Context: an optimization exercise on an open-source flow, tuned for small area. The choices shown serve that exercise and are no tape-out recipe.
In this exercise RTL edits were held to simulation tests only and were not proved equivalent to the original.
Not every run is shown, and edits may drop behaviour that the tests do not exercise.
Power and IR-drop figures of this design are not reliable: the tool's default activity estimate is inflated in some of its runs.

==> flow/run.sh <==
#!/bin/bash
# synth_recipe.tcl (not shown) runs the flow's synth.tcl, then flattens the netlist and writes it again
# the make line also repeats each setting of config.mk as NAME=value (left out here)
make -C /OpenROAD-flow-scripts/flow DESIGN_CONFIG=/design/flow/config.mk WORK_HOME=/design/flow/orfs CLKGATE_MAP_FILE= SYNTH_SCRIPT=/design/flow/synth_recipe.tcl finish
==> flow/config.mk <==
export PLATFORM = sky130hd
export DESIGN_NAME = Processor_Top
export DESIGN_NICKNAME = Processor_Top
export VERILOG_FILES = /design/flow/design.v
export SDC_FILE = /design/flow/constraint.sdc
export NUM_CORES = 8
export LEC_CHECK = 0
export CAP_MARGIN = 20
export CORE_MARGIN = 2
export CORE_UTILIZATION = 40
export SLEW_MARGIN = 20
==> flow/constraint.sdc <==
create_clock -name core_clock -period 25.0 [get_ports {clock}]
set_input_delay 5.0000 -clock core_clock [delete_from_list [all_inputs] [get_ports {clock}]]
set_output_delay 5.0000 -clock core_clock [all_outputs]
set_load 0.01 [all_outputs]
==> flow/design.v <==
module Instruction_Fetch_Unit(
    input clock,
    input reset_n,
    input [31:0] jump_address,
    input branch_condition,
    input [31:0] instruction_word,
    output [31:0] instruction_address,
    output [31:0] current_instruction,
    output [31:0] next_instruction_addr
);
    reg [31:0] program_counter;
    wire [31:0] subsequent_pc = branch_condition ? jump_address : (program_counter + 32'd4);
    assign next_instruction_addr = program_counter + 32'd4;
    always @(posedge clock or negedge reset_n) begin
        if (!reset_n) begin
            program_counter <= 32'h00000000;   
        end else begin
            program_counter <= subsequent_pc;   
        end
    end
    assign instruction_address = program_counter;
    assign current_instruction = instruction_word;
endmodule
module Instruction_Decoder(
    input [31:0] instr,
    input [31:0] next_pc,
    output reg [5:0] op,
    output reg [4:0] src1, src2, dest, shift_amt,
    output reg [5:0] func,
    output reg [15:0] immediate,
    output reg [25:0] jump_target,
    output reg write_reg,
    output reg read_mem,
    output reg write_mem,
    output reg branch_en,
    output reg jump_en,
    output reg use_imm,
    output reg [3:0] alu_ctrl,
    output reg mem_to_reg_en,
    output reg float_op,
    output reg reg_dest_sel,
    output reg [1:0] jump_src_sel,
    output reg fp_to_int,
    output reg int_to_fp
);
always @(*) begin
    write_reg = 0;
    read_mem = 0;
    write_mem = 0;
    branch_en = 0;
    jump_en = 0;
    use_imm = 0;
    alu_ctrl = 4'b0000;
    mem_to_reg_en = 0;
    float_op = 0;
    reg_dest_sel = 0;
    jump_src_sel = 2'b00;
    fp_to_int = 0;
    int_to_fp = 0;
    op = instr[31:26];
    src1 = instr[25:21];
    src2 = instr[20:16];
    dest = instr[15:11];
    shift_amt = instr[10:6];
    func = instr[5:0];
    immediate = instr[15:0];
    jump_target = instr[25:0];
    case(op)
        6'b000000: begin
            case(func)
                6'b100000: begin  
                    write_reg = 1;
                    reg_dest_sel = 1;
                    alu_ctrl = 4'b0001;
                end
                6'b100010: begin  
                    write_reg = 1;
                    reg_dest_sel = 1;
                    alu_ctrl = 4'b0010;
                end
                6'b100001: begin  
                    write_reg = 1;
                    reg_dest_sel = 1;
                    alu_ctrl = 4'b0001;
                end
                6'b100011: begin  
                    write_reg = 1;
                    reg_dest_sel = 1;
                    alu_ctrl = 4'b0010;
                end
                6'b111100: begin  
                    write_reg = 1;
                    reg_dest_sel = 1;
                    alu_ctrl = 4'b0011;
                end
                6'b111101: begin  
                    write_reg = 1;
                    reg_dest_sel = 1;
                    alu_ctrl = 4'b0100;
                end
                6'b011000: begin  
                    write_reg = 1;
                    reg_dest_sel = 1;
                    alu_ctrl = 4'b0101;
                end
                6'b100100: begin  
                    write_reg = 1;
                    reg_dest_sel = 1;
                    alu_ctrl = 4'b0110;
                end
                6'b100101: begin  
                    write_reg = 1;
                    reg_dest_sel = 1;
                    alu_ctrl = 4'b0111;
                end
                6'b100111: begin  
                    write_reg = 1;
                    reg_dest_sel = 1;
                    alu_ctrl = 4'b1000;
                end
                6'b100110: begin  
                    write_reg = 1;
                    reg_dest_sel = 1;
                    alu_ctrl = 4'b1001;
                end
                6'b101010: begin  
                    write_reg = 1;
                    reg_dest_sel = 1;
                    alu_ctrl = 4'b1010;
                end
                6'b101011: begin  
                    write_reg = 1;
                    reg_dest_sel = 1;
                    alu_ctrl = 4'b1011;
                end
                6'b000000: begin  
                    write_reg = 1;
                    reg_dest_sel = 1;
                    alu_ctrl = 4'b1110;
                end
                6'b000010: begin  
                    write_reg = 1;
                    reg_dest_sel = 1;
                    alu_ctrl = 4'b1111;
                end
                6'b000011: begin  
                    write_reg = 1;
                    reg_dest_sel = 1;
                    alu_ctrl = 4'b1111;
                end
                6'b000100: begin  
                    write_reg = 1;
                    reg_dest_sel = 1;
                    alu_ctrl = 4'b1110;
                end
                6'b001000: begin  
                    jump_en = 1;
                    jump_src_sel = 2'b10;
                end
            endcase
        end
        6'b001000: begin  
            write_reg = 1;
            use_imm = 1;
            alu_ctrl = 4'b0001;
        end
        6'b001001: begin  
            write_reg = 1;
            use_imm = 1;
            alu_ctrl = 4'b0001;
        end
        6'b001100: begin  
            write_reg = 1;
            use_imm = 1;
            alu_ctrl = 4'b0110;
        end
        6'b001101: begin  
            write_reg = 1;
            use_imm = 1;
            alu_ctrl = 4'b0111;
        end
        6'b001110: begin  
            write_reg = 1;
            use_imm = 1;
            alu_ctrl = 4'b1001;
        end
        6'b100000: begin  
            write_reg = 1;
            use_imm = 1;
            read_mem = 1;
            mem_to_reg_en = 1;
            alu_ctrl = 4'b0001;
        end
        6'b101000: begin  
            use_imm = 1;
            write_mem = 1;
            alu_ctrl = 4'b0001;
        end
        6'b001111: begin  
            write_reg = 1;
            use_imm = 1;
            alu_ctrl = 4'b1100;
        end
        6'b000100: begin  
            branch_en = 1;
        end
        6'b000101: begin  
            branch_en = 1;
        end
        6'b000110: begin  
            branch_en = 1;
        end
        6'b000111: begin  
            branch_en = 1;
        end
        6'b001000: begin  
            branch_en = 1;
        end
        6'b001001: begin  
            branch_en = 1;
        end
        6'b001010: begin  
            branch_en = 1;
        end
        6'b001011: begin  
            branch_en = 1;
        end
        6'b000010: begin  
            jump_en = 1;
        end
        6'b000011: begin  
            jump_en = 1;
            write_reg = 1;
        end
        6'b110000: begin  
            float_op = 1;
            write_reg = 1;
            alu_ctrl = 4'b0001;
        end
        6'b110001: begin  
            float_op = 1;
            write_reg = 1;
            alu_ctrl = 4'b0010;
        end
        6'b110010: begin  
            float_op = 1;
            alu_ctrl = 4'b0011;
        end
        6'b110011: begin  
            float_op = 1;
            alu_ctrl = 4'b0100;
        end
        6'b110100: begin  
            float_op = 1;
            alu_ctrl = 4'b0101;
        end
        6'b110101: begin  
            float_op = 1;
            write_reg = 1;
            alu_ctrl = 4'b0110;
        end
        6'b110110: begin  
            float_op = 1;
            write_reg = 1;
            fp_to_int = 1;
        end
        6'b110111: begin  
            float_op = 1;
            int_to_fp = 1;
        end
    endcase
end
endmodule
module Register_File_Unit(
    input clock,
    input reset_signal,
    input [4:0] int_read_addr1,
    input [4:0] int_read_addr2,
    output reg [31:0] int_read_data1,
    output reg [31:0] int_read_data2,
    input [4:0] int_write_addr,
    input [31:0] int_write_data,
    input int_write_enable,
    input [4:0] fp_read_addr1,
    input [4:0] fp_read_addr2,
    output reg [31:0] fp_read_data1,
    output reg [31:0] fp_read_data2,
    input [4:0] fp_write_addr,
    input [31:0] fp_write_data,
    input fp_write_enable,
    input gpr_to_fpr_en,     
    input fpr_to_gpr_en,     
    input [4:0] move_reg_num   
);
    reg [1023:0] integer_registers;   
    reg [1023:0] float_registers;     
    wire [31:0] int_raw1 = integer_registers[int_read_addr1*32 +: 32];
    always @(*) begin
        int_read_data1 = (int_read_addr1 == 0) ? 32'b0 : int_raw1;
        int_read_data2 = (int_read_addr2 == 0) ? 32'b0 : integer_registers[int_read_addr2*32 +: 32];
        fp_read_data1 = float_registers[fp_read_addr1*32 +: 32];
        fp_read_data2 = float_registers[fp_read_addr2*32 +: 32];
    end
    wire int_we = (int_write_enable && int_write_addr != 0) || (fpr_to_gpr_en && move_reg_num != 0);
    wire [4:0] int_wa = (fpr_to_gpr_en && move_reg_num != 0) ? move_reg_num : int_write_addr;
    wire [31:0] int_wd = (fpr_to_gpr_en && move_reg_num != 0) ? fp_read_data1 : int_write_data;
    wire fp_we = fp_write_enable || gpr_to_fpr_en;
    wire [4:0] fp_wa = gpr_to_fpr_en ? move_reg_num : fp_write_addr;
    wire [31:0] fp_wd = gpr_to_fpr_en ? int_raw1 : fp_write_data;
    genvar g;
    generate
        for (g = 0; g < 32; g = g + 1) begin : regs
            always @(posedge clock or posedge reset_signal) begin
                if (reset_signal)
                    integer_registers[g*32 +: 32] <= (g == 29) ? 32'h80000000 :
                                                     (g == 28) ? 32'h10008000 : 32'h00000000;
                else if (int_we && int_wa == g)
                    integer_registers[g*32 +: 32] <= int_wd;
            end
            always @(posedge clock or posedge reset_signal) begin
                if (reset_signal)
                    float_registers[g*32 +: 32] <= 32'h00000000;
                else if (fp_we && fp_wa == g)
                    float_registers[g*32 +: 32] <= fp_wd;
            end
        end
    endgenerate
endmodule
module ALU_Unit (
    input wire [31:0] operand_A,
    input wire [31:0] operand_B,
    input wire [3:0] operation_code,
    input wire is_float,
    output reg [31:0] result
);
    always @(*) begin
        case(operation_code)
            4'b0001: result = operand_A + operand_B;        
            4'b0010: result = operand_A - operand_B;        
            4'b0011: result = $signed(operand_A) * $signed(operand_B);  
            4'b0100: result = operand_A * operand_B;        
            4'b0101: result = operand_A * operand_B;        
            4'b0110: result = operand_A & operand_B;        
            4'b0111: result = operand_A | operand_B;        
            4'b1000: result = ~(operand_A | operand_B);     
            4'b1001: result = operand_A ^ operand_B;        
            4'b1010: result = ($signed(operand_A) < $signed(operand_B)) ? 32'd1 : 32'd0;  
            4'b1011: result = (operand_A < operand_B) ? 32'd1 : 32'd0;  
            4'b1100: result = {operand_B[15:0], 16'b0};     
            4'b1110: result = operand_B << operand_A[4:0];  
            4'b1111: result = operand_B >> operand_A[4:0];  
            default: result = 32'b0;
        endcase
    end
endmodule
module FPU (
    input [31:0] src1,
    input [31:0] src2,
    input [3:0] fpu_control,
    output reg [31:0] fpu_result,
    output reg status_flag,
    output reg exception,
    output reg overflow_flag,
    output reg underflow_flag
);
    reg equal_flag, less_flag, less_equal_flag, greater_flag, greater_equal_flag;
    reg [31:0] add_out, sub_out;
    localparam MIN_EXP = 8'b00000000;
    localparam MAX_EXP = 8'b11111111;
    wire op1_sign = src1[31];
    wire op2_sign = src2[31];
    wire [7:0] op1_exp = src1[30:23];
    wire [7:0] op2_exp = src2[30:23];
    wire [23:0] op1_mant = (op1_exp == 0) ? {1'b0, src1[22:0]} : {1'b1, src1[22:0]};
    wire [23:0] op2_mant = (op2_exp == 0) ? {1'b0, src2[22:0]} : {1'b1, src2[22:0]};
    always @(*) begin
        equal_flag = (src1 == src2);
        less_flag = ($signed({op1_sign, op1_exp, op1_mant}) < 
                   $signed({op2_sign, op2_exp, op2_mant}));
        less_equal_flag = less_flag | equal_flag;
        greater_flag = !less_equal_flag;
        greater_equal_flag = !less_flag;
    end
    function [31:0] pack_float_result;
        input sign;
        input [7:0] exponent;
        input [24:0] mantissa;
        begin
            if (exponent == 0 || exponent >= MAX_EXP) begin
                pack_float_result = {sign, MAX_EXP, 23'b0};
            end else begin
                pack_float_result = {sign, exponent, mantissa[22:0]};
            end
        end
    endfunction
    always @(*) begin
        reg [24:0] aligned_larger, aligned_smaller;
        reg [7:0] final_exp, add_exp, sub_exp;
        reg result_sign_bit;
        reg [24:0] computed_mantissa;
        if (op1_exp > op2_exp) begin
            aligned_larger = {1'b0, op1_mant};
            aligned_smaller = {1'b0, op2_mant} >> (op1_exp - op2_exp);
            final_exp = op1_exp;
        end else begin
            aligned_larger = {1'b0, op2_mant};
            aligned_smaller = {1'b0, op1_mant} >> (op2_exp - op1_exp);
            final_exp = op2_exp;
        end
        if (op1_sign == op2_sign) begin
            computed_mantissa = aligned_larger + aligned_smaller;
            result_sign_bit = op1_sign;
        end else begin
            if (aligned_larger > aligned_smaller) begin
                computed_mantissa = aligned_larger - aligned_smaller;
                result_sign_bit = op1_sign;
            end else begin
                computed_mantissa = aligned_smaller - aligned_larger;
                result_sign_bit = op2_sign;
            end
        end
        add_exp = final_exp;
        if (computed_mantissa[24]) begin
            computed_mantissa = computed_mantissa >> 1;
            add_exp = add_exp + 1;
        end
        add_out = pack_float_result(result_sign_bit, add_exp, computed_mantissa);
        if (op1_sign != op2_sign) begin
            computed_mantissa = aligned_larger + aligned_smaller;
            result_sign_bit = op1_sign;
        end else begin
            if (aligned_larger > aligned_smaller) begin
                computed_mantissa = aligned_larger - aligned_smaller;
                result_sign_bit = op1_sign;
            end else begin
                computed_mantissa = aligned_smaller - aligned_larger;
                result_sign_bit = ~op1_sign;
            end
        end
        sub_exp = final_exp;
        if (computed_mantissa[24]) begin
            computed_mantissa = computed_mantissa >> 1;
            sub_exp = sub_exp + 1;
        end
        sub_out = pack_float_result(result_sign_bit, sub_exp, computed_mantissa);
    end
    always @(*) begin
        fpu_result = 32'b0;
        status_flag = 1'b0;
        exception = 1'b0;
        overflow_flag = 1'b0;
        underflow_flag = 1'b0;
        case (fpu_control)
            4'b0000: fpu_result = src1;                   
            4'b0001: fpu_result = add_out;                
            4'b0010: fpu_result = sub_out;                
            4'b0011: status_flag = equal_flag;            
            4'b0100: status_flag = less_flag;             
            4'b0101: status_flag = less_equal_flag;       
            4'b0110: status_flag = greater_equal_flag;    
            4'b0111: status_flag = greater_flag;          
            4'b1000: fpu_result = src2;                   
            default: exception = 1'b1;                    
        endcase
    end
endmodule
module Branch_Control(
    input [31:0] reg_src1_val,
    input [31:0] reg_src2_val,
    input [31:0] immediate_val,
    input [5:0] operation,
    output reg branch_decision,
    output [31:0] jump_address
);
    assign jump_address = {{14{immediate_val[15]}}, immediate_val, 2'b00};
    wire signed [31:0] signed_val1 = reg_src1_val;
    wire signed [31:0] signed_val2 = reg_src2_val;
    wire [31:0] unsigned_val1 = reg_src1_val;
    wire [31:0] unsigned_val2 = reg_src2_val;
    always @(*) begin
        case(operation)
            6'b000100: branch_decision = (reg_src1_val == reg_src2_val);   
            6'b000101: branch_decision = (reg_src1_val != reg_src2_val);   
            6'b000110: branch_decision = (signed_val1 > signed_val2);     
            6'b000111: branch_decision = (signed_val1 >= signed_val2);    
            6'b001000: branch_decision = (signed_val1 < signed_val2);     
            6'b001001: branch_decision = (signed_val1 <= signed_val2);    
            6'b001010: branch_decision = (unsigned_val1 < unsigned_val2);  
            6'b001011: branch_decision = (unsigned_val1 > unsigned_val2);  
            default: branch_decision = 1'b0;
        endcase
    end
endmodule
module Processor_Top(
    input clock,
    input reset_n,
    output [31:0] instr_addr,
    input [31:0] instr_data,
    output dmem_we,
    output [31:0] dmem_wdata,
    input [31:0] dmem_rdata,
    output [31:0] alu_output,
    output [31:0] current_instruction,
    output [31:0] next_pc_value,
    output branch_active
);
    wire [31:0] reg_data1, reg_data2, jump_target_addr;
    wire [15:0] immediate_value;
    wire [31:0] sign_ext_imm = {{16{immediate_value[15]}}, immediate_value};
    wire [31:0] fp_reg_data1, fp_reg_data2, fp_result;
    wire [31:0] mem_output, wb_data;
    wire [4:0] src_reg1, src_reg2, dest_reg, shift_amount;
    wire [5:0] opcode_field, function_field;
    wire reg_write_en, mem_read_en, mem_write_en;
    wire branch_en, jump_en, alu_src_sel;
    wire [3:0] alu_control, fpu_control;
    wire float_operation, mem_to_reg_sel;
    wire fp_condition_code;
    wire gpr_to_fpr_en, fpr_to_gpr_en;
    Instruction_Fetch_Unit IFU (
        .clock(clock),
        .reset_n(reset_n),
        .jump_address(jump_target_addr),
        .branch_condition(branch_active || jump_en),
        .instruction_word(instr_data),
        .instruction_address(instr_addr),
        .current_instruction(current_instruction),
        .next_instruction_addr(next_pc_value)
    );
    Instruction_Decoder ID (
        .instr(current_instruction),
        .next_pc(next_pc_value),
        .op(opcode_field),
        .src1(src_reg1),
        .src2(src_reg2),
        .dest(dest_reg),
        .shift_amt(shift_amount),
        .func(function_field),
        .immediate(immediate_value),
        .write_reg(reg_write_en),
        .read_mem(mem_read_en),
        .write_mem(mem_write_en),
        .branch_en(branch_en),
        .jump_en(jump_en),
        .use_imm(alu_src_sel),
        .alu_ctrl(alu_control),
        .mem_to_reg_en(mem_to_reg_sel),
        .float_op(float_operation),
        .fp_to_int(fpr_to_gpr_en),
        .int_to_fp(gpr_to_fpr_en)
    );
    Register_File_Unit RFU (
        .clock(clock),
        .reset_signal(!reset_n),
        .int_read_addr1(src_reg1),
        .int_read_addr2(src_reg2),
        .int_read_data1(reg_data1),
        .int_read_data2(reg_data2),
        .int_write_addr(dest_reg),
        .int_write_data(wb_data),
        .int_write_enable(reg_write_en && !float_operation),
        .fp_read_addr1(src_reg1),
        .fp_read_addr2(src_reg2),
        .fp_read_data1(fp_reg_data1),
        .fp_read_data2(fp_reg_data2),
        .fp_write_addr(dest_reg),
        .fp_write_data(fp_result),
        .fp_write_enable(reg_write_en && float_operation),
        .gpr_to_fpr_en(gpr_to_fpr_en),
        .fpr_to_gpr_en(fpr_to_gpr_en),
        .move_reg_num(dest_reg)
    );
    ALU_Unit main_alu (
        .operand_A(reg_data1),
        .operand_B(alu_src_sel ? sign_ext_imm : reg_data2),
        .operation_code(alu_control),
        .is_float(float_operation),
        .result(alu_output)
    );
    FPU floating_point_unit (
        .src1(fp_reg_data1),
        .src2(fp_reg_data2),
        .fpu_control(alu_control),
        .fpu_result(fp_result),
        .status_flag(fp_condition_code)
    );
    assign dmem_we = mem_write_en;
    assign dmem_wdata = reg_data2;
    assign mem_output = dmem_rdata;
    Branch_Control branch_ctl (
        .reg_src1_val(reg_data1),
        .reg_src2_val(reg_data2),
        .immediate_val(immediate_value),
        .operation(opcode_field),
        .branch_decision(branch_active),
        .jump_address(jump_target_addr)
    );
    assign wb_data = (float_operation && !fpr_to_gpr_en && !gpr_to_fpr_en) ? 
                    fp_result : 
                    (mem_to_reg_sel ? mem_output : alu_output);
endmodule
**Run 1: metal layers overlaid**

Scale bar: 200 um. Two of the layers only.
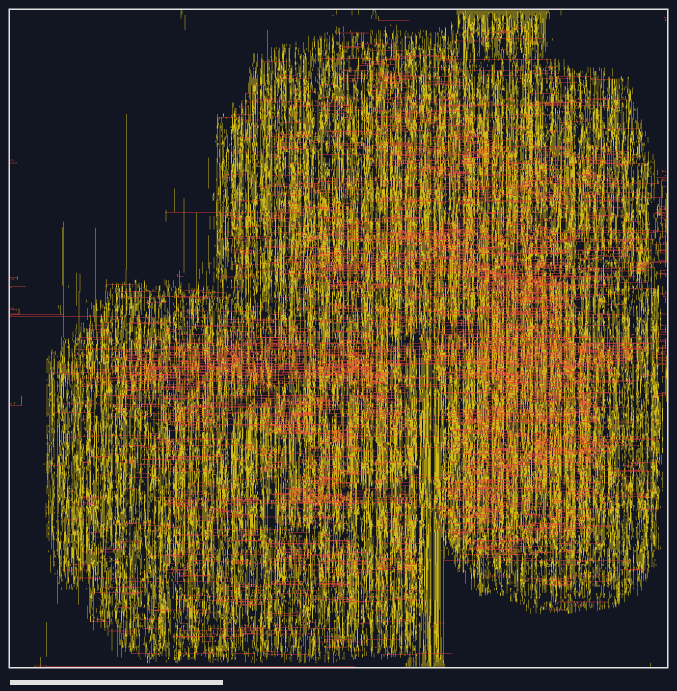
red -> metal 3  # wire length 69.6 mm
yellow -> metal 2  # wire length 269 mm
Post-Route WL: 625000 um
via count: 123069
Total GRT Usage: 0.326
routed length per instance: 31.4 um

**Run 1: the metal 1 layer**

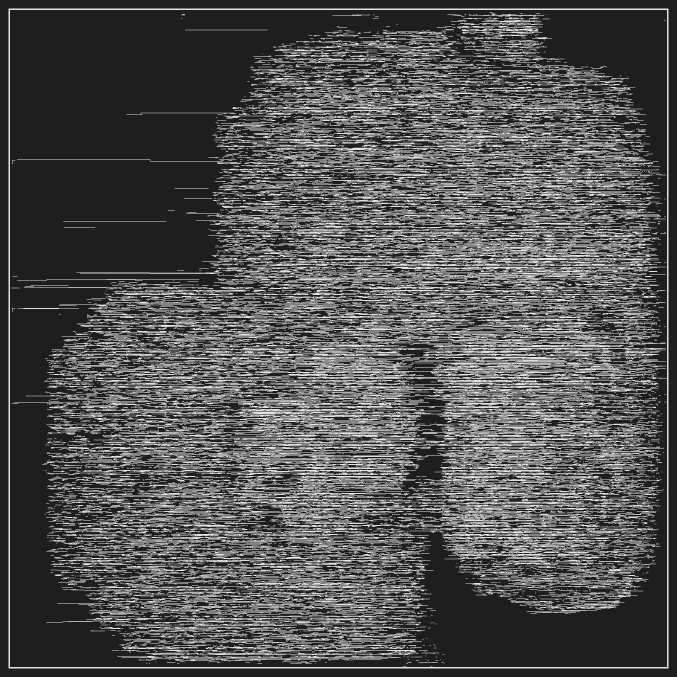
share of all routed wire = 38%
main direction = horizontal
wire length on this layer = 240 mm
longest straight run = 124 um

**Run 1: clock wires, drivers and flops**

Scale bar: 200 um.
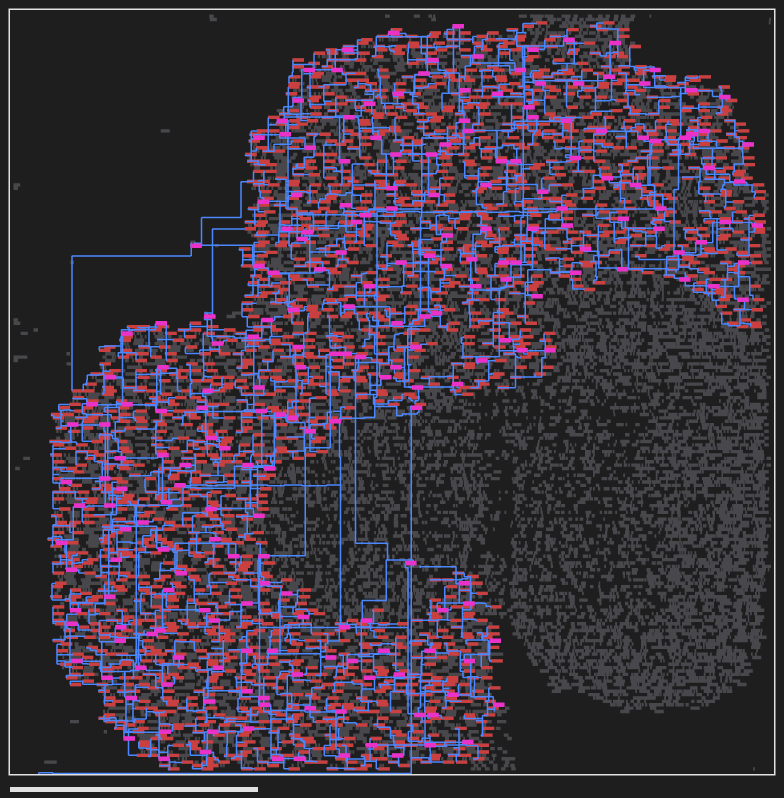
red -> flip-flops  # count 2078
blue -> clock wires  # length 29.6 mm
magenta -> clock drivers  # count 228
flops lie = all over the die
routed clock nets = 229

==> flow_summary.ini, run 1 <==
[worst_setup_path]
critPathArrivalTime_ps = 17270
reg2reg_slack_ps = 11530
r2r_end = RFU.float_registers[294]
r2r_cells = 32
path_common_cell = fa_1
cp-start-kind = primary input
critPathSlowestCell = inv_1
crit_path_end_kind = output port
startpoint = instr_data[31]
crit_fanout = 17
slowest_delay_ps = 820
required_ps = 20000
worst_r2r_startpoint = RFU.float_registers[119]

[floorplan]
die_h_um = 616
ios = 228
initial_core_util = 0.402
core_mm2 = 0.372
rows = 224
fp.dieW_um = 616

[clock_tree]
cts.sinks = 2078
numCtsBuffers = 228
clkTransAtPathRegs_ps = 60
clk_latency_ps = 990
cts_buffer_depth = 4
cts_tree = built
h-tree-depth = 4
postCtsResizedCells = 0
ctsHoldBuffers = 0
root_buffer = clkbuf_16

[logic_synthesis]
synth_seq_area_share = 0.348
synth.cell_area_mm2 = 0.150
yosys_warnings = 7
synth_top_area_cell = dfrtp_1
syn_area_per_cell_um2 = 9.92
synthTopCellsByArea = dfrtp_1 35%, mux4_2 17%, fa_1 7.6%
synth_edf_count = 0
synth_cell_types = 126
synthesis.instances = 15081
async_flop_share = 1.00
ys.flop_type = dfrtp_1
yosysTopAreaCellShare = 0.347
ys_seq_elements = 2078
synthTopCellsByCount = 2628 x nand2_1, 2075 x dfrtp_1, 1807 x o21ai_0, 1096 x mux4_2, 967 x nor2_1

[finish]
final_area_mm2 = 0.165
nets = 15758
fin_cells = 19880
layout-drive-gt1-share = 0.160
area_growth_pct = 10.2

[sta]
whs_ps = 393
finalClockSkew_ps = 110
fin_tns_setup_ps = 0
fin_crit_ps = 22270
fin_crit_sh = 0.891
setup_viol = 0
hold_viol_final = 0
tightest_slew_ps = 1270
fin_ws_ps = 2730
relSlewSlack = 0.148
grt_setup_unrepaired = no

[grt]
grt_max_degree = 180
grt_pass1_wl_um = 897000
antenna_found_initial = 25
grt_pass1_vias = 120797

[detailed_routing]
first_iter_violations = 16281
viasPerCell = 6.19
first_pass_iters = 10
remaining_drc_errors = 0
drtAntennaViolNets = 0

[place]
dpl_worst_slack_ps = 2640
port_buffers = 223
place_congestion = 1.08
placed_cells = 19425
dpl-instance-area_mm2 = 0.157

[flow_run]
max-cap-violations = 0

[status]
outcome = finished clean

[min_path]
min_path_cells = 0
hold_path_class = flip-flop to flip-flop
==> run 1: sequential cells by signal, indices dropped and copies added (netlist names) <==
signal,cells
RFU.float_registers,1024
IFU.program_counter,30
RFU.integer_registers,1024
==> run 1: worst max-delay path, delay by kind of cell <==
family	cells	cell delay, ps
fa+ha+maj	9	4360
buf+inv	11	3330
compound gates	9	3120
simple gates	5	1250
xor+xnor	1	190
==> run 1: kinds of logic (layout without fill, tap and decap cells) <==
family	Yosys count	in the layout	share of synthesized area
other	1	30	0.0000251
buffers and inverters	2310	2108	0.0656
muxes	1677	1677	0.206
adders and majority gates	1004	1004	0.112
xor gates and xnor gates	219	219	0.0135
and+or+nand+nor	4235	4235	0.115
AOI/OAI and AO/OA	3557	3557	0.139
DFF	2078	2078	0.348
==> run 1: final cells by class <==
cell class                 count  area, um^2
clock inverter                94        1320
tap                         4972        6220
clock buffer                 328        6670
multi-input combinational  10696       88800
timing repair buffer         677        5930
fill                       35560      207000
sequential                  2078       52000
inverter                    1009        3800
antenna                       26        65.1
==> run 1: per-layer routing <==
layer | GRT usage | wire [um]
met1 | 0.425 | 240000
met2 | 0.484 | 269000
met3 | 0.0901 | 69600
met4 | 0.197 | 45800
met5 | 0 | 255
==> run 1: cell usage in the layout, fill, tap and decap left out, types with 34 or more instances in the layout <==
cell type / n
nand2_1: 2565
dfrtp_1: 2075
o21ai_0: 1797
mux4_2: 1096
inv_1: 964
nor2_1: 948
a21oi_1: 571
fa_1: 566
mux2i_1: 448
ha_1: 435
buf_4: 432
clkbuf_16: 230
clkdlybuf4s50_1: 212
o21ai_1: 208
xnor2_1: 163
nand3_1: 140
mux2_2: 111
nor3_1: 109
nor2b_1: 83
o31ai_1: 83
o22ai_1: 77
a211oi_1: 73
a21o_1: 63
a31oi_1: 63
clkbuf_8: 56
o211ai_1: 54
nand2b_1: 48
a22o_1: 46
xor2_1: 46
and3_1: 46
o21bai_1: 43
clkbuf_1: 43
a21oi_2: 42
a22oi_1: 40
clkinv_2: 39
o21a_1: 37
nand4_1: 37
and2_1: 35
nand2_2: 34
==> run 1: per-stage QoR <==
stage,util
global placement,0.421
global route,0.443
CTS,0.442
finish,0.443
detailed placement,0.421
floorplan,-
**Run 1: static IR drop**

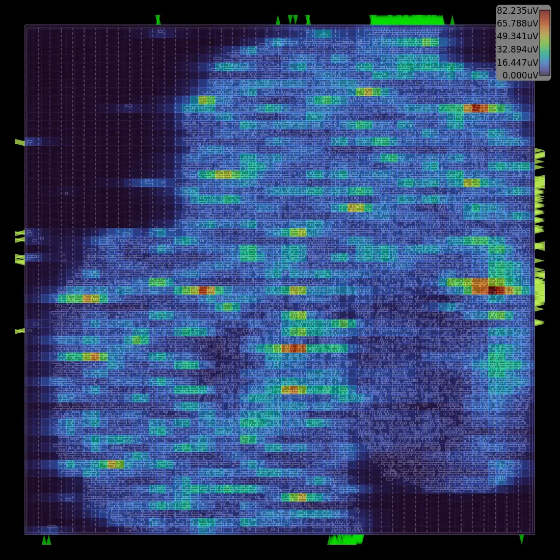

==> run 2: too many edits to list; what changed since run 1 <==
flow/design.v: 601 -> 2345 lines; modules unchanged: 0
  Instruction_Fetch_Unit: edited, 23 -> 24 lines
  Instruction_Decoder: edited, 250 -> 68 lines
  Register_File_Unit: edited, 55 -> 61 lines
  RF_Dec5: new, 3 lines
  RF_En: new, 4 lines
  RF_WMux: new, 3 lines
  RF_Rd31: new, 12 lines
  RF_Rd32: new, 17 lines
  RF_Or11n: new, 7 lines
  RF_Aoi222: new, 3 lines
  RF_Nand2: new, 3 lines
  RF_Nand3: new, 3 lines
  RF_Nand4: new, 3 lines
  RF_Or3: new, 3 lines
  ALU_Unit: edited, 27 -> 33 lines
  Mul32lo: new, 1338 lines
  Booth_Enc: new, 7 lines
  Cell_FA: new, 3 lines
  Cell_HA: new, 3 lines
  Cell_Xor2: new, 3 lines
  Cell_Oai22: new, 3 lines
  Cell_Xnor2: new, 3 lines
  Cell_Nand2: new, 3 lines
  Cell_Nor2: new, 3 lines
  Cell_Inv: new, 3 lines
  Add32: new, 187 lines
  ALU_Add32c: new, 207 lines
  Add_HA: new, 3 lines
  Add_AO21: new, 3 lines
  Add_And2: new, 3 lines
  and 11 more new or edited modules
==> module RF_Or11n as of run 2 <==
module RF_Or11n(input [10:0] g, output y);
    wire h0, h1, h2;
    RF_Nand4 n0 (.a(g[0]), .b(g[1]), .c(g[2]), .d(g[3]), .y(h0));
    RF_Nand4 n1 (.a(g[4]), .b(g[5]), .c(g[6]), .d(g[7]), .y(h1));
    RF_Nand3 n2 (.a(g[8]), .b(g[9]), .c(g[10]), .y(h2));
    RF_Or3 o (.a(h0), .b(h1), .c(h2), .y(y));
endmodule
==> module Add_Xor2 as of run 2 <==
module Add_Xor2(input a, input b, output y);
    assign y = a ^ b;
endmodule
==> module Branch_Control as of run 2 <==
module Branch_Control(
    input [31:0] a,
    input [31:0] b,
    input [5:0] op,
    output lt_s,
    output lt_u,
    output reg taken
);
    wire eq = (a == b);
    assign lt_u = a < b;
    assign lt_s = $signed(a) < $signed(b);
    always @(*) begin
        case (op)
            6'h04: taken = eq;
            6'h05: taken = ~eq;
            6'h06: taken = ~lt_s & ~eq;
            6'h07: taken = ~lt_s;
            6'h08: taken = lt_s;
            6'h09: taken = lt_s | eq;
            6'h0a: taken = lt_u;
            6'h0b: taken = ~lt_u & ~eq;
            default: taken = 1'b0;
        endcase
    end
endmodule
==> module Register_File_Unit as of run 2 <==
module Register_File_Unit(
    input clock,
    input reset_n,
    input [4:0] rs, rt, rd,
    input int_we,
    input fp_we,
    input [31:0] wdata,
    output [31:0] rs_val,
    output [31:0] rt_val,
    output [31:0] fs_val,
    output [31:0] ft_val
);
    wire rst = ~reset_n;
    wire [31:0] sel_s, sel_t, sel_d;
    RF_Dec5 dec_s (.a(rs), .y(sel_s));
    RF_Dec5 dec_t (.a(rt), .y(sel_t));
    RF_Dec5 dec_d (.a(rd), .y(sel_d));
    wire [31:0] wd = wdata & {32{reset_n}};
    wire [31:0] wd28 = wd | {3'd0, rst, 12'd0, rst, 15'd0};    
    wire [31:0] wd29 = wd | {rst, 31'd0};                     
    reg [31:0] ir [1:31];
    reg [31:0] fr [0:31];
    wire [1023:0] ir_flat, fr_flat;
    assign ir_flat[31:0] = 32'd0;
    genvar g, b;
    generate
        for (g = 1; g < 32; g = g + 1) begin : gi
            wire en, enn;
            wire [31:0] nxt;
            RF_En we_i (.rst(rst), .we(int_we), .sel(sel_d[g]), .en(en), .enn(enn));
            for (b = 0; b < 32; b = b + 1) begin : gb
                RF_WMux m (.q(ir[g][b]),
                           .d((g == 29) ? wd29[b] : (g == 28) ? wd28[b] : wd[b]),
                           .en(en), .enn(enn), .y(nxt[b]));
            end
            always @(posedge clock) ir[g] <= nxt;
            assign ir_flat[32*g +: 32] = ir[g];
        end
        for (g = 0; g < 32; g = g + 1) begin : gf
            wire en, enn;
            wire [31:0] nxt;
            RF_En we_f (.rst(rst), .we(fp_we), .sel(sel_d[g]), .en(en), .enn(enn));
            for (b = 0; b < 32; b = b + 1) begin : gb
                RF_WMux m (.q(fr[g][b]), .d(wd[b]), .en(en), .enn(enn), .y(nxt[b]));
            end
            always @(posedge clock) fr[g] <= nxt;
            assign fr_flat[32*g +: 32] = fr[g];
        end
        for (b = 0; b < 32; b = b + 1) begin : rdb
            wire [31:0] ci, cf;
            for (g = 0; g < 32; g = g + 1) begin : col
                assign ci[g] = ir_flat[32*g + b];
                assign cf[g] = fr_flat[32*g + b];
            end
            RF_Rd31 rp_s (.sel(sel_s), .d(ci), .y(rs_val[b]));
            RF_Rd31 rp_t (.sel(sel_t), .d(ci), .y(rt_val[b]));
            RF_Rd32 rp_fs (.sel(sel_s), .d(cf), .y(fs_val[b]));
            RF_Rd32 rp_ft (.sel(sel_t), .d(cf), .y(ft_val[b]));
        end
    endgenerate
endmodule
==> module ALU_Unit as of run 2 <==
module ALU_Unit (
    input [31:0] a,           
    input [31:0] b,           
    input [15:0] imm,
    input use_imm,
    input lt_s, lt_u,
    input c_add, c_sub, c_mul, c_and, c_or, c_nor, c_xor, c_slt, c_sltu, c_lui, c_sll, c_srl,
    output [31:0] result
);
    wire [31:0] bi = use_imm ? {{16{imm[15]}}, imm} : b;
    wire [31:0] bs = bi ^ {32{c_sub}};
    wire [31:0] sum, p, g;
    ALU_Add32c add (.a(a), .b(bs), .ci(c_sub), .s(sum), .p(p), .g(g));
    wire [31:0] o = p | g;                   
    function [31:0] rev32(input [31:0] x);
        integer k;
        for (k = 0; k < 32; k = k + 1) rev32[k] = x[31-k];
    endfunction
    wire shift = c_sll | c_srl;
    wire [31:0] mx = c_srl ? rev32(b) : b;
    wire [31:0] my = shift ? (32'd1 << a[4:0]) : a;
    wire [31:0] prod;
    Mul32lo mul (.x(mx), .y(my), .p(prod));
    assign result = ({32{c_add | c_sub}} & sum) |
                    ({32{c_mul | c_sll}} & prod) |
                    ({32{c_srl}} & rev32(prod)) |
                    ({32{c_and}} & g) |
                    ({32{c_or}} & o) |
                    ({32{c_nor}} & ~o) |
                    ({32{c_xor}} & p) |
                    {31'd0, (c_slt & lt_s) | (c_sltu & lt_u)} |
                    ({32{c_lui}} & {imm, 16'd0});
endmodule
==> module RF_Rd32 as of run 2 <==
module RF_Rd32(input [31:0] sel, input [31:0] d, output y);
    wire [11:0] g;
    genvar k;
    generate
        for (k = 0; k < 10; k = k + 1) begin : a
            RF_Aoi222 u (.a1(sel[3*k]), .a2(d[3*k]), .b1(sel[3*k+1]), .b2(d[3*k+1]),
                         .c1(sel[3*k+2]), .c2(d[3*k+2]), .y(g[k]));
        end
    endgenerate
    RF_Nand2 u10 (.a(sel[30]), .b(d[30]), .y(g[10]));
    RF_Nand2 u11 (.a(sel[31]), .b(d[31]), .y(g[11]));
    wire h0, h1, h2;
    RF_Nand4 n0 (.a(g[0]), .b(g[1]), .c(g[2]), .d(g[3]), .y(h0));
    RF_Nand4 n1 (.a(g[4]), .b(g[5]), .c(g[6]), .d(g[7]), .y(h1));
    RF_Nand4 n2 (.a(g[8]), .b(g[9]), .c(g[10]), .d(g[11]), .y(h2));
    RF_Or3 o (.a(h0), .b(h1), .c(h2), .y(y));
endmodule
==> module Cell_Nor2 as of run 2 <==
module Cell_Nor2(input a, input b, output y);
    assign y = ~(a | b);
endmodule
==> module RF_Nand4 as of run 2 <==
module RF_Nand4(input a, input b, input c, input d, output y);
    assign y = ~(a & b & c & d);
endmodule
==> module RF_Rd31 as of run 2 <==
module RF_Rd31(input [31:0] sel, input [31:0] d, output y);
    wire [10:0] g;
    genvar k;
    generate
        for (k = 0; k < 10; k = k + 1) begin : a
            RF_Aoi222 u (.a1(sel[3*k+1]), .a2(d[3*k+1]), .b1(sel[3*k+2]), .b2(d[3*k+2]),
                         .c1(sel[3*k+3]), .c2(d[3*k+3]), .y(g[k]));
        end
    endgenerate
    RF_Nand2 u10 (.a(sel[31]), .b(d[31]), .y(g[10]));
    RF_Or11n o (.g(g), .y(y));
endmodule
==> module RF_Or3 as of run 2 <==
module RF_Or3(input a, input b, input c, output y);
    assign y = a | b | c;
endmodule
==> module FPU as of run 2 <==
module FPU (
    input [31:0] a,
    input [31:0] b,
    input is_sub,
    output [31:0] y
);
    wire s1 = a[31], s2 = b[31];
    wire swap, swapn;                        
    FP_Gt31 cmp (.a(b[30:0]), .b(a[30:0]), .gt(swap), .gtn(swapn));
    wire [30:0] big, sml;
    genvar i;
    generate
        for (i = 0; i < 31; i = i + 1) begin : sw
            FP_Mux2 mb (.s(swap), .sn(swapn), .a1(b[i]), .a0(a[i]), .y(big[i]));
            FP_Mux2 ms (.s(swap), .sn(swapn), .a1(a[i]), .a0(b[i]), .y(sml[i]));
        end
    endgenerate
    wire [7:0] eb = big[30:23], es = sml[30:23];
    wire [23:0] mb = {|eb, big[22:0]};
    wire [23:0] ms = {|es, sml[22:0]};
    wire [7:0] d;
    FP_Sub8 dsub (.a(eb), .b(es), .d(d));
    wire [23:0] ma;
    FP_Shr24 sh (.x(ms), .d(d), .y(ma));
    wire eff_sub = s1 ^ s2 ^ is_sub;
    wire [24:0] m;
    FP_AddSub25 add (.a(mb), .b(ma), .sub(eff_sub), .s(m));
    wire sign = s1 ^ (eff_sub & (d == 8'd0) & swapn);
    wire [7:0] e = eb + {7'd0, m[24]};
    wire inf = (e == 8'd0) | (e == 8'hff);
    wire hi = m[24] & ~inf, hin = ~m[24] & ~inf;
    wire [22:0] f;
    generate
        for (i = 0; i < 23; i = i + 1) begin : nf
            FP_Mux2 mn (.s(hi), .sn(hin), .a1(m[i+1]), .a0(m[i]), .y(f[i]));
        end
    endgenerate
    assign y = {sign, e | {8{inf}}, f};
endmodule
==> module FP_Gt31 as of run 2 <==
module FP_Gt31(input [30:0] a, input [30:0] b, output gt, output gtn);
    assign gt = a > b;
    assign gtn = ~gt;
endmodule
==> module RF_WMux as of run 2 <==
module RF_WMux(input q, input d, input en, input enn, output y);
    assign y = (en & d) | (enn & q);
endmodule
==> module Cell_HA as of run 2 <==
module Cell_HA(input a, input b, output s, output co);
    assign {co, s} = a + b;
endmodule
==> module FP_Shr24 as of run 2 <==
module FP_Shr24(input [23:0] x, input [7:0] d, output [23:0] y);
    wire kill = d[7] | d[6] | d[5] | (d[4] & d[3]);
    wire [4:0] s, sn;
    assign s[3:0] = d[3:0];
    assign sn[3:0] = ~d[3:0];
    assign s[4] = d[4] & ~kill;
    assign sn[4] = ~d[4] & ~kill;
    wire [23:0] l [0:5];
    assign l[0] = x;
    genvar k, i;
    generate
        for (k = 0; k < 5; k = k + 1) begin : lv
            for (i = 0; i < 24; i = i + 1) begin : b
                if (i + (1 << k) < 24) begin : m
                    FP_Mux2 u (.s(s[k]), .sn(sn[k]), .a1(l[k][i + (1 << k)]), .a0(l[k][i]), .y(l[k+1][i]));
                end else begin : z
                    FP_And2 u (.a(sn[k]), .b(l[k][i]), .y(l[k+1][i]));
                end
            end
        end
    endgenerate
    assign y = l[5];
endmodule
==> module RF_En as of run 2 <==
module RF_En(input rst, input we, input sel, output en, output enn);
    assign en = rst | (we & sel);
    assign enn = ~en;
endmodule
==> module RF_Nand2 as of run 2 <==
module RF_Nand2(input a, input b, output y);
    assign y = ~(a & b);
endmodule
==> module FP_And2 as of run 2 <==
module FP_And2(input a, input b, output y);
    assign y = a & b;
endmodule
==> module Add_And2 as of run 2 <==
module Add_And2(input a, input b, output y);
    assign y = a & b;
endmodule
==> module FP_AddSub25 as of run 2 <==
module FP_AddSub25(input [23:0] a, input [23:0] b, input sub, output [24:0] s);
    wire co;
    FP_Add24c add (.a(a), .b(b ^ {24{sub}}), .ci(sub), .s(s[23:0]), .co(co));
    assign s[24] = co & ~sub;
endmodule
==> module Instruction_Fetch_Unit as of run 2 <==
module Instruction_Fetch_Unit(
    input clock,
    input reset_n,
    input take,
    input [15:0] target,
    output [31:0] pc,
    output [31:0] pc_plus4
);
    reg [29:0] pc_q;
    wire [29:0] inc;
    wire [30:0] c;
    assign c[0] = 1'b1;
    genvar i;
    generate
        for (i = 0; i < 30; i = i + 1) begin : r
            Add_HA u (.a(pc_q[i]), .b(c[i]), .s(inc[i]), .co(c[i+1]));
        end
    endgenerate
    always @(posedge clock or negedge reset_n)
        if (!reset_n) pc_q <= 30'd0;
        else pc_q <= take ? {14'd0, target} : inc;
    assign pc = {pc_q, 2'b00};
    assign pc_plus4 = {inc, 2'b00};
endmodule
==> module RF_Dec5 as of run 2 <==
module RF_Dec5(input [4:0] a, output [31:0] y);
    assign y = 32'd1 << a;
endmodule
==> module Cell_Xnor2 as of run 2 <==
module Cell_Xnor2(input a, input b, output y);
    assign y = ~(a ^ b);
endmodule
==> module Cell_Xor2 as of run 2 <==
module Cell_Xor2(input a, input b, output y);
    assign y = a ^ b;
endmodule
==> module Cell_FA as of run 2 <==
module Cell_FA(input a, input b, input c, output s, output co);
    assign {co, s} = a + b + c;
endmodule
==> module Instruction_Decoder as of run 2 <==
module Instruction_Decoder(
    input [31:0] instr,
    output int_we,       
    output fp_we,        
    output use_imm,
    output jump,         
    output w_mem, w_mfc1, w_mtc1, w_fpu, w_zero,
    output c_add, c_sub, c_mul, c_and, c_or, c_nor, c_xor, c_slt, c_sltu, c_lui, c_sll, c_srl,
    output fp_sub,
    output store
);
    wire [5:0] op = instr[31:26];
    wire [5:0] fn = instr[5:0];
    wire rtype = (op == 6'h00);
    wire r_add  = rtype & (fn == 6'h20 | fn == 6'h21);
    wire r_sub  = rtype & (fn == 6'h22 | fn == 6'h23);
    wire r_mul  = rtype & (fn == 6'h3c | fn == 6'h3d | fn == 6'h18);
    wire r_and  = rtype & (fn == 6'h24);
    wire r_or   = rtype & (fn == 6'h25);
    wire r_nor  = rtype & (fn == 6'h27);
    wire r_xor  = rtype & (fn == 6'h26);
    wire r_slt  = rtype & (fn == 6'h2a);
    wire r_sltu = rtype & (fn == 6'h2b);
    wire r_sll  = rtype & (fn == 6'h00 | fn == 6'h04);
    wire r_srl  = rtype & (fn == 6'h02 | fn == 6'h03);
    wire r_jr   = rtype & (fn == 6'h08);
    wire o_addi = (op == 6'h08) | (op == 6'h09);
    wire o_andi = (op == 6'h0c);
    wire o_ori  = (op == 6'h0d);
    wire o_xori = (op == 6'h0e);
    wire o_lui  = (op == 6'h0f);
    wire o_lw   = (op == 6'h20);
    wire o_sw   = (op == 6'h28);
    wire o_j    = (op == 6'h02);
    wire o_jal  = (op == 6'h03);
    wire o_adds = (op == 6'h30);
    wire o_subs = (op == 6'h31);
    wire o_cmps = (op == 6'h32) | (op == 6'h33) | (op == 6'h34);
    wire o_movs = (op == 6'h35);
    wire o_mfc1 = (op == 6'h36);
    wire o_mtc1 = (op == 6'h37);
    assign c_add  = r_add | o_addi | o_lw | o_sw | o_adds;
    assign c_sub  = r_sub | o_subs;
    assign c_mul  = r_mul | o_cmps;
    assign c_and  = r_and | o_andi | o_movs;
    assign c_or   = r_or | o_ori;
    assign c_nor  = r_nor;
    assign c_xor  = r_xor | o_xori;
    assign c_slt  = r_slt;
    assign c_sltu = r_sltu;
    assign c_lui  = o_lui;
    assign c_sll  = r_sll;
    assign c_srl  = r_srl;
    assign use_imm = o_addi | o_andi | o_ori | o_xori | o_lui | o_lw | o_sw;
    wire r_write = r_add | r_sub | r_mul | r_and | r_or | r_nor | r_xor |
                   r_slt | r_sltu | r_sll | r_srl;
    assign int_we = (instr[15:11] != 5'd0) &
                    (r_write | o_addi | o_andi | o_ori | o_xori | o_lui | o_lw | o_jal | o_mfc1);
    assign fp_we  = o_adds | o_subs | o_movs | o_mfc1 | o_mtc1;
    assign jump   = o_j | o_jal | r_jr;
    assign w_mem  = o_lw;
    assign w_mfc1 = o_mfc1;
    assign w_mtc1 = o_mtc1;
    assign w_fpu  = o_adds | o_subs;
    assign w_zero = o_movs;
    assign fp_sub = op[0];
    assign store  = o_sw;
endmodule
==> module FP_Mux2 as of run 2 <==
module FP_Mux2(input s, input sn, input a1, input a0, output y);
    assign y = (s & a1) | (sn & a0);
endmodule
==> module RF_Aoi222 as of run 2 <==
module RF_Aoi222(input a1, input a2, input b1, input b2, input c1, input c2, output y);
    assign y = ~((a1 & a2) | (b1 & b2) | (c1 & c2));
endmodule
==> module Booth_Enc as of run 2 <==
module Booth_Enc(input y2, input y1, input y0, output onen, output twon, output neg);
    wire t;
    Cell_Xnor2 u1 (.a(y1), .b(y0), .y(onen));
    Cell_Xor2 u2 (.a(y2), .b(y1), .y(t));
    Cell_Nand2 u3 (.a(t), .b(onen), .y(twon));      
    assign neg = y2;
endmodule
==> module Cell_Inv as of run 2 <==
module Cell_Inv(input a, output y);
    assign y = ~a;
endmodule
==> module Cell_Oai22 as of run 2 <==
module Cell_Oai22(input a1, input a2, input b1, input b2, output y);
    assign y = ~((a1 | a2) & (b1 | b2));
endmodule
==> module Cell_Nand2 as of run 2 <==
module Cell_Nand2(input a, input b, output y);
    assign y = ~(a & b);
endmodule
==> module RF_Nand3 as of run 2 <==
module RF_Nand3(input a, input b, input c, output y);
    assign y = ~(a & b & c);
endmodule
==> module Add_AO21 as of run 2 <==
module Add_AO21(input a1, input a2, input b1, output y);
    assign y = (a1 & a2) | b1;
endmodule
==> module FP_Sub8 as of run 2 <==
module FP_Sub8(input [7:0] a, input [7:0] b, output [7:0] d);
    assign d = a - b;
endmodule
--- a/flow/config.mk
+++ b/flow/config.mk
@@ -9,3 +9,7 @@
 export CORE_MARGIN = 2
 export CORE_UTILIZATION = 40
+export CTS_BUF_LIST = sky130_fd_sc_hd__clkbuf_8
+export CTS_CLUSTER_DIAMETER = 60
+export CTS_CLUSTER_SIZE = 16
 export SLEW_MARGIN = 20
+export SYNTH_HIERARCHICAL = 1
**Run 2: static IR drop**

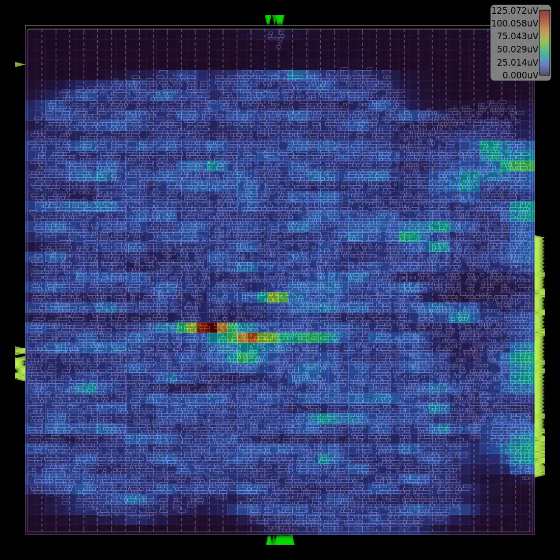

**Run 2: clock wires, drivers and flops**

Scale bar: 200 um.
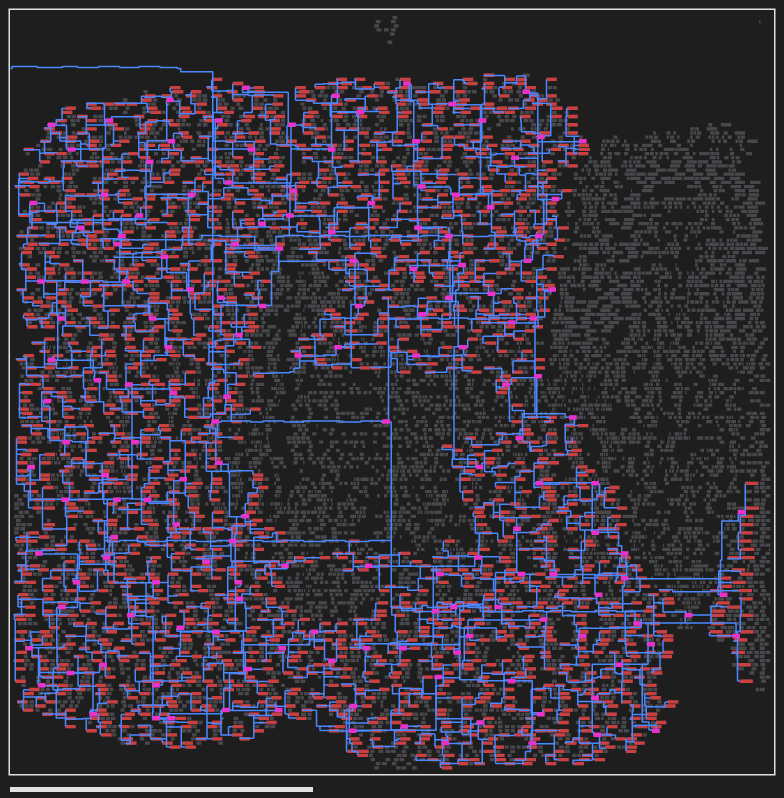
magenta -> clock drivers  # count 161
red -> flip-flops  # count 2046
blue -> clock wires  # length 24.2 mm
routed clock nets = 162
flops lie = all over the die
Layout Skew: 99.7 ps

**Run 2: the metal 1 layer**

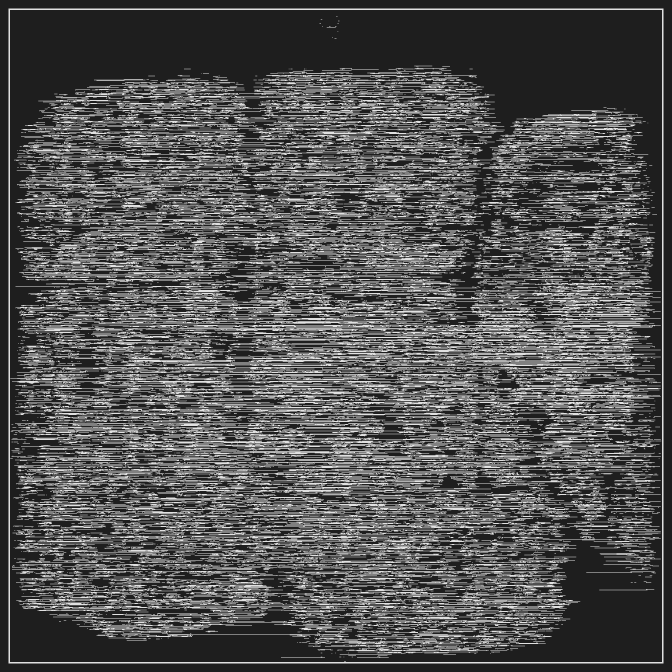
longest straight run = 155 um
wire length on this layer = 187 mm
share of all routed wire = 36%

==> run 2 against run 1 <==
Against the previous run:
- still clean on timing, DRC and antenna
- clock skew fell by 10 ps
- via count fell by 18%
- non-clock buffer count fell by 77
- worst setup slack improved by 130 ps
==> flow_summary.ini, run 2 <==
[clock_tree]
cts_tree = built
root_buffer = clkbuf_8
postCtsResizedCells = 0
ctsHoldBuffers = 0
cts_setup_buffers = 0
cts.sinks = 2046
h-tree-depth = 4
clk_latency_ps = 1060
clkTransAtPathRegs_ps = 80
cts_buffer_depth = 3
numCtsBuffers = 161

[grt]
antenna_found_initial = 42
track_usage = 0.385
grt_max_degree = 76
grt_pass1_wl_um = 722000
overflow = 0
grt_pass1_vias = 94455

[place]
dpl_worst_slack_ps = 3300
place_congestion = 1.04
port_buffers = 223
dp_hpwl_um = 320000
dpl-instance-area_mm2 = 0.110

[finish]
nets = 10124
final_common_cell = a22o_1
area_growth_pct = 13.0
final_area_mm2 = 0.113
largest_reg_flops = 1024
layout-drive-gt1-share = 0.0918
final_cell_mix = 2220 x a22o_1, 2016 x dfxtp_1, 1295 x a222oi_1
fin_util = 0.454
largest_register = RF.fr
reg_top3 = RF.fr: 1024 flops, RF.ir: 992 flops, IFU.pc_q: 30 flops
nFillCells = 23171

[detailed_routing]
wl_met2_um = 208000
viasPerCell = 7.76
met3_length_um = 74200
wl_met1_um = 187000
finalWirelength_um = 519000
first_pass_iters = 13
first_iter_violations = 22254
drtAntennaViolNets = 0
remaining_drc_errors = 0
vias = 101244
wl_per_cell_um = 39.7
top_layer = met5

[floorplan]
ios = 228
die_area_mm2 = 0.254
rows = 183
core_mm2 = 0.249
fp.dieW_um = 504
die_h_um = 504
initial_core_util = 0.402

[worst_setup_path]
slowest_delay_ps = 1030
critPathSlowestCell = clkdlybuf4s50_1
critPathArrivalTime_ps = 17140
required_ps = 20000
crit_path_end_kind = output port
worst-setup-path-type = primary input to output port
cp-start-kind = primary input
path_common_cell = fa_1
crit_fanout = 46

[sta]
grt_setup_unrepaired = no
fin_crit_sh = 0.886
slew_viol_final = 0
fin_crit_ps = 22140
fin_ws_ps = 2860
max_freq_ghz = 0.0452
relSlewSlack = 0.195
tightest_slew_ps = 1210
fin_tns_setup_ps = 0
hold_viol_final = 0
setup_viol = 0

[min_path]
hold_path_class = flip-flop to flip-flop

[status]
outcome = finished clean

[logic_synthesis]
synth.cell_area_mm2 = 0.100
yosys_warnings = 15
syn_area_per_cell_um2 = 11.1
synthesis.instances = 9022

[flow_run]
max-cap-violations = 0
==> run 2: cell types whose count changed in the layout (fill, tap and decap cells not counted), moves of 400 or more <==
cell,delta
dfxtp_1,+2016
a22o_1,+2174
mux2i_1,-400
a21oi_1,-489
dfrtp_1,-2045
o21ai_0,-1772
nor2_1,-849
a222oi_1,+1275
nand2_1,-2271
inv_1,-828
mux4_2,-1096
==> run 2: metrics by stage <==
step | instances | hold slack [ps]
floorplan | 9026 | 460
global placement | 12788 | 472
detailed placement | 12791 | 476
CTS | 13029 | 501
global route | 13040 | 517
finish | 13055 | 500
==> run 2: cell type report <==
cell class	instances	area [um^2]	share of cell area
multi-input combinational	6694	58900	0.521
sequential	2046	41100	0.364
timing repair buffer	600	5210	0.0461
tap	3330	4170	0.0369
clock buffer	174	2390	0.0212
clock inverter	64	703	0.00622
inverter	125	477	0.00422
antenna	22	55.1	0.000487
==> run 2: worst paths after layout <==
| kind | start | endpoint | slack (ps) | cells past startpoint |
|---|---|---|---|---|
| min | RF.ir[31][16] | RF.ir[31][16] | 500 | 1 |
| max | instr_data[22] | alu_output[2] | 2860 | 32 |
| max reg2reg | RF.fr[12][13] | RF.ir[11][10] | 10960 | 41 |
| min in group asynchronous | reset_n | IFU.pc_q[16] | 4090 | 2 |
| min reg2reg | RF.ir[31][16] | RF.ir[31][16] | 500 | 1 |
| max in group asynchronous | reset_n | IFU.pc_q[13] | 20470 | 2 |
==> run 2: critical path, delay by kind of cell <==
family                     cells  cell delay (ps)
xor gates and xnor gates       3              580
adders and majority gates      6             2650
AOI/OAI and AO/OA              7             1720
buffers and inverters          6             3440
and+or+nand+nor               10             3690
==> run 2: layer usage <==
layer,vias to the layer above,GRT usage
met4,30,0.309
met5,-,0
met2,9001,0.539
met3,1799,0.118
li1,40605,-
met1,49809,0.485
**Run 2: metal layers overlaid**

Scale bar: 200 um. Two of the layers only.
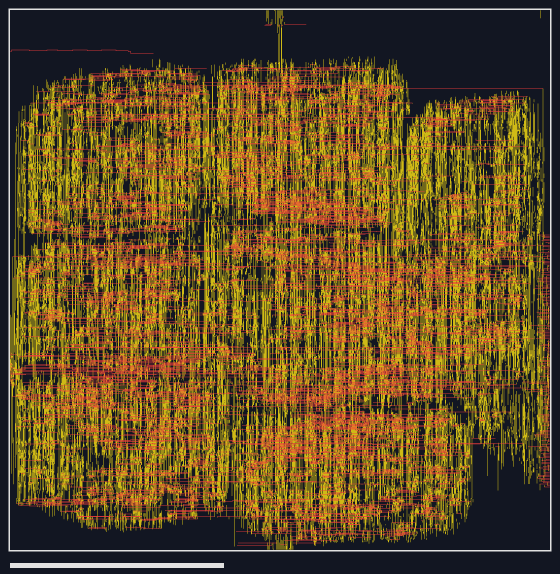

==> run 3: changes to the inputs <==
--- a/flow/design.v
+++ b/flow/design.v
@@ -220,4 +220,8 @@
     input lt_s, lt_u,
     input c_add, c_sub, c_mul, c_and, c_or, c_nor, c_xor, c_slt, c_sltu, c_lui, c_sll, c_srl,
+    input fp,
+    input [23:0] fp_ms,
+    input [7:0] fp_d,
+    output [23:0] fp_ma,
     output [31:0] result
 );
@@ -231,9 +235,16 @@
         for (k = 0; k < 32; k = k + 1) rev32[k] = x[31-k];
     endfunction
+    function [23:0] rev24(input [23:0] x);
+        integer k;
+        for (k = 0; k < 24; k = k + 1) rev24[k] = x[23-k];
+    endfunction
     wire shift = c_sll | c_srl;
-    wire [31:0] mx = c_srl ? rev32(b) : b;
-    wire [31:0] my = shift ? (32'd1 << a[4:0]) : a;
+    wire [31:0] mx = fp ? {8'd0, rev24(fp_ms)} : c_srl ? rev32(b) : b;
+    wire [4:0] amt = fp ? fp_d[4:0] : a[4:0];
+    wire far = fp & (fp_d[7:5] != 3'd0);     
+    wire [31:0] my = (shift | fp) ? ((32'd1 << amt) & {32{~far}}) : a;
     wire [31:0] prod;
     Mul32lo mul (.x(mx), .y(my), .p(prod));
+    assign fp_ma = rev24(prod[23:0]);
     assign result = ({32{c_add | c_sub}} & sum) |
                     ({32{c_mul | c_sll}} & prod) |
@@ -2025,5 +2036,8 @@
     input [31:0] b,
     input is_sub,
-    output [31:0] y
+    output [31:0] y,
+    output [23:0] ms,
+    output [7:0] d,
+    input [23:0] ma
 );
     wire s1 = a[31], s2 = b[31];
@@ -2040,9 +2054,6 @@
     wire [7:0] eb = big[30:23], es = sml[30:23];
     wire [23:0] mb = {|eb, big[22:0]};
-    wire [23:0] ms = {|es, sml[22:0]};
-    wire [7:0] d;
+    assign ms = {|es, sml[22:0]};
     FP_Sub8 dsub (.a(eb), .b(es), .d(d));
-    wire [23:0] ma;
-    FP_Shr24 sh (.x(ms), .d(d), .y(ma));
     wire eff_sub = s1 ^ s2 ^ is_sub;
     wire [24:0] m;
@@ -2070,30 +2081,4 @@
     assign y = (s & a1) | (sn & a0);
 endmodule
-module FP_And2(input a, input b, output y);
-    assign y = a & b;
-endmodule
-module FP_Shr24(input [23:0] x, input [7:0] d, output [23:0] y);
-    wire kill = d[7] | d[6] | d[5] | (d[4] & d[3]);
-    wire [4:0] s, sn;
-    assign s[3:0] = d[3:0];
-    assign sn[3:0] = ~d[3:0];
-    assign s[4] = d[4] & ~kill;
-    assign sn[4] = ~d[4] & ~kill;
-    wire [23:0] l [0:5];
-    assign l[0] = x;
-    genvar k, i;
-    generate
-        for (k = 0; k < 5; k = k + 1) begin : lv
-            for (i = 0; i < 24; i = i + 1) begin : b
-                if (i + (1 << k) < 24) begin : m
-                    FP_Mux2 u (.s(s[k]), .sn(sn[k]), .a1(l[k][i + (1 << k)]), .a0(l[k][i]), .y(l[k+1][i]));
-                end else begin : z
-                    FP_And2 u (.a(sn[k]), .b(l[k][i]), .y(l[k+1][i]));
-                end
-            end
-        end
-    endgenerate
-    assign y = l[5];
-endmodule
 module FP_AddSub25(input [23:0] a, input [23:0] b, input sub, output [24:0] s);
     wire co;
@@ -2317,6 +2302,9 @@
     );
     wire lt_s, lt_u, eq;
+    wire [23:0] fp_ms, fp_ma;
+    wire [7:0] fp_d;
     ALU_Unit ALU (
         .a(rs_val), .b(rt_val), .imm(imm), .use_imm(use_imm),
+        .fp(w_fpu), .fp_ms(fp_ms), .fp_d(fp_d), .fp_ma(fp_ma),
         .lt_s(lt_s), .lt_u(lt_u),
         .c_add(c_add), .c_sub(c_sub), .c_mul(c_mul), .c_and(c_and), .c_or(c_or),
@@ -2326,5 +2314,6 @@
     );
     wire [31:0] fpu_y;
-    FPU FP (.a(fs_val), .b(ft_val), .is_sub(fp_sub), .y(fpu_y));
+    FPU FP (.a(fs_val), .b(ft_val), .is_sub(fp_sub), .y(fpu_y),
+            .ms(fp_ms), .d(fp_d), .ma(fp_ma));
     Branch_Control BC (
         .a(rs_val), .b(rt_val), .op(ins[31:26]),
==> flow/flow/run.sh (new file) <==
#!/bin/bash
# Own layout flow: the standard flow (standard.sh, with its standard
# synthesis unchanged) with three layout settings changed:
#  - port buffers are sky130_fd_sc_hd__buf_1 cells (every port still gets one);
#  - the clock tree is built without dummy loads, in clusters of at most 16
#    sinks within 60 um, from clkbuf_8 cells;
#  - after global routing, gates off the critical paths are downsized
#    (repair_timing -recover_power).
# Each tool's full log is in orfs/logs/ as the standard flow writes it; make's
# own output goes to flow_make.log.
set -euo pipefail
export BUFFER_PORTS_ARGS="-buffer_cell sky130_fd_sc_hd__buf_1"
export CTS_ARGS="-sink_clustering_enable -repair_clock_nets -dont_use_dummy_load -sink_clustering_size 16 -sink_clustering_max_diameter 60 -buf_list sky130_fd_sc_hd__clkbuf_8"
export RECOVER_POWER=100
bash standard.sh > flow_make.log 2>&1
==> flow/standard.sh (new file) <==
#!/bin/bash
# synth_recipe.tcl (not shown) runs the flow's synth.tcl, then flattens the netlist and writes it again
# the make line also repeats each setting of config.mk as NAME=value (left out here)
make -C /OpenROAD-flow-scripts/flow DESIGN_CONFIG=/design/flow/config.mk WORK_HOME=/design/flow/orfs CLKGATE_MAP_FILE= SYNTH_SCRIPT=/design/flow/synth_recipe.tcl "${@:-finish}"
removed: flow/run.sh
**Run 3: metal layers overlaid**

Scale bar: 200 um. Two of the layers only.
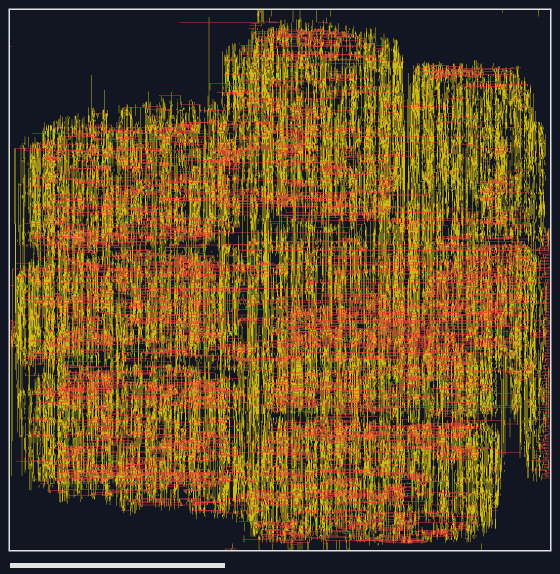
yellow -> metal 2  # wire length 211 mm
red -> metal 3  # wire length 82.1 mm

**Run 3: static IR drop**

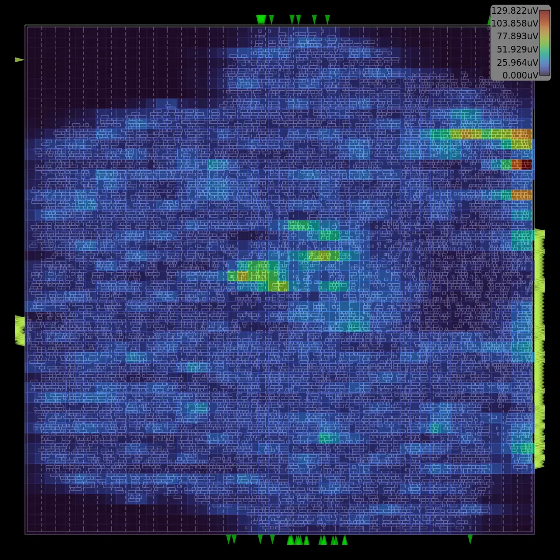

**Run 3: the metal 1 layer**

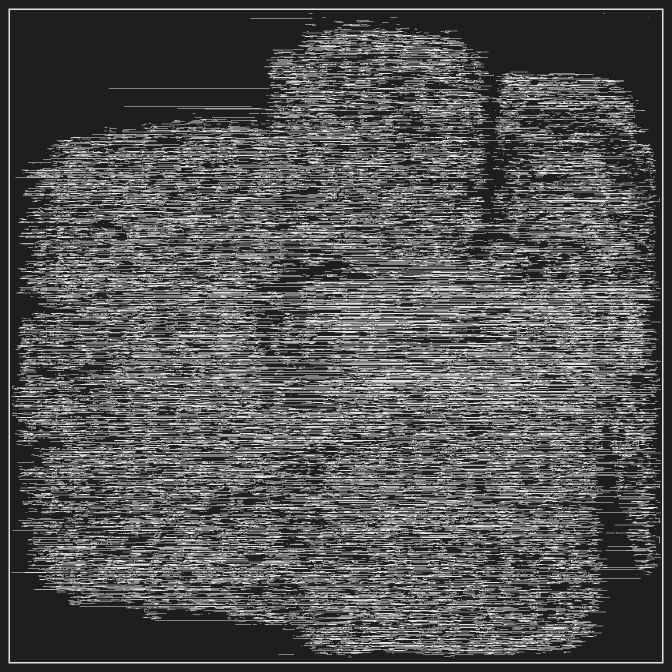
main direction = horizontal
longest straight run = 141 um
nets with wire on the layer = 9674
via count: 102371
Post-Route WL: 531000 um
global-route track usage on met1: 0.498

==> run 3 against run 2 <==
Against the previous run:
- the layout now fails its checks (capacitance limit, slew limit)
- die area is 0.64% lower
- via count is 1.1% higher
- worst hold slack worse by 5.2 ps
- count of clock-buffer cells in the layout is 7 lower
- routed wire length is 2.4% higher
- flip-flop and latch count stayed put
- cell count is 0.28% higher
- first-iteration DRC count is 5.4% higher
- utilization is 0.50 points lower
==> flow_summary.ini, run 3 <==
[floorplan]
initial_core_util = 0.401
ios = 228
die_h_um = 502
die_area_mm2 = 0.252
rows = 183
core_mm2 = 0.248
fp.dieW_um = 502

[sta]
slew_viol_final = 170
hold_viol_final = 0
fin_crit_ps = 24650
relSlewSlack = -1.10
fin_crit_sh = 0.986
max_freq_ghz = 0.0406
setup_viol = 0
tightest_slew_ps = 3140
fin_ws_ps = 350
finalClockSkew_ps = 136

[place]
dpl_worst_slack_ps = 433
dp_hpwl_um = 333000
port_buffers = 223
place_congestion = 1.06
dpl-instance-area_mm2 = 0.109

[worst_setup_path]
slowest_delay_ps = 760
crit_fanout = 41
crit_path_end_kind = output port
critPathSlowestCell = or3b_1
worst-setup-path-type = primary input to output port
cp-start-kind = primary input
reg2reg_slack_ps = 6580
required_ps = 20000
critPathArrivalTime_ps = 19650

[detailed_routing]
first_iter_violations = 23449
viasPerCell = 7.82
first_pass_iters = 17
wl_per_cell_um = 40.6
remaining_drc_errors = 0
drtAntennaViolNets = 0

[logic_synthesis]
syn_area_per_cell_um2 = 11.0
synth.cell_area_mm2 = 0.0994
yosys_warnings = 14
synthesis.instances = 9009

[min_path]
hold_path_class = flip-flop to flip-flop

[finish]
layout-drive-gt1-share = 0.0898
largest_reg_flops = 1024
final_area_mm2 = 0.111
final_cell_mix = 2133 x a22o_1, 2016 x dfxtp_1, 1282 x a222oi_1
reg_top3 = RF.fr: 1024 flops, RF.ir: 992 flops, IFU.pc_q: 30 flops
final_common_cell = a22o_1
largest_register = RF.fr
nets = 10212
area_growth_pct = 12.1

[grt]
grt_pass1_wl_um = 730000
track_usage = 0.396
grt_max_degree = 89
antenna_found_initial = 56
overflow = 0
grt_pass1_vias = 95112

[clock_tree]
clkTransAtPathRegs_ps = 70
numCtsBuffers = 167
h-tree-depth = 4
ctsHoldBuffers = 0
cts.sinks = 2046
cts_tree = built
root_buffer = clkbuf_8
clk_latency_ps = 1040
cts_buffer_depth = 3

[status]
outcome = failed layout checks
so_faults = capacitance limit, slew limit

[flow_run]
max-cap-violations = 8
[run 3: final cells by class]
class	count	area, um^2
diodes	48	120
clock buffers	167	2300
multi-input cells	6684	58400
inverters	122	465
flip-flops and latches	2046	41100
repair buffers	695	4910
well taps	3330	4170
fillers	23231	137000
[run 3: what timing repair did]
| item | CTS | global route |
|---|---|---|
| resized for setup | 0 | 6 |
| endpoints found under the setup margin | 0 | 12 |
| setup buffers | 0 | 21 |
[run 3: critical path, delay by kind of cell]
kind / cells / cell delay (ps)
AO/OA/AOI/OAI: 17 / 4490
AND/OR/NAND/NOR: 11 / 3640
adder cells (fa/ha/maj): 8 / 3330
buffers and inverters: 6 / 1900
XOR/XNOR: 3 / 1210
[run 3: per-layer routing]
metal,vias up,part of all wire,track usage
li1,40563,-,-
met1,50188,0.36,0.498
met2,9631,0.40,0.555
met3,1961,0.15,0.134
met4,28,0.093,0.305
met5,-,0.00036,0.000190
[run 3: final timing paths]
kind	from	cells past startpoint	to
setup / recovery	instr_data[17]	45	alu_output[0]
hold / removal	RF.ir[23][11]	1	RF.ir[23][11]
setup reg to reg	RF.fr[21][25]	59	RF.fr[4][21]
hold reg to reg	RF.ir[23][11]	1	RF.ir[23][11]
max in group asynchronous	reset_n	3	IFU.pc_q[3]
min in group asynchronous	reset_n	3	IFU.pc_q[25]
[run 3: stage by stage]
| stage | hold WS [ps] | TNS (ps) | util | cells |
|---|---|---|---|---|
| after floorplan | 460 | 0 | - | 9013 |
| after global placement | 472 | 0 | 0.439 | 12845 |
| after detailed placement | 475 | 0 | 0.439 | 12847 |
| after CTS | 497 | 0 | 0.448 | 13014 |
| after global routing | 509 | -6.05 | 0.449 | 13076 |
| final | 495 | 0 | 0.449 | 13092 |
**Run 3: clock wires, drivers and flops**

Scale bar: 200 um.
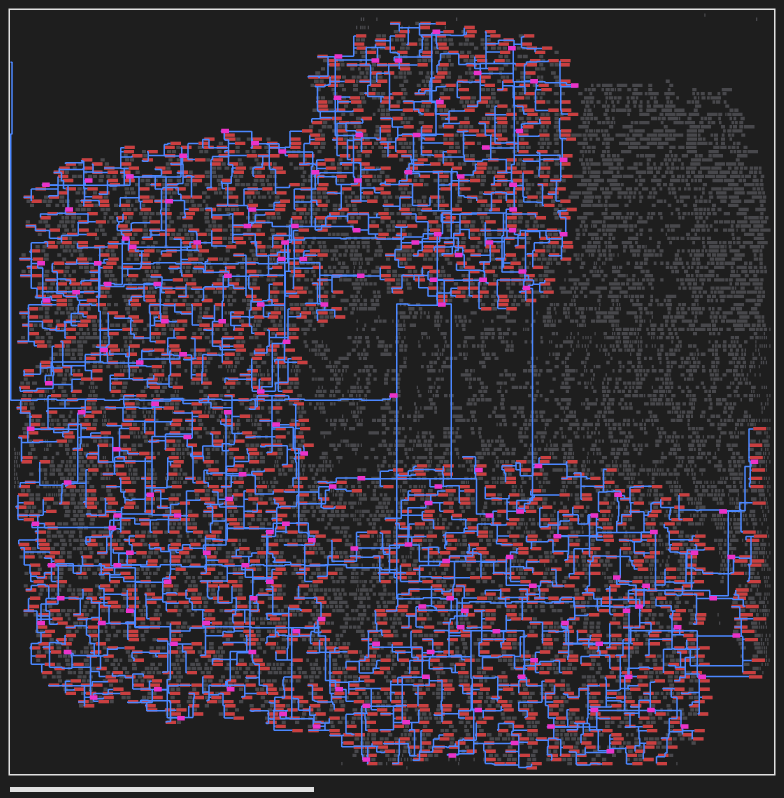

==> run 4: too many edits to list; what changed since run 3 <==
flow/design.v: 2334 -> 2252 lines; modules unchanged: 26
  Instruction_Fetch_Unit: edited, 24 -> 31 lines
  IF_AO22: new, 3 lines
  IF_And2: new, 3 lines
  Register_File_Unit: edited, 61 -> 66 lines
  RF_Dec5E: new, 3 lines
  ALU_Unit: edited, 44 -> 40 lines
  ALU_AO22: new, 3 lines
  Mul32lo: edited, 1338 -> 1005 lines
  Rad4_Enc: new, 5 lines
  Cell_HAn: new, 4 lines
  Cell_Aoi222: new, 3 lines
  Add32c: new, 205 lines
  FPU: edited, 39 -> 39 lines
  FP_And2: new, 3 lines
  FP_Shr24: new, 23 lines
  Processor_Top: edited, 70 -> 77 lines
  WB_Aoi222: new, 3 lines
  WB_Nand2: new, 3 lines
  removed: Booth_Enc, Cell_HA, Cell_Xor2, Cell_Oai22, Cell_Nand2, Cell_Nor2, Cell_Inv
==> module FP_And2 as of run 4 <==
module FP_And2(input a, input b, output y);
    assign y = a & b;
endmodule
==> module IF_AO22 as of run 4 <==
module IF_AO22(input a1, input a2, input b1, input b2, output y);
    assign y = (a1 & a2) | (b1 & b2);
endmodule
==> module ALU_Unit as of run 4 <==
module ALU_Unit (
    input [31:0] a,           
    input [31:0] b,           
    input [15:0] imm,
    input use_imm,
    input lt_s, lt_u,
    input c_add, c_sub, c_mul, c_and, c_or, c_nor, c_xor, c_slt, c_sltu, c_lui, c_sll, c_srl,
    output [31:0] result
);
    wire [31:0] bi = use_imm ? {{16{imm[15]}}, imm} : b;
    wire [31:0] bs = bi ^ {32{c_sub}};
    wire [31:0] sum, p, g;
    ALU_Add32c add (.a(a), .b(bs), .ci(c_sub), .s(sum), .p(p), .g(g));
    wire [31:0] o = p | g;                   
    function [31:0] rev32(input [31:0] x);
        integer k;
        for (k = 0; k < 32; k = k + 1) rev32[k] = x[31-k];
    endfunction
    wire shift = c_sll | c_srl;
    wire [31:0] mx;
    wire nsrl = ~c_srl;
    genvar i;
    generate
        for (i = 0; i < 32; i = i + 1) begin : xm
            ALU_AO22 u (.a1(c_srl), .a2(b[31-i]), .b1(nsrl), .b2(b[i]), .y(mx[i]));
        end
    endgenerate
    wire [31:0] my = shift ? (32'd1 << a[4:0]) : a;
    wire [31:0] prod;
    Mul32lo mul (.x(mx), .y(my), .p(prod));
    assign result = ({32{c_add | c_sub}} & sum) |
                    ({32{c_mul | c_sll}} & prod) |
                    ({32{c_srl}} & rev32(prod)) |
                    ({32{c_and}} & g) |
                    ({32{c_or}} & o) |
                    ({32{c_nor}} & ~o) |
                    ({32{c_xor}} & p) |
                    {31'd0, (c_slt & lt_s) | (c_sltu & lt_u)} |
                    ({32{c_lui}} & {imm, 16'd0});
endmodule
==> module RF_Dec5E as of run 4 <==
module RF_Dec5E(input [4:0] a, input en, output [31:0] y);
    assign y = {31'd0, en} << a;
endmodule
==> module Rad4_Enc as of run 4 <==
module Rad4_Enc(input y1, input y0, output s1, output s2, output s3);
    assign s1 = y0 & ~y1;
    assign s2 = ~y0 & y1;
    assign s3 = y0 & y1;
endmodule
==> module ALU_AO22 as of run 4 <==
module ALU_AO22(input a1, input a2, input b1, input b2, output y);
    assign y = (a1 & a2) | (b1 & b2);
endmodule
==> module WB_Aoi222 as of run 4 <==
module WB_Aoi222(input a1, input a2, input b1, input b2, input c1, input c2, output y);
    assign y = ~((a1 & a2) | (b1 & b2) | (c1 & c2));
endmodule
==> module Cell_Aoi222 as of run 4 <==
module Cell_Aoi222(input a1, input a2, input b1, input b2, input c1, input c2, output y);
    assign y = ~((a1 & a2) | (b1 & b2) | (c1 & c2));
endmodule
==> module Add32c as of run 4 <==
module Add32c(input [31:0] a, input [31:0] b, input ci, output [31:0] s);
    wire [31:0] p0, g0;
    genvar i;
    generate for (i = 0; i < 32; i = i + 1) begin : pg
        Add_HA u (.a(a[i]), .b(b[i]), .s(p0[i]), .co(g0[i]));
    end endgenerate
    Add_Xor2 x0 (.a(p0[0]), .b(ci), .y(s[0]));
    wire G1;
    Add_AO21 c1 (.a1(p0[0]), .a2(ci), .b1(g0[0]), .y(G1));
    Add_Xor2 x1 (.a(p0[1]), .b(G1), .y(s[1]));
    wire G43;
    Add_AO21 c43 (.a1(p0[1]), .a2(G1), .b1(g0[1]), .y(G43));
    Add_Xor2 x2 (.a(p0[2]), .b(G43), .y(s[2]));
    wire P2;
    Add_And2 d2 (.a(p0[2]), .b(p0[1]), .y(P2));
    wire G2;
    Add_AO21 c2 (.a1(p0[2]), .a2(g0[1]), .b1(g0[2]), .y(G2));
    wire G17;
    Add_AO21 c17 (.a1(P2), .a2(G1), .b1(G2), .y(G17));
    Add_Xor2 x3 (.a(p0[3]), .b(G17), .y(s[3]));
    wire G44;
    Add_AO21 c44 (.a1(p0[3]), .a2(G17), .b1(g0[3]), .y(G44));
    Add_Xor2 x4 (.a(p0[4]), .b(G44), .y(s[4]));
    wire P3;
    Add_And2 d3 (.a(p0[4]), .b(p0[3]), .y(P3));
    wire G3;
    Add_AO21 c3 (.a1(p0[4]), .a2(g0[3]), .b1(g0[4]), .y(G3));
    wire G36;
    Add_AO21 c36 (.a1(P3), .a2(G17), .b1(G3), .y(G36));
    Add_Xor2 x5 (.a(p0[5]), .b(G36), .y(s[5]));
    wire G45;
    Add_AO21 c45 (.a1(p0[5]), .a2(G36), .b1(g0[5]), .y(G45));
    Add_Xor2 x6 (.a(p0[6]), .b(G45), .y(s[6]));
    wire P4;
    Add_And2 d4 (.a(p0[6]), .b(p0[5]), .y(P4));
    wire P18;
    Add_And2 d18 (.a(P4), .b(P3), .y(P18));
    wire G4;
    Add_AO21 c4 (.a1(p0[6]), .a2(g0[5]), .b1(g0[6]), .y(G4));
    wire G18;
    Add_AO21 c18 (.a1(P4), .a2(G3), .b1(G4), .y(G18));
    wire G25;
    Add_AO21 c25 (.a1(P18), .a2(G17), .b1(G18), .y(G25));
    Add_Xor2 x7 (.a(p0[7]), .b(G25), .y(s[7]));
    wire G46;
    Add_AO21 c46 (.a1(p0[7]), .a2(G25), .b1(g0[7]), .y(G46));
    Add_Xor2 x8 (.a(p0[8]), .b(G46), .y(s[8]));
    wire P5;
    Add_And2 d5 (.a(p0[8]), .b(p0[7]), .y(P5));
    wire G5;
    Add_AO21 c5 (.a1(p0[8]), .a2(g0[7]), .b1(g0[8]), .y(G5));
    wire G37;
    Add_AO21 c37 (.a1(P5), .a2(G25), .b1(G5), .y(G37));
    Add_Xor2 x9 (.a(p0[9]), .b(G37), .y(s[9]));
    wire G47;
    Add_AO21 c47 (.a1(p0[9]), .a2(G37), .b1(g0[9]), .y(G47));
    Add_Xor2 x10 (.a(p0[10]), .b(G47), .y(s[10]));
    wire P6;
    Add_And2 d6 (.a(p0[10]), .b(p0[9]), .y(P6));
    wire P19;
    Add_And2 d19 (.a(P6), .b(P5), .y(P19));
    wire G6;
    Add_AO21 c6 (.a1(p0[10]), .a2(g0[9]), .b1(g0[10]), .y(G6));
    wire G19;
    Add_AO21 c19 (.a1(P6), .a2(G5), .b1(G6), .y(G19));
    wire G33;
    Add_AO21 c33 (.a1(P19), .a2(G25), .b1(G19), .y(G33));
    Add_Xor2 x11 (.a(p0[11]), .b(G33), .y(s[11]));
    wire G48;
    Add_AO21 c48 (.a1(p0[11]), .a2(G33), .b1(g0[11]), .y(G48));
    Add_Xor2 x12 (.a(p0[12]), .b(G48), .y(s[12]));
    wire P7;
    Add_And2 d7 (.a(p0[12]), .b(p0[11]), .y(P7));
    wire G7;
    Add_AO21 c7 (.a1(p0[12]), .a2(g0[11]), .b1(g0[12]), .y(G7));
    wire G38;
    Add_AO21 c38 (.a1(P7), .a2(G33), .b1(G7), .y(G38));
    Add_Xor2 x13 (.a(p0[13]), .b(G38), .y(s[13]));
    wire G49;
    Add_AO21 c49 (.a1(p0[13]), .a2(G38), .b1(g0[13]), .y(G49));
    Add_Xor2 x14 (.a(p0[14]), .b(G49), .y(s[14]));
    wire P8;
    Add_And2 d8 (.a(p0[14]), .b(p0[13]), .y(P8));
    wire P20;
    Add_And2 d20 (.a(P8), .b(P7), .y(P20));
    wire P26;
    Add_And2 d26 (.a(P20), .b(P19), .y(P26));
    wire G8;
    Add_AO21 c8 (.a1(p0[14]), .a2(g0[13]), .b1(g0[14]), .y(G8));
    wire G20;
    Add_AO21 c20 (.a1(P8), .a2(G7), .b1(G8), .y(G20));
    wire G26;
    Add_AO21 c26 (.a1(P20), .a2(G19), .b1(G20), .y(G26));
    wire G29;
    Add_AO21 c29 (.a1(P26), .a2(G25), .b1(G26), .y(G29));
    Add_Xor2 x15 (.a(p0[15]), .b(G29), .y(s[15]));
    wire G50;
    Add_AO21 c50 (.a1(p0[15]), .a2(G29), .b1(g0[15]), .y(G50));
    Add_Xor2 x16 (.a(p0[16]), .b(G50), .y(s[16]));
    wire P9;
    Add_And2 d9 (.a(p0[16]), .b(p0[15]), .y(P9));
    wire G9;
    Add_AO21 c9 (.a1(p0[16]), .a2(g0[15]), .b1(g0[16]), .y(G9));
    wire G39;
    Add_AO21 c39 (.a1(P9), .a2(G29), .b1(G9), .y(G39));
    Add_Xor2 x17 (.a(p0[17]), .b(G39), .y(s[17]));
    wire G51;
    Add_AO21 c51 (.a1(p0[17]), .a2(G39), .b1(g0[17]), .y(G51));
    Add_Xor2 x18 (.a(p0[18]), .b(G51), .y(s[18]));
    wire P10;
    Add_And2 d10 (.a(p0[18]), .b(p0[17]), .y(P10));
    wire P21;
    Add_And2 d21 (.a(P10), .b(P9), .y(P21));
    wire G10;
    Add_AO21 c10 (.a1(p0[18]), .a2(g0[17]), .b1(g0[18]), .y(G10));
    wire G21;
    Add_AO21 c21 (.a1(P10), .a2(G9), .b1(G10), .y(G21));
    wire G34;
    Add_AO21 c34 (.a1(P21), .a2(G29), .b1(G21), .y(G34));
    Add_Xor2 x19 (.a(p0[19]), .b(G34), .y(s[19]));
    wire G52;
    Add_AO21 c52 (.a1(p0[19]), .a2(G34), .b1(g0[19]), .y(G52));
    Add_Xor2 x20 (.a(p0[20]), .b(G52), .y(s[20]));
    wire P11;
    Add_And2 d11 (.a(p0[20]), .b(p0[19]), .y(P11));
    wire G11;
    Add_AO21 c11 (.a1(p0[20]), .a2(g0[19]), .b1(g0[20]), .y(G11));
    wire G40;
    Add_AO21 c40 (.a1(P11), .a2(G34), .b1(G11), .y(G40));
    Add_Xor2 x21 (.a(p0[21]), .b(G40), .y(s[21]));
    wire G53;
    Add_AO21 c53 (.a1(p0[21]), .a2(G40), .b1(g0[21]), .y(G53));
    Add_Xor2 x22 (.a(p0[22]), .b(G53), .y(s[22]));
    wire P12;
    Add_And2 d12 (.a(p0[22]), .b(p0[21]), .y(P12));
    wire P22;
    Add_And2 d22 (.a(P12), .b(P11), .y(P22));
    wire P27;
    Add_And2 d27 (.a(P22), .b(P21), .y(P27));
    wire G12;
    Add_AO21 c12 (.a1(p0[22]), .a2(g0[21]), .b1(g0[22]), .y(G12));
    wire G22;
    Add_AO21 c22 (.a1(P12), .a2(G11), .b1(G12), .y(G22));
    wire G27;
    Add_AO21 c27 (.a1(P22), .a2(G21), .b1(G22), .y(G27));
    wire G32;
    Add_AO21 c32 (.a1(P27), .a2(G29), .b1(G27), .y(G32));
    Add_Xor2 x23 (.a(p0[23]), .b(G32), .y(s[23]));
    wire G54;
    Add_AO21 c54 (.a1(p0[23]), .a2(G32), .b1(g0[23]), .y(G54));
    Add_Xor2 x24 (.a(p0[24]), .b(G54), .y(s[24]));
    wire P13;
    Add_And2 d13 (.a(p0[24]), .b(p0[23]), .y(P13));
    wire G13;
    Add_AO21 c13 (.a1(p0[24]), .a2(g0[23]), .b1(g0[24]), .y(G13));
    wire G41;
    Add_AO21 c41 (.a1(P13), .a2(G32), .b1(G13), .y(G41));
    Add_Xor2 x25 (.a(p0[25]), .b(G41), .y(s[25]));
    wire G55;
    Add_AO21 c55 (.a1(p0[25]), .a2(G41), .b1(g0[25]), .y(G55));
    Add_Xor2 x26 (.a(p0[26]), .b(G55), .y(s[26]));
    wire P14;
    Add_And2 d14 (.a(p0[26]), .b(p0[25]), .y(P14));
    wire P23;
    Add_And2 d23 (.a(P14), .b(P13), .y(P23));
    wire G14;
    Add_AO21 c14 (.a1(p0[26]), .a2(g0[25]), .b1(g0[26]), .y(G14));
    wire G23;
    Add_AO21 c23 (.a1(P14), .a2(G13), .b1(G14), .y(G23));
    wire G35;
    Add_AO21 c35 (.a1(P23), .a2(G32), .b1(G23), .y(G35));
    Add_Xor2 x27 (.a(p0[27]), .b(G35), .y(s[27]));
    wire G56;
    Add_AO21 c56 (.a1(p0[27]), .a2(G35), .b1(g0[27]), .y(G56));
    Add_Xor2 x28 (.a(p0[28]), .b(G56), .y(s[28]));
    wire P15;
    Add_And2 d15 (.a(p0[28]), .b(p0[27]), .y(P15));
    wire G15;
    Add_AO21 c15 (.a1(p0[28]), .a2(g0[27]), .b1(g0[28]), .y(G15));
    wire G42;
    Add_AO21 c42 (.a1(P15), .a2(G35), .b1(G15), .y(G42));
    Add_Xor2 x29 (.a(p0[29]), .b(G42), .y(s[29]));
    wire G57;
    Add_AO21 c57 (.a1(p0[29]), .a2(G42), .b1(g0[29]), .y(G57));
    Add_Xor2 x30 (.a(p0[30]), .b(G57), .y(s[30]));
    wire P16;
    Add_And2 d16 (.a(p0[30]), .b(p0[29]), .y(P16));
    wire P24;
    Add_And2 d24 (.a(P16), .b(P15), .y(P24));
    wire P28;
    Add_And2 d28 (.a(P24), .b(P23), .y(P28));
    wire P30;
    Add_And2 d30 (.a(P28), .b(P27), .y(P30));
    wire G16;
    Add_AO21 c16 (.a1(p0[30]), .a2(g0[29]), .b1(g0[30]), .y(G16));
    wire G24;
    Add_AO21 c24 (.a1(P16), .a2(G15), .b1(G16), .y(G24));
    wire G28;
    Add_AO21 c28 (.a1(P24), .a2(G23), .b1(G24), .y(G28));
    wire G30;
    Add_AO21 c30 (.a1(P28), .a2(G27), .b1(G28), .y(G30));
    wire G31;
    Add_AO21 c31 (.a1(P30), .a2(G29), .b1(G30), .y(G31));
    Add_Xor2 x31 (.a(p0[31]), .b(G31), .y(s[31]));
endmodule
==> module FP_Shr24 as of run 4 <==
module FP_Shr24(input [23:0] x, input [7:0] d, output [23:0] y);
    wire kill = d[7] | d[6] | d[5] | (d[4] & d[3]);
    wire [4:0] s, sn;
    assign s[3:0] = d[3:0];
    assign sn[3:0] = ~d[3:0];
    assign s[4] = d[4] & ~kill;
    assign sn[4] = ~d[4] & ~kill;
    wire [23:0] l [0:5];
    assign l[0] = x;
    genvar k, i;
    generate
        for (k = 0; k < 5; k = k + 1) begin : lv
            for (i = 0; i < 24; i = i + 1) begin : b
                if (i + (1 << k) < 24) begin : m
                    FP_Mux2 u (.s(s[k]), .sn(sn[k]), .a1(l[k][i + (1 << k)]), .a0(l[k][i]), .y(l[k+1][i]));
                end else begin : z
                    FP_And2 u (.a(sn[k]), .b(l[k][i]), .y(l[k+1][i]));
                end
            end
        end
    endgenerate
    assign y = l[5];
endmodule
==> module IF_And2 as of run 4 <==
module IF_And2(input a, input b, output y);
    assign y = a & b;
endmodule
==> module Cell_HAn as of run 4 <==
module Cell_HAn(input a, input b, output s, output co);
    assign s = ~(a ^ b);
    assign co = a | b;
endmodule
==> module WB_Nand2 as of run 4 <==
module WB_Nand2(input a, input b, output y);
    assign y = ~(a & b);
endmodule
==> flow/flow/run.sh (replaced) <==
#!/bin/bash
# Own layout flow: the standard flow (standard.sh, with its standard
# synthesis unchanged) with two layout settings changed:
#  - output ports are buffered with sky130_fd_sc_hd__buf_1 cells (they drive
#    only the port load); input ports get sky130_fd_sc_hd__buf_2 cells,
#    inserted right after global placement by flow/post_gp.tcl. Every port
#    still gets a buffer.
#  - the clock tree is built from clkbuf_8 cells in clusters of at most 16
#    sinks within 60 um, without dummy loads.
# Each tool's full log is in orfs/logs/ as the standard flow writes it; make's
# own output goes to flow_make.log in this folder.
set -euo pipefail
export BUFFER_PORTS_ARGS="-outputs -buffer_cell sky130_fd_sc_hd__buf_1"
export POST_GLOBAL_PLACE_TCL="$(pwd)/flow/post_gp.tcl"
export CTS_ARGS="-sink_clustering_enable -repair_clock_nets -dont_use_dummy_load -sink_clustering_size 16 -sink_clustering_max_diameter 60 -buf_list sky130_fd_sc_hd__clkbuf_8"
bash standard.sh > flow_make.log 2>&1
==> flow/flow/post_gp.tcl (new file) <==
# Sourced by the standard flow after global placement (POST_GLOBAL_PLACE_TCL):
# the outputs got their port buffers before global placement; here every
# input port gets its buffer, a sky130_fd_sc_hd__buf_2 (the resizer's repair
# that follows sizes up or adds buffers where a port's fanout needs more).
buffer_ports -inputs -buffer_cell sky130_fd_sc_hd__buf_2
**Run 4: clock wires, drivers and flops**

Scale bar: 200 um.
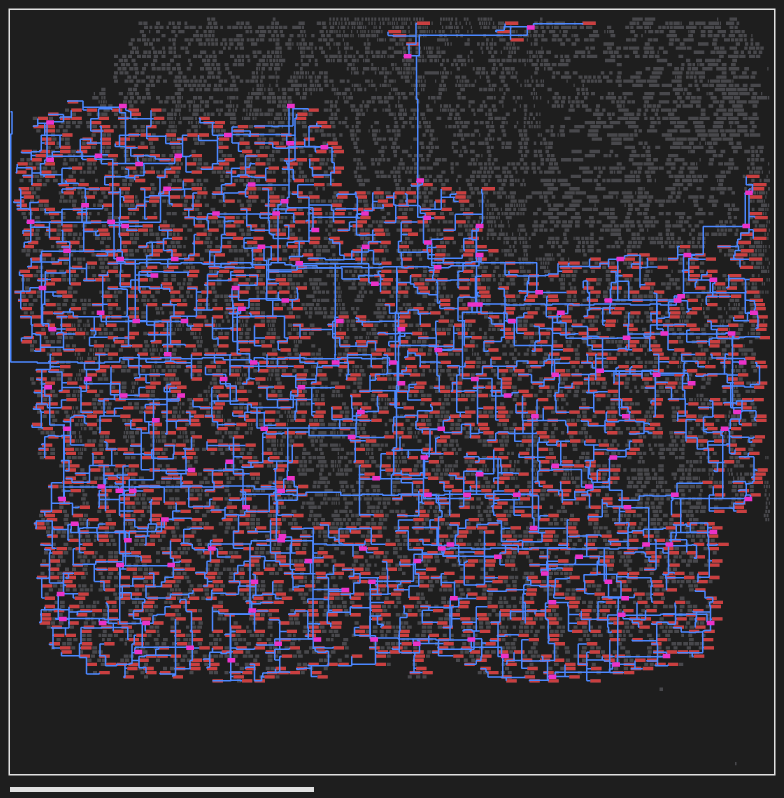
magenta -> clock drivers  # count 160
blue -> clock wires  # length 24.0 mm
red -> flip-flops  # count 2046
routed clock nets = 161

**Run 4: congestion heat map**

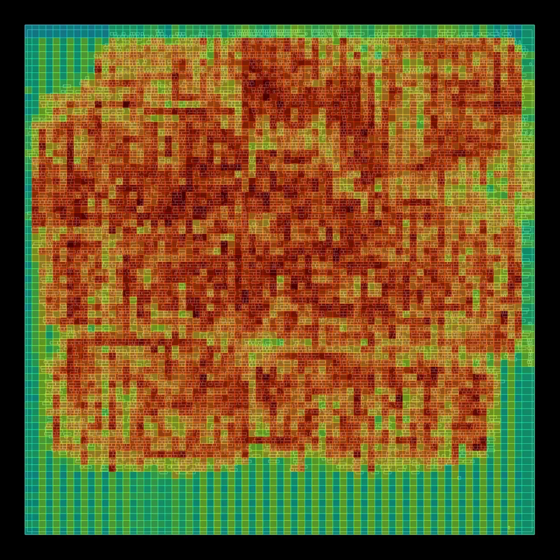
GR Layer Usage met3: 0.134
gr busiest metal: met2
fin util: 0.446
Total GRT Usage: 0.393
met2 GRT Util: 0.540

**Run 4: static IR drop**

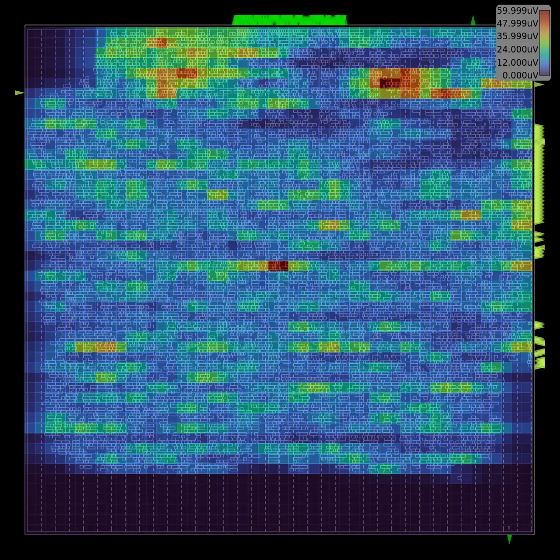

==> run 4 against run 3 <==
Against the previous run:
- the run now finishes clean
- synthesized area is essentially flat
- fmax grew 11%
- clock skew shrank 15 ps
- flip-flop and latch count is the same
- critical path depth shrank 11
- count of clock-buffer cells in the layout shrank 7
- non-clock buffer count shrank 133
- critical path type unchanged
- critical endpoint is now alu_output[9]
==> flow_summary.ini, run 4 <==
[detailed_routing]
first_pass_iters = 17
viasPerCell = 8.09
first_iter_violations = 26762
wl_per_cell_um = 41.0
remaining_drc_errors = 0
drtAntennaViolNets = 0
vias = 103553
finalWirelength_um = 525000

[worst_setup_path]
slowest_delay_ps = 950
reg2reg_slack_ps = 10800
path_common_cell = a21o_1
r2r_cells = 40
crit_path_end_kind = output port
critPathSlowestCell = xor2_1
crit_fanout = 46
worst-setup-path-type = primary input to output port
critPathArrivalTime_ps = 17190
required_ps = 20000
cp-start-kind = primary input

[grt]
gr-usage-met1 = 0.498
grt_pass1_wl_um = 729000
grt_pass1_vias = 97097
antenna_found_initial = 38
grt_max_degree = 78
overflow = 0

[clock_tree]
cts_setup_buffers = 0
cts_tree = built
numCtsBuffers = 160
h-tree-depth = 4
cts_buffer_depth = 3
ctsHoldBuffers = 0
clkTransAtPathRegs_ps = 80
postCtsResizedCells = 0
cts.sinks = 2046
clk_latency_ps = 1020
root_buffer = clkbuf_8

[floorplan]
die_h_um = 502
initial_core_util = 0.403
ios = 228
die_area_mm2 = 0.252
rows = 182
fp.dieW_um = 502
core_mm2 = 0.246

[finish]
reg_top3 = RF.fr: 1024 flops, RF.ir: 992 flops, IFU.pc_q: 30 flops
fin_cells = 12794
final_cell_mix = 2270 x a22o_1, 2016 x dfxtp_1, 1631 x a222oi_1
largest_reg_flops = 1024
area_growth_pct = 10.7
largest_register = RF.fr
nets = 9946
final_common_cell = a22o_1
layout-drive-gt1-share = 0.0876
final_area_mm2 = 0.110

[place]
dp_hpwl_um = 317000
dpl-instance-area_mm2 = 0.108
placed_cells = 12595
port_buffers = 223
dpl_worst_slack_ps = 3410

[sta]
max_freq_ghz = 0.0451
whs_ps = 502
fin_ws_ps = 2810
setup_viol = 0
fin_tns_setup_ps = 0
slew_viol_final = 0
fin_crit_sh = 0.888
grt_setup_unrepaired = no
fin_crit_ps = 22190
relSlewSlack = 0.176
finalClockSkew_ps = 121
tightest_slew_ps = 1230
hold_viol_final = 0

[logic_synthesis]
synth.cell_area_mm2 = 0.0994
yosys_warnings = 15
syn_area_per_cell_um2 = 11.3
synthesis.instances = 8791

[min_path]
hold_path_class = flip-flop to flip-flop
min_path_cells = 1

[flow_run]
max-cap-violations = 0

[status]
outcome = finished clean
==> run 4: final timing paths <==
kind                               start            end
max in group asynchronous        reset_n   IFU.pc_q[25]
hold / removal              RF.fr[28][6]   RF.fr[28][6]
setup reg to reg           RF.fr[15][13]  RF.ir[28][15]
min in group asynchronous        reset_n   IFU.pc_q[16]
hold reg to reg             RF.fr[28][6]   RF.fr[28][6]
setup / recovery                 reset_n  alu_output[9]
==> run 4: routing by layer <==
layer	routed length, um	share of wire	vias to the layer above
met5	333	0.00063	-
met4	49300	0.094	24
met3	82600	0.16	2229
met2	206000	0.39	10109
met1	187000	0.36	50588
li1	-	-	40603
==> run 4: layout make-up <==
class | instances | area (um^2)
Timing Repair Buffer | 562 | 3520
Fill cell | 22924 | 136000
Clock buffer | 160 | 2200
Tap cell | 3312 | 4140
Inverter | 124 | 473
Sequential cell | 2046 | 41100
Antenna cell | 37 | 92.6
Multi-Input combinational cell | 6553 | 58400
==> run 4: worst max-delay path, delay by kind of cell <==
kind	cells	cell delay (ps)
compound gates	13	3010
xor+xnor	2	1650
fa+ha+maj	6	2640
buf+inv	5	1890
simple gates	8	2860
**Run 4: metal layers overlaid**

Scale bar: 200 um. Two of the layers only.
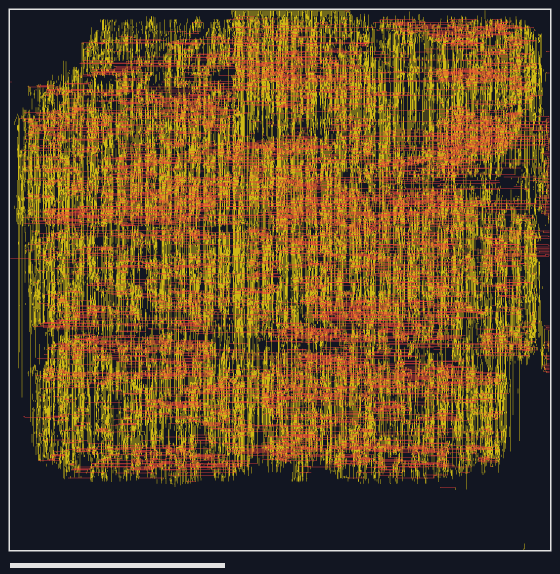

==> run 5: changes to the inputs <==
==> flow/run.sh (new file) <==
#!/bin/bash
# synth_recipe.tcl (not shown) runs the flow's synth.tcl, then flattens the netlist and writes it again
# the make line also repeats each setting of config.mk as NAME=value (left out here)
make -C /OpenROAD-flow-scripts/flow DESIGN_CONFIG=/design/flow/config.mk WORK_HOME=/design/flow/orfs CLKGATE_MAP_FILE= SYNTH_SCRIPT=/design/flow/synth_recipe.tcl finish
removed: flow/flow/run.sh
removed: flow/flow/post_gp.tcl
removed: flow/standard.sh
**Run 5: metal layers overlaid**

Scale bar: 200 um. Two of the layers only.
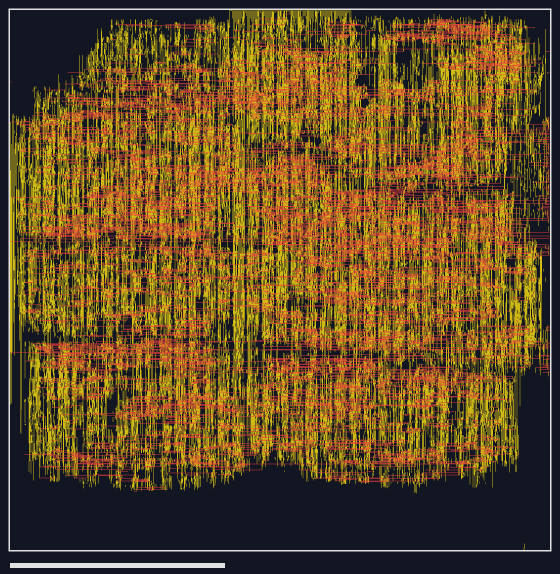
red -> metal 3  # wire length 82.3 mm
yellow -> metal 2  # wire length 209 mm

**Run 5: congestion heat map**

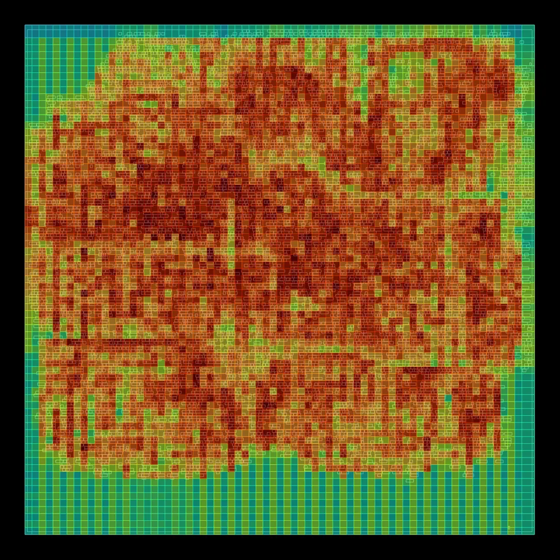
met2 GRT Util: 0.551
fin util: 0.455

==> run 5 against run 4 <==
Against the previous run:
- clock skew shrank 45 ps
- worst setup slack lost 990 ps
- cell count grew 0.58%
- flip-flop and latch count is the same
- synthesized area is the same
- count of clock-buffer cells in the layout grew 8
- first-iteration DRC count shrank 1.1%
- cell area grew 1.9%
- highest routed layer unchanged
==> flow_summary.ini, run 5 <==
[status]
outcome = finished clean

[worst_setup_path]
path_buf_inv = 5
worst-setup-path-type = primary input to output port
required_ps = 20000
r2r_end = RF.ir[18][21]
r2r_cells = 39
critPathSlowestCell = a22o_1
reg2reg_slack_ps = 10980
path_common_cell = a21o_1
worst_r2r_startpoint = RF.fr[12][27]
slowest_delay_ps = 760
critPathArrivalTime_ps = 18190
critical_path.top_delay_family = simple AND/OR/NAND/NOR gates

[min_path]
hp-start = RF.fr[25][20]
min_path_cells = 1
hold_path_class = flip-flop to flip-flop
whs_endpoint = RF.fr[25][20]

[clock_tree]
ctsHoldBuffers = 0
cts.sinks = 2046
clkTransAtPathRegs_ps = 100
clk_latency_ps = 1030
postCtsResizedCells = 0
cts_setup_buffers = 0
root_buffer = clkbuf_8
h-tree-depth = 4

[finish]
fin_cells = 12868
largest_register = RF.fr
largest_reg_flops = 1024
reg_top3 = RF.fr: 1024 flops, RF.ir: 992 flops, IFU.pc_q: 30 flops
nets = 9952
final_common_cell = a22o_1
nFillCells = 22897
area_growth_pct = 12.8
final_cell_mix = 2270 x a22o_1, 2016 x dfxtp_1, 1631 x a222oi_1

[flow_run]
max-cap-violations = 0

[grt]
antenna_found_initial = 45
gr-usage-met1 = 0.501
grt_max_degree = 82
met3_usage = 0.129
grt_pass1_wl_um = 734000
overflow = 0
grt.busiest_layer = met2

[floorplan]
die_h_um = 502
fp.dieW_um = 502
die_area_mm2 = 0.252
core_mm2 = 0.246
ios = 228
initial_core_util = 0.403
rows = 182

[detailed_routing]
first_iter_violations = 26467
viasPerCell = 8.04
finalWirelength_um = 525000
wl_per_cell_um = 40.8
drtAntennaViolNets = 0
vias = 103395
first_pass_iters = 15
remaining_drc_errors = 0

[place]
place_congestion = 0.970
port_buffers = 223
dp_hpwl_um = 317000
placed_cells = 12603

[logic_synthesis]
synthesis.instances = 8791
yosys_warnings = 15
syn_area_per_cell_um2 = 11.3
synth.cell_area_mm2 = 0.0994

[sta]
tightest_slew_ps = 1200
hold_viol_final = 0
fin_crit_sh = 0.928
relSlewSlack = 0.198
grt_setup_unrepaired = no
max_freq_ghz = 0.0431
finalClockSkew_ps = 76.2
slew_viol_final = 0
setup_viol = 0
**Run 5: the metal 1 layer**

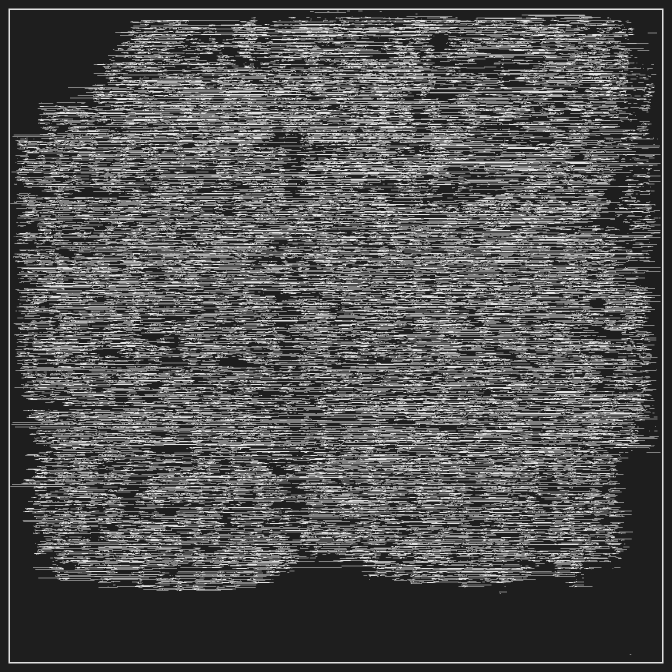
longest straight run = 106 um
nets with wire on the layer = 9463
wire length on this layer = 185 mm
main direction = horizontal
share of all routed wire = 35%

## run 5: per-layer routing
metal / part of all wire / vias up
met5: 0.00014 / -
met1: 0.35 / 50516
met3: 0.16 / 2249
met2: 0.40 / 9965
met4: 0.092 / 12
li1: - / 40653
## run 5: worst max path at each step
| stage | start | end | cells after the start |
|---|---|---|---|
| floorplan | instr_data[30] | alu_output[1] | 36 |
| global placement | instr_data[18] | alu_output[1] | 36 |
| detailed placement | instr_data[19] | alu_output[1] | 36 |
| CTS | instr_data[19] | alu_output[1] | 36 |
| global route | instr_data[18] | alu_output[3] | 35 |
| finish | instr_data[18] | alu_output[1] | 36 |
## run 5: worst register-to-register path, delay by kind of cell, from the launching register on
family / cells / cell delay (ps)
compound gates: 18 / 5680
simple gates: 11 / 4810
buf+inv: 5 / 1690
fa+ha+maj: 4 / 1280
flops: 1 / 340
xor+xnor: 1 / 140
## run 5: metrics by stage
step / setup slack, ps / instance area, um^2 / hold WS, ps
final: 1810 / 112000 / 505
after global routing: 1600 / 112000 / 517
after CTS: 2360 / 112000 / 505
after detailed placement: 2390 / 109000 / 476
after global placement: 2370 / 109000 / 472
after floorplan: 2900 / 99700 / 460
## run 5: final cells by class
type	instances	area, um^2	area share
diodes	36	90.1	0.000804
clock buffers	168	2310	0.0206
clock inverters	60	634	0.00566
inverters	124	473	0.00422
multi-input cells	6553	58400	0.522
flip-flops and latches	2046	41100	0.367
well taps	3312	4140	0.0370
repair buffers	569	4860	0.0434
**Run 5: static IR drop**

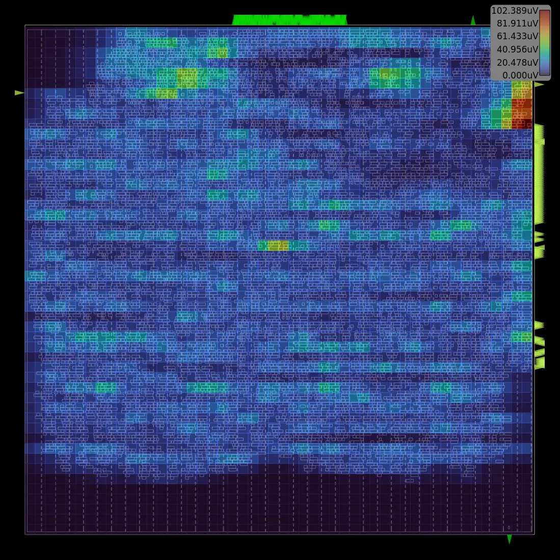

==> run 6: changes to the inputs <==
--- a/flow/design.v
+++ b/flow/design.v
@@ -116,17 +116,9 @@
     output [31:0] ft_val
 );
-    wire rst = ~reset_n;
     wire [31:0] sel_s, sel_t, sel_d;
-    RF_Dec5E dec_s (.a(rs), .en(reset_n), .y(sel_s));
-    RF_Dec5E dec_t (.a(rt), .en(reset_n), .y(sel_t));
+    RF_Dec5 dec_s (.a(rs), .y(sel_s));
+    RF_Dec5 dec_t (.a(rt), .y(sel_t));
     RF_Dec5 dec_d (.a(rd), .y(sel_d));
-    wire [31:0] rs_raw, rt_raw;
-    wire s28 = rst & (rs == 5'd28), s29 = rst & (rs == 5'd29);
-    wire t28 = rst & (rt == 5'd28), t29 = rst & (rt == 5'd29);
-    assign rs_val = rs_raw | {s29, 2'd0, s28, 12'd0, s28, 15'd0};
-    assign rt_val = rt_raw | {t29, 2'd0, t28, 12'd0, t28, 15'd0};
-    wire [31:0] wd = wdata;                 
-    wire [31:0] wd28 = wd | {3'd0, rst, 12'd0, rst, 15'd0};    
-    wire [31:0] wd29 = wd | {rst, 31'd0};                     
+    wire [31:0] wd = wdata;
     reg [31:0] ir [1:31];
     reg [31:0] fr [0:31];
@@ -138,11 +130,11 @@
             wire en, enn;
             wire [31:0] nxt;
-            RF_En we_i (.rst(rst), .we(int_we), .sel(sel_d[g]), .en(en), .enn(enn));
+            RF_En we_i (.we(int_we), .sel(sel_d[g]), .en(en), .enn(enn));
             for (b = 0; b < 32; b = b + 1) begin : gb
-                RF_WMux m (.q(ir[g][b]),
-                           .d((g == 29) ? wd29[b] : (g == 28) ? wd28[b] : wd[b]),
-                           .en(en), .enn(enn), .y(nxt[b]));
+                RF_WMux m (.q(ir[g][b]), .d(wd[b]), .en(en), .enn(enn), .y(nxt[b]));
             end
-            always @(posedge clock) ir[g] <= nxt;
+            always @(posedge clock or negedge reset_n)
+                if (!reset_n) ir[g] <= (g == 29) ? 32'h80000000 : (g == 28) ? 32'h10008000 : 32'd0;
+                else ir[g] <= nxt;
             assign ir_flat[32*g +: 32] = ir[g];
         end
@@ -150,9 +142,11 @@
             wire en, enn;
             wire [31:0] nxt;
-            RF_En we_f (.rst(rst), .we(fp_we), .sel(sel_d[g]), .en(en), .enn(enn));
+            RF_En we_f (.we(fp_we), .sel(sel_d[g]), .en(en), .enn(enn));
             for (b = 0; b < 32; b = b + 1) begin : gb
                 RF_WMux m (.q(fr[g][b]), .d(wd[b]), .en(en), .enn(enn), .y(nxt[b]));
             end
-            always @(posedge clock) fr[g] <= nxt;
+            always @(posedge clock or negedge reset_n)
+                if (!reset_n) fr[g] <= 32'd0;
+                else fr[g] <= nxt;
             assign fr_flat[32*g +: 32] = fr[g];
         end
@@ -163,6 +157,6 @@
                 assign cf[g] = fr_flat[32*g + b];
             end
-            RF_Rd31 rp_s (.sel(sel_s), .d(ci), .y(rs_raw[b]));
-            RF_Rd31 rp_t (.sel(sel_t), .d(ci), .y(rt_raw[b]));
+            RF_Rd31 rp_s (.sel(sel_s), .d(ci), .y(rs_val[b]));
+            RF_Rd31 rp_t (.sel(sel_t), .d(ci), .y(rt_val[b]));
             RF_Rd32 rp_fs (.sel(sel_s), .d(cf), .y(fs_val[b]));
             RF_Rd32 rp_ft (.sel(sel_t), .d(cf), .y(ft_val[b]));
@@ -173,9 +167,6 @@
     assign y = 32'd1 << a;
 endmodule
-module RF_Dec5E(input [4:0] a, input en, output [31:0] y);
-    assign y = {31'd0, en} << a;
-endmodule
-module RF_En(input rst, input we, input sel, output en, output enn);
-    assign en = rst | (we & sel);
+module RF_En(input we, input sel, output en, output enn);
+    assign en = we & sel;
     assign enn = ~en;
 endmodule
**Run 6: static IR drop**

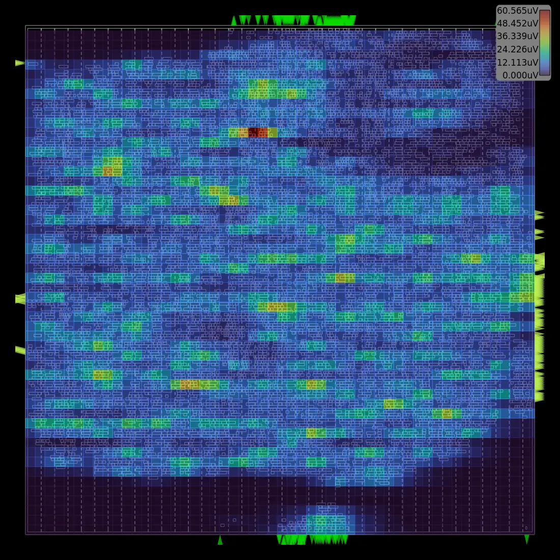

**Run 6: metal layers overlaid**

Scale bar: 200 um. Two of the layers only.
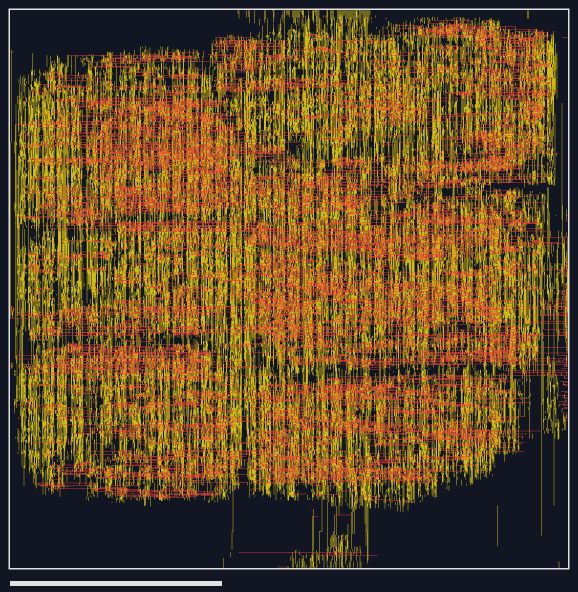
red -> metal 3  # wire length 94.6 mm
yellow -> metal 2  # wire length 229 mm

==> run 6 against run 5 <==
Against the previous run:
- worst setup slack got worse by 26 ps
- fmax is 0.11% lower
- cell area up 9.1%
- die area increased by 9.3%
- critical path depth down 3
- cell count up 2.6%
- non-clock buffer count rose by 19
- register-to-register slack gained 80 ps
- critical endpoint is now alu_output[29]
- highest routed layer unchanged
==> flow_summary.ini, run 6 <==
[grt]
grt_max_degree = 181
overflow = 0
grt.busiest_layer = met2
grt_pass1_wl_um = 807000
grt_pass1_vias = 103597
antenna_found_initial = 60
met3_usage = 0.175

[min_path]
min_path_cells = 1
hold_path_class = flip-flop to flip-flop

[floorplan]
initial_core_util = 0.402
die_area_mm2 = 0.276
ios = 228
core_mm2 = 0.271
fp.dieW_um = 525
die_h_um = 525
rows = 191

[sta]
fin_crit_ps = 23210
relSlewSlack = 0.174
slew_viol_final = 0
setup_viol = 0
finalClockSkew_ps = 138
grt_setup_unrepaired = no
max_freq_ghz = 0.0431
fin_tns_setup_ps = 0
hold_viol_final = 0
tightest_slew_ps = 1240
fin_crit_sh = 0.929

[logic_synthesis]
synthesis.instances = 8717
synth.cell_area_mm2 = 0.109
yosys_warnings = 15
syn_area_per_cell_um2 = 12.5

[finish]
ff_latch_area_mm2 = 0.0512
layout-drive-gt1-share = 0.0891
final_common_cell = a22o_1
nFillCells = 24674
final_cell_mix = 2270 x a22o_1, 2043 x dfrtp_1, 1631 x a222oi_1
nets = 9963
largest_reg_flops = 1024
largest_register = RF.fr
multi_input_area_mm2 = 0.0574
area_growth_pct = 12.5
reg_top3 = RF.fr: 1024 flops, RF.ir: 992 flops, IFU.pc_q: 30 flops

[status]
outcome = finished clean

[place]
dp_hpwl_um = 347000
port_buffers = 223
place_congestion = 0.984

[clock_tree]
root_buffer = clkbuf_8
ctsHoldBuffers = 0
numCtsBuffers = 167
clkTransAtPathRegs_ps = 100
h-tree-depth = 4
cts_buffer_depth = 3
clk_latency_ps = 1170
postCtsResizedCells = 0
cts_tree = built
cts.sinks = 2046
cts_setup_buffers = 0

[detailed_routing]
first_iter_violations = 28384
viasPerCell = 8.18
drtAntennaViolNets = 0
first_pass_iters = 23
remaining_drc_errors = 0
finalWirelength_um = 582000
vias = 107987

[worst_setup_path]
crit_path_end_kind = output port
critPathSlowestCell = nor2_4
worst-setup-path-type = primary input to output port
path_common_cell = a21o_1
cp-start-kind = primary input
required_ps = 20000
slowest_delay_ps = 950
crit_fanout = 27
r2r_cells = 40
critPathArrivalTime_ps = 18210

[flow_run]
max-cap-violations = 0
**Run 6: congestion heat map**

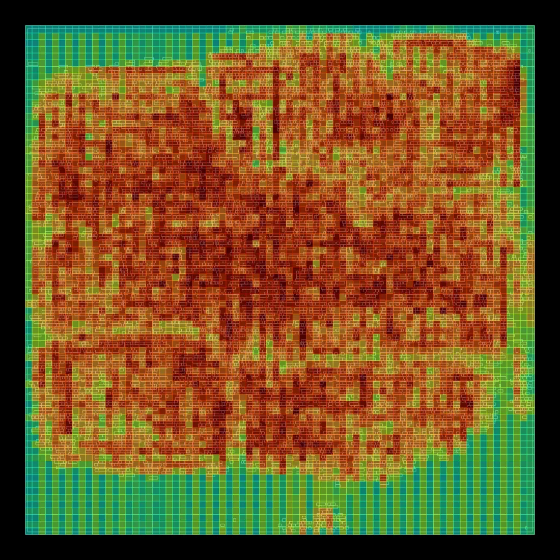
fin util: 0.452
routed length per instance: 44.1 um
Total GRT Usage: 0.403
met2 GRT Util: 0.542
global-route track usage on met1: 0.495

[run 6: worst max-delay path: cells and delay by family]
| kind | cells | cell delay, ps |
|---|---|---|
| AO/OA/AOI/OAI | 12 | 3140 |
| XOR/XNOR | 2 | 1100 |
| adder cells (fa/ha/maj) | 7 | 3180 |
| buffers and inverters | 4 | 2130 |
| AND/OR/NAND/NOR | 8 | 3600 |
[run 6: worst paths after layout]
kind	slack, ps	start	end
max	1790	instr_data[19]	alu_output[29]
min in group asynchronous	3800	reset_n	RF.fr[0][12]
min	530	RF.ir[26][7]	RF.ir[26][7]
min reg2reg	530	RF.ir[26][7]	RF.ir[26][7]
max in group asynchronous	16290	reset_n	RF.ir[19][11]
max reg2reg	11060	RF.fr[21][16]	RF.ir[2][9]
[run 6: metal layers]
| layer | up-vias | part of all wire |
|---|---|---|
| li1 | 40631 | - |
| met1 | 53953 | 0.34 |
| met2 | 10742 | 0.39 |
| met3 | 2635 | 0.16 |
| met4 | 26 | 0.10 |
| met5 | - | 0.00062 |
[run 6: area by class of cell]
type / count / share of cell area
timing repair buffer: 588 / 0.0417
sequential: 2046 / 0.419
multi-input combinational: 6538 / 0.470
inverter: 123 / 0.00378
tap: 3570 / 0.0365
antenna: 70 / 0.00143
clock inverter: 86 / 0.00823
clock buffer: 177 / 0.0199
[run 6: through the flow]
step / worst slack (ps) / hold slack, ps / area (um^2) / instances / utilization
after floorplan: 2900 / 483 / 109000 / 8816 / -
after global placement: 1950 / 498 / 119000 / 12859 / 0.438
after CTS: 2160 / 529 / 122000 / 13124 / 0.451
after global routing: 1710 / 540 / 122000 / 13168 / 0.452
final: 1790 / 530 / 122000 / 13198 / 0.452
after detailed placement: 2200 / 501 / 119000 / 12861 / 0.438
**Run 6: the metal 1 layer**

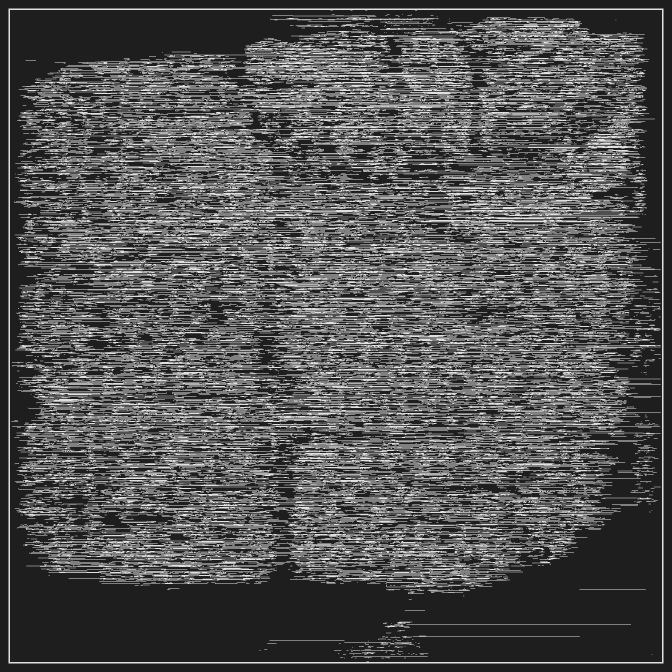

## Run 7: large edit since run 6, in outline
flow/design.v: 2243 -> 2270 lines; modules unchanged: 38
  Register_File_Unit: edited, 60 -> 66 lines
  RF_Dec5E: new, 3 lines
  RF_En: edited, 4 -> 4 lines
  Mul32lo: edited, 1005 -> 1019 lines
  Cell_Or2: new, 3 lines
  Cell_Nand2: new, 3 lines
  Processor_Top: edited, 77 -> 76 lines
  WB_Aoi22: new, 3 lines
  removed: Cell_HAn
==> module Register_File_Unit as of run 7 <==
module Register_File_Unit(
    input clock,
    input reset_n,
    input [4:0] rs, rt, rd,
    input int_we,
    input fp_we,
    input [31:0] wdata,
    output [31:0] rs_val,
    output [31:0] rt_val,
    output [31:0] fs_val,
    output [31:0] ft_val
);
    wire rst = ~reset_n;
    wire [31:0] sel_s, sel_t, sel_d;
    RF_Dec5E dec_s (.a(rs), .en(reset_n), .y(sel_s));
    RF_Dec5E dec_t (.a(rt), .en(reset_n), .y(sel_t));
    RF_Dec5 dec_d (.a(rd), .y(sel_d));
    wire [31:0] rs_raw, rt_raw;
    wire s28 = rst & (rs == 5'd28), s29 = rst & (rs == 5'd29);
    wire t28 = rst & (rt == 5'd28), t29 = rst & (rt == 5'd29);
    assign rs_val = rs_raw | {s29, 2'd0, s28, 12'd0, s28, 15'd0};
    assign rt_val = rt_raw | {t29, 2'd0, t28, 12'd0, t28, 15'd0};
    wire [31:0] wd = wdata;                 
    wire [31:0] wd28 = wd | {3'd0, rst, 12'd0, rst, 15'd0};    
    wire [31:0] wd29 = wd | {rst, 31'd0};                     
    reg [31:0] ir [1:31];
    reg [31:0] fr [0:31];
    wire [1023:0] ir_flat, fr_flat;
    assign ir_flat[31:0] = 32'd0;
    genvar g, b;
    generate
        for (g = 1; g < 32; g = g + 1) begin : gi
            wire en, enn;
            wire [31:0] nxt;
            RF_En we_i (.rst(rst), .we(int_we), .sel(sel_d[g]), .en(en), .enn(enn));
            for (b = 0; b < 32; b = b + 1) begin : gb
                RF_WMux m (.q(ir[g][b]),
                           .d((g == 29) ? wd29[b] : (g == 28) ? wd28[b] : wd[b]),
                           .en(en), .enn(enn), .y(nxt[b]));
            end
            always @(posedge clock) ir[g] <= nxt;
            assign ir_flat[32*g +: 32] = ir[g];
        end
        for (g = 0; g < 32; g = g + 1) begin : gf
            wire en, enn;
            wire [31:0] nxt;
            RF_En we_f (.rst(rst), .we(fp_we), .sel(sel_d[g]), .en(en), .enn(enn));
            for (b = 0; b < 32; b = b + 1) begin : gb
                RF_WMux m (.q(fr[g][b]), .d(wd[b]), .en(en), .enn(enn), .y(nxt[b]));
            end
            always @(posedge clock) fr[g] <= nxt;
            assign fr_flat[32*g +: 32] = fr[g];
        end
        for (b = 0; b < 32; b = b + 1) begin : rdb
            wire [31:0] ci, cf;
            for (g = 0; g < 32; g = g + 1) begin : col
                assign ci[g] = ir_flat[32*g + b];
                assign cf[g] = fr_flat[32*g + b];
            end
            RF_Rd31 rp_s (.sel(sel_s), .d(ci), .y(rs_raw[b]));
            RF_Rd31 rp_t (.sel(sel_t), .d(ci), .y(rt_raw[b]));
            RF_Rd32 rp_fs (.sel(sel_s), .d(cf), .y(fs_val[b]));
            RF_Rd32 rp_ft (.sel(sel_t), .d(cf), .y(ft_val[b]));
        end
    endgenerate
endmodule
==> module RF_Dec5E as of run 7 <==
module RF_Dec5E(input [4:0] a, input en, output [31:0] y);
    assign y = {31'd0, en} << a;
endmodule
==> module Cell_Or2 as of run 7 <==
module Cell_Or2(input a, input b, output y);
    assign y = a | b;
endmodule
==> flow/flow/run.sh (new file) <==
#!/bin/bash
# Own layout flow: the standard flow (standard.sh, with its standard
# synthesis unchanged) with two layout settings changed:
#  - output ports are buffered with sky130_fd_sc_hd__buf_1 cells (they drive
#    only the port load); input ports get sky130_fd_sc_hd__buf_2 cells,
#    inserted right after global placement by flow/post_gp.tcl. Every port
#    still gets a buffer.
#  - the clock tree is built from clkbuf_8 cells in clusters of at most 16
#    sinks within 60 um, without dummy loads.
# Each tool's full log is in orfs/logs/ as the standard flow writes it; make's
# own output goes to flow_make.log in this folder.
set -euo pipefail
export BUFFER_PORTS_ARGS="-outputs -buffer_cell sky130_fd_sc_hd__buf_1"
export POST_GLOBAL_PLACE_TCL="$(pwd)/flow/post_gp.tcl"
export CTS_ARGS="-sink_clustering_enable -repair_clock_nets -dont_use_dummy_load -sink_clustering_size 16 -sink_clustering_max_diameter 60 -buf_list sky130_fd_sc_hd__clkbuf_8"
bash standard.sh > flow_make.log 2>&1
==> flow/flow/post_gp.tcl (new file) <==
# Sourced by the standard flow after global placement (POST_GLOBAL_PLACE_TCL):
# the outputs got their port buffers before global placement; here every
# input port gets its buffer, a sky130_fd_sc_hd__buf_2 (the resizer's repair
# that follows sizes up or adds buffers where a port's fanout needs more).
buffer_ports -inputs -buffer_cell sky130_fd_sc_hd__buf_2
==> flow/standard.sh (new file) <==
#!/bin/bash
# synth_recipe.tcl (not shown) runs the flow's synth.tcl, then flattens the netlist and writes it again
# the make line also repeats each setting of config.mk as NAME=value (left out here)
make -C /OpenROAD-flow-scripts/flow DESIGN_CONFIG=/design/flow/config.mk WORK_HOME=/design/flow/orfs CLKGATE_MAP_FILE= SYNTH_SCRIPT=/design/flow/synth_recipe.tcl "${@:-finish}"
removed: flow/run.sh
**Run 7: the metal 1 layer**

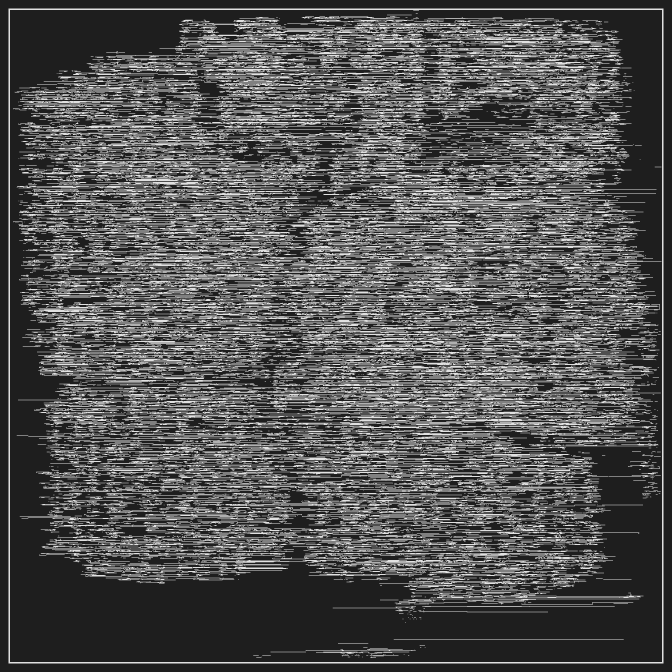
wire length on this layer = 188 mm
nets with wire on the layer = 9390
longest straight run = 177 um

**Run 7: congestion heat map**

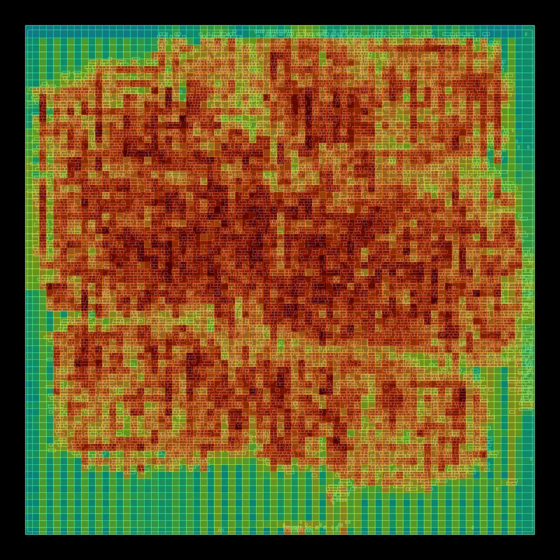
global-route track usage on met1: 0.507
GR Layer Usage met3: 0.170
Total GRT Usage: 0.410

==> run 7 against run 6 <==
Against the previous run:
- die area down 8.6%
- synthesized area down 8.7%
- fmax up 5.1%
- flip-flop and latch count unchanged
- routed wire length down 6.4%
- count of clock-buffer cells in the layout down 18
- synthesized cell count up 0.99%
- still clean
- cell count down 3.6%
- worst setup slack better by 1100 ps
==> flow_summary.ini, run 7 <==
[grt]
grt_pass1_vias = 97288
grt_max_degree = 87
overflow = 0

[sta]
slew_viol_final = 0

[worst_setup_path]
cp-start-kind = primary input
critPathArrivalTime_ps = 17090
critical_path.top_delay_family = compound AO/OA/AOI/OAI gates

[place]
dp_hpwl_um = 323000

[finish]
final_cell_mix = 2270 x a22o_1, 2016 x dfxtp_1, 1583 x a222oi_1

[detailed_routing]
first_iter_violations = 27433
drtAntennaViolNets = 0

[clock_tree]
root_buffer = clkbuf_8

[floorplan]
die_area_mm2 = 0.252
initial_core_util = 0.403

[logic_synthesis]
syn_area_per_cell_um2 = 11.3

[status]
outcome = finished clean
**Run 7: clock wires, drivers and flops**

Scale bar: 200 um.
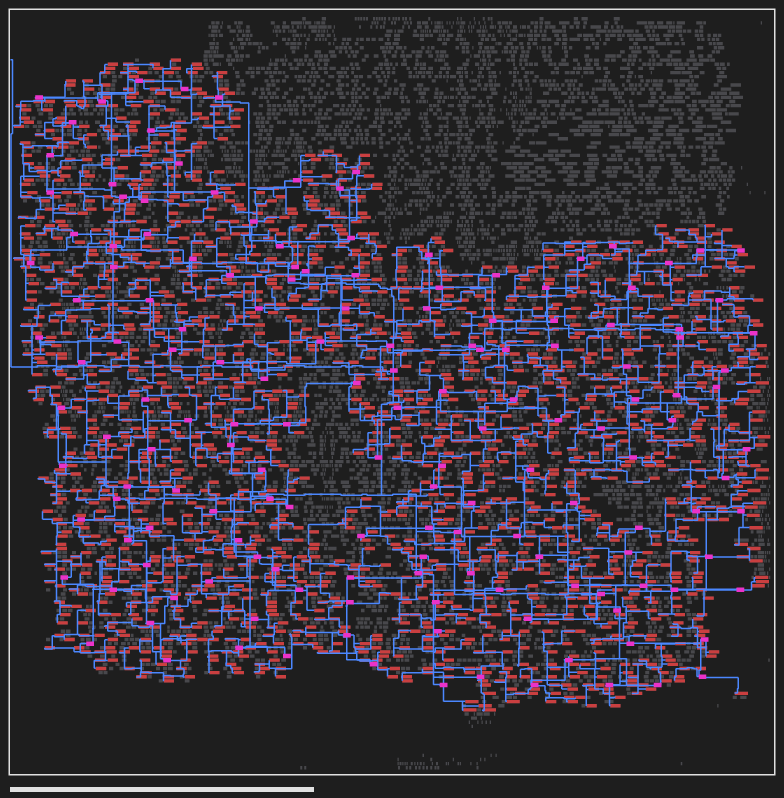
blue -> clock wires  # length 24.0 mm
red -> flip-flops  # count 2046
magenta -> clock drivers  # count 159
routed clock nets = 160

[run 7: area by class of cell]
type,count,area (um^2)
clock buffers,159,2190
inverters,124,473
repair buffers,566,3670
flip-flops and latches,2046,41100
well taps,3312,4140
fillers,23128,137000
multi-input cells,6473,57900
diodes,49,123
[run 7: routing by layer]
metal	vias up	wire [um]	global-route usage	share of wire
met5	-	222	0.00270	0.00041
met2	10734	208000	0.551	0.38
met4	26	55000	0.331	0.10
met1	50903	188000	0.507	0.35
li1	40432	-	-	-
met3	2621	92200	0.170	0.17

==> separate check: timing with driven ports <==
The flow's constraints put no driver on any port. The routed layouts listed below were extracted and timed again, unchanged, in two steps. Step 1: set_driving_cell puts a clkbuf_16 on clock and a buf_2 on each other input, an assumption about the parent block. Step 2 moves the port delays by t, midway between the first and last clock arrival at a register: inputs arrive t later, outputs are due t later. That takes back most of the time a late clock gives input paths. Slacks: ideal / step 1 / step 2; pairs: ideal / step 1.
run | t, ns | setup slack, ns | worst setup path after step 2 | cell pins on the clock port's net
run 1 | 1.038 | 2.727 / 2.684 / 2.684 | input to output | 1
run 2 | 1.117 | 2.861 / 2.830 / 2.830 | input to output | 1
run 3 | 1.060 | 0.350 / 0.326 / 0.326 | input to output | 1
run 4 | 1.046 | 2.806 / 2.772 / 2.772 | input to output | 1
run 5 | 1.090 | 1.812 / 1.788 / 1.788 | input to output | 1
run 6 | 1.193 | 1.786 / 1.762 / 1.762 | input to output | 1
run 7 | 1.093 | 2.910 / 2.886 / 2.886 | input to output | 1
For run 1, which loses most, drivers alone change the setup slack by -0.043 ns; drivers and shift together by -0.043 ns.
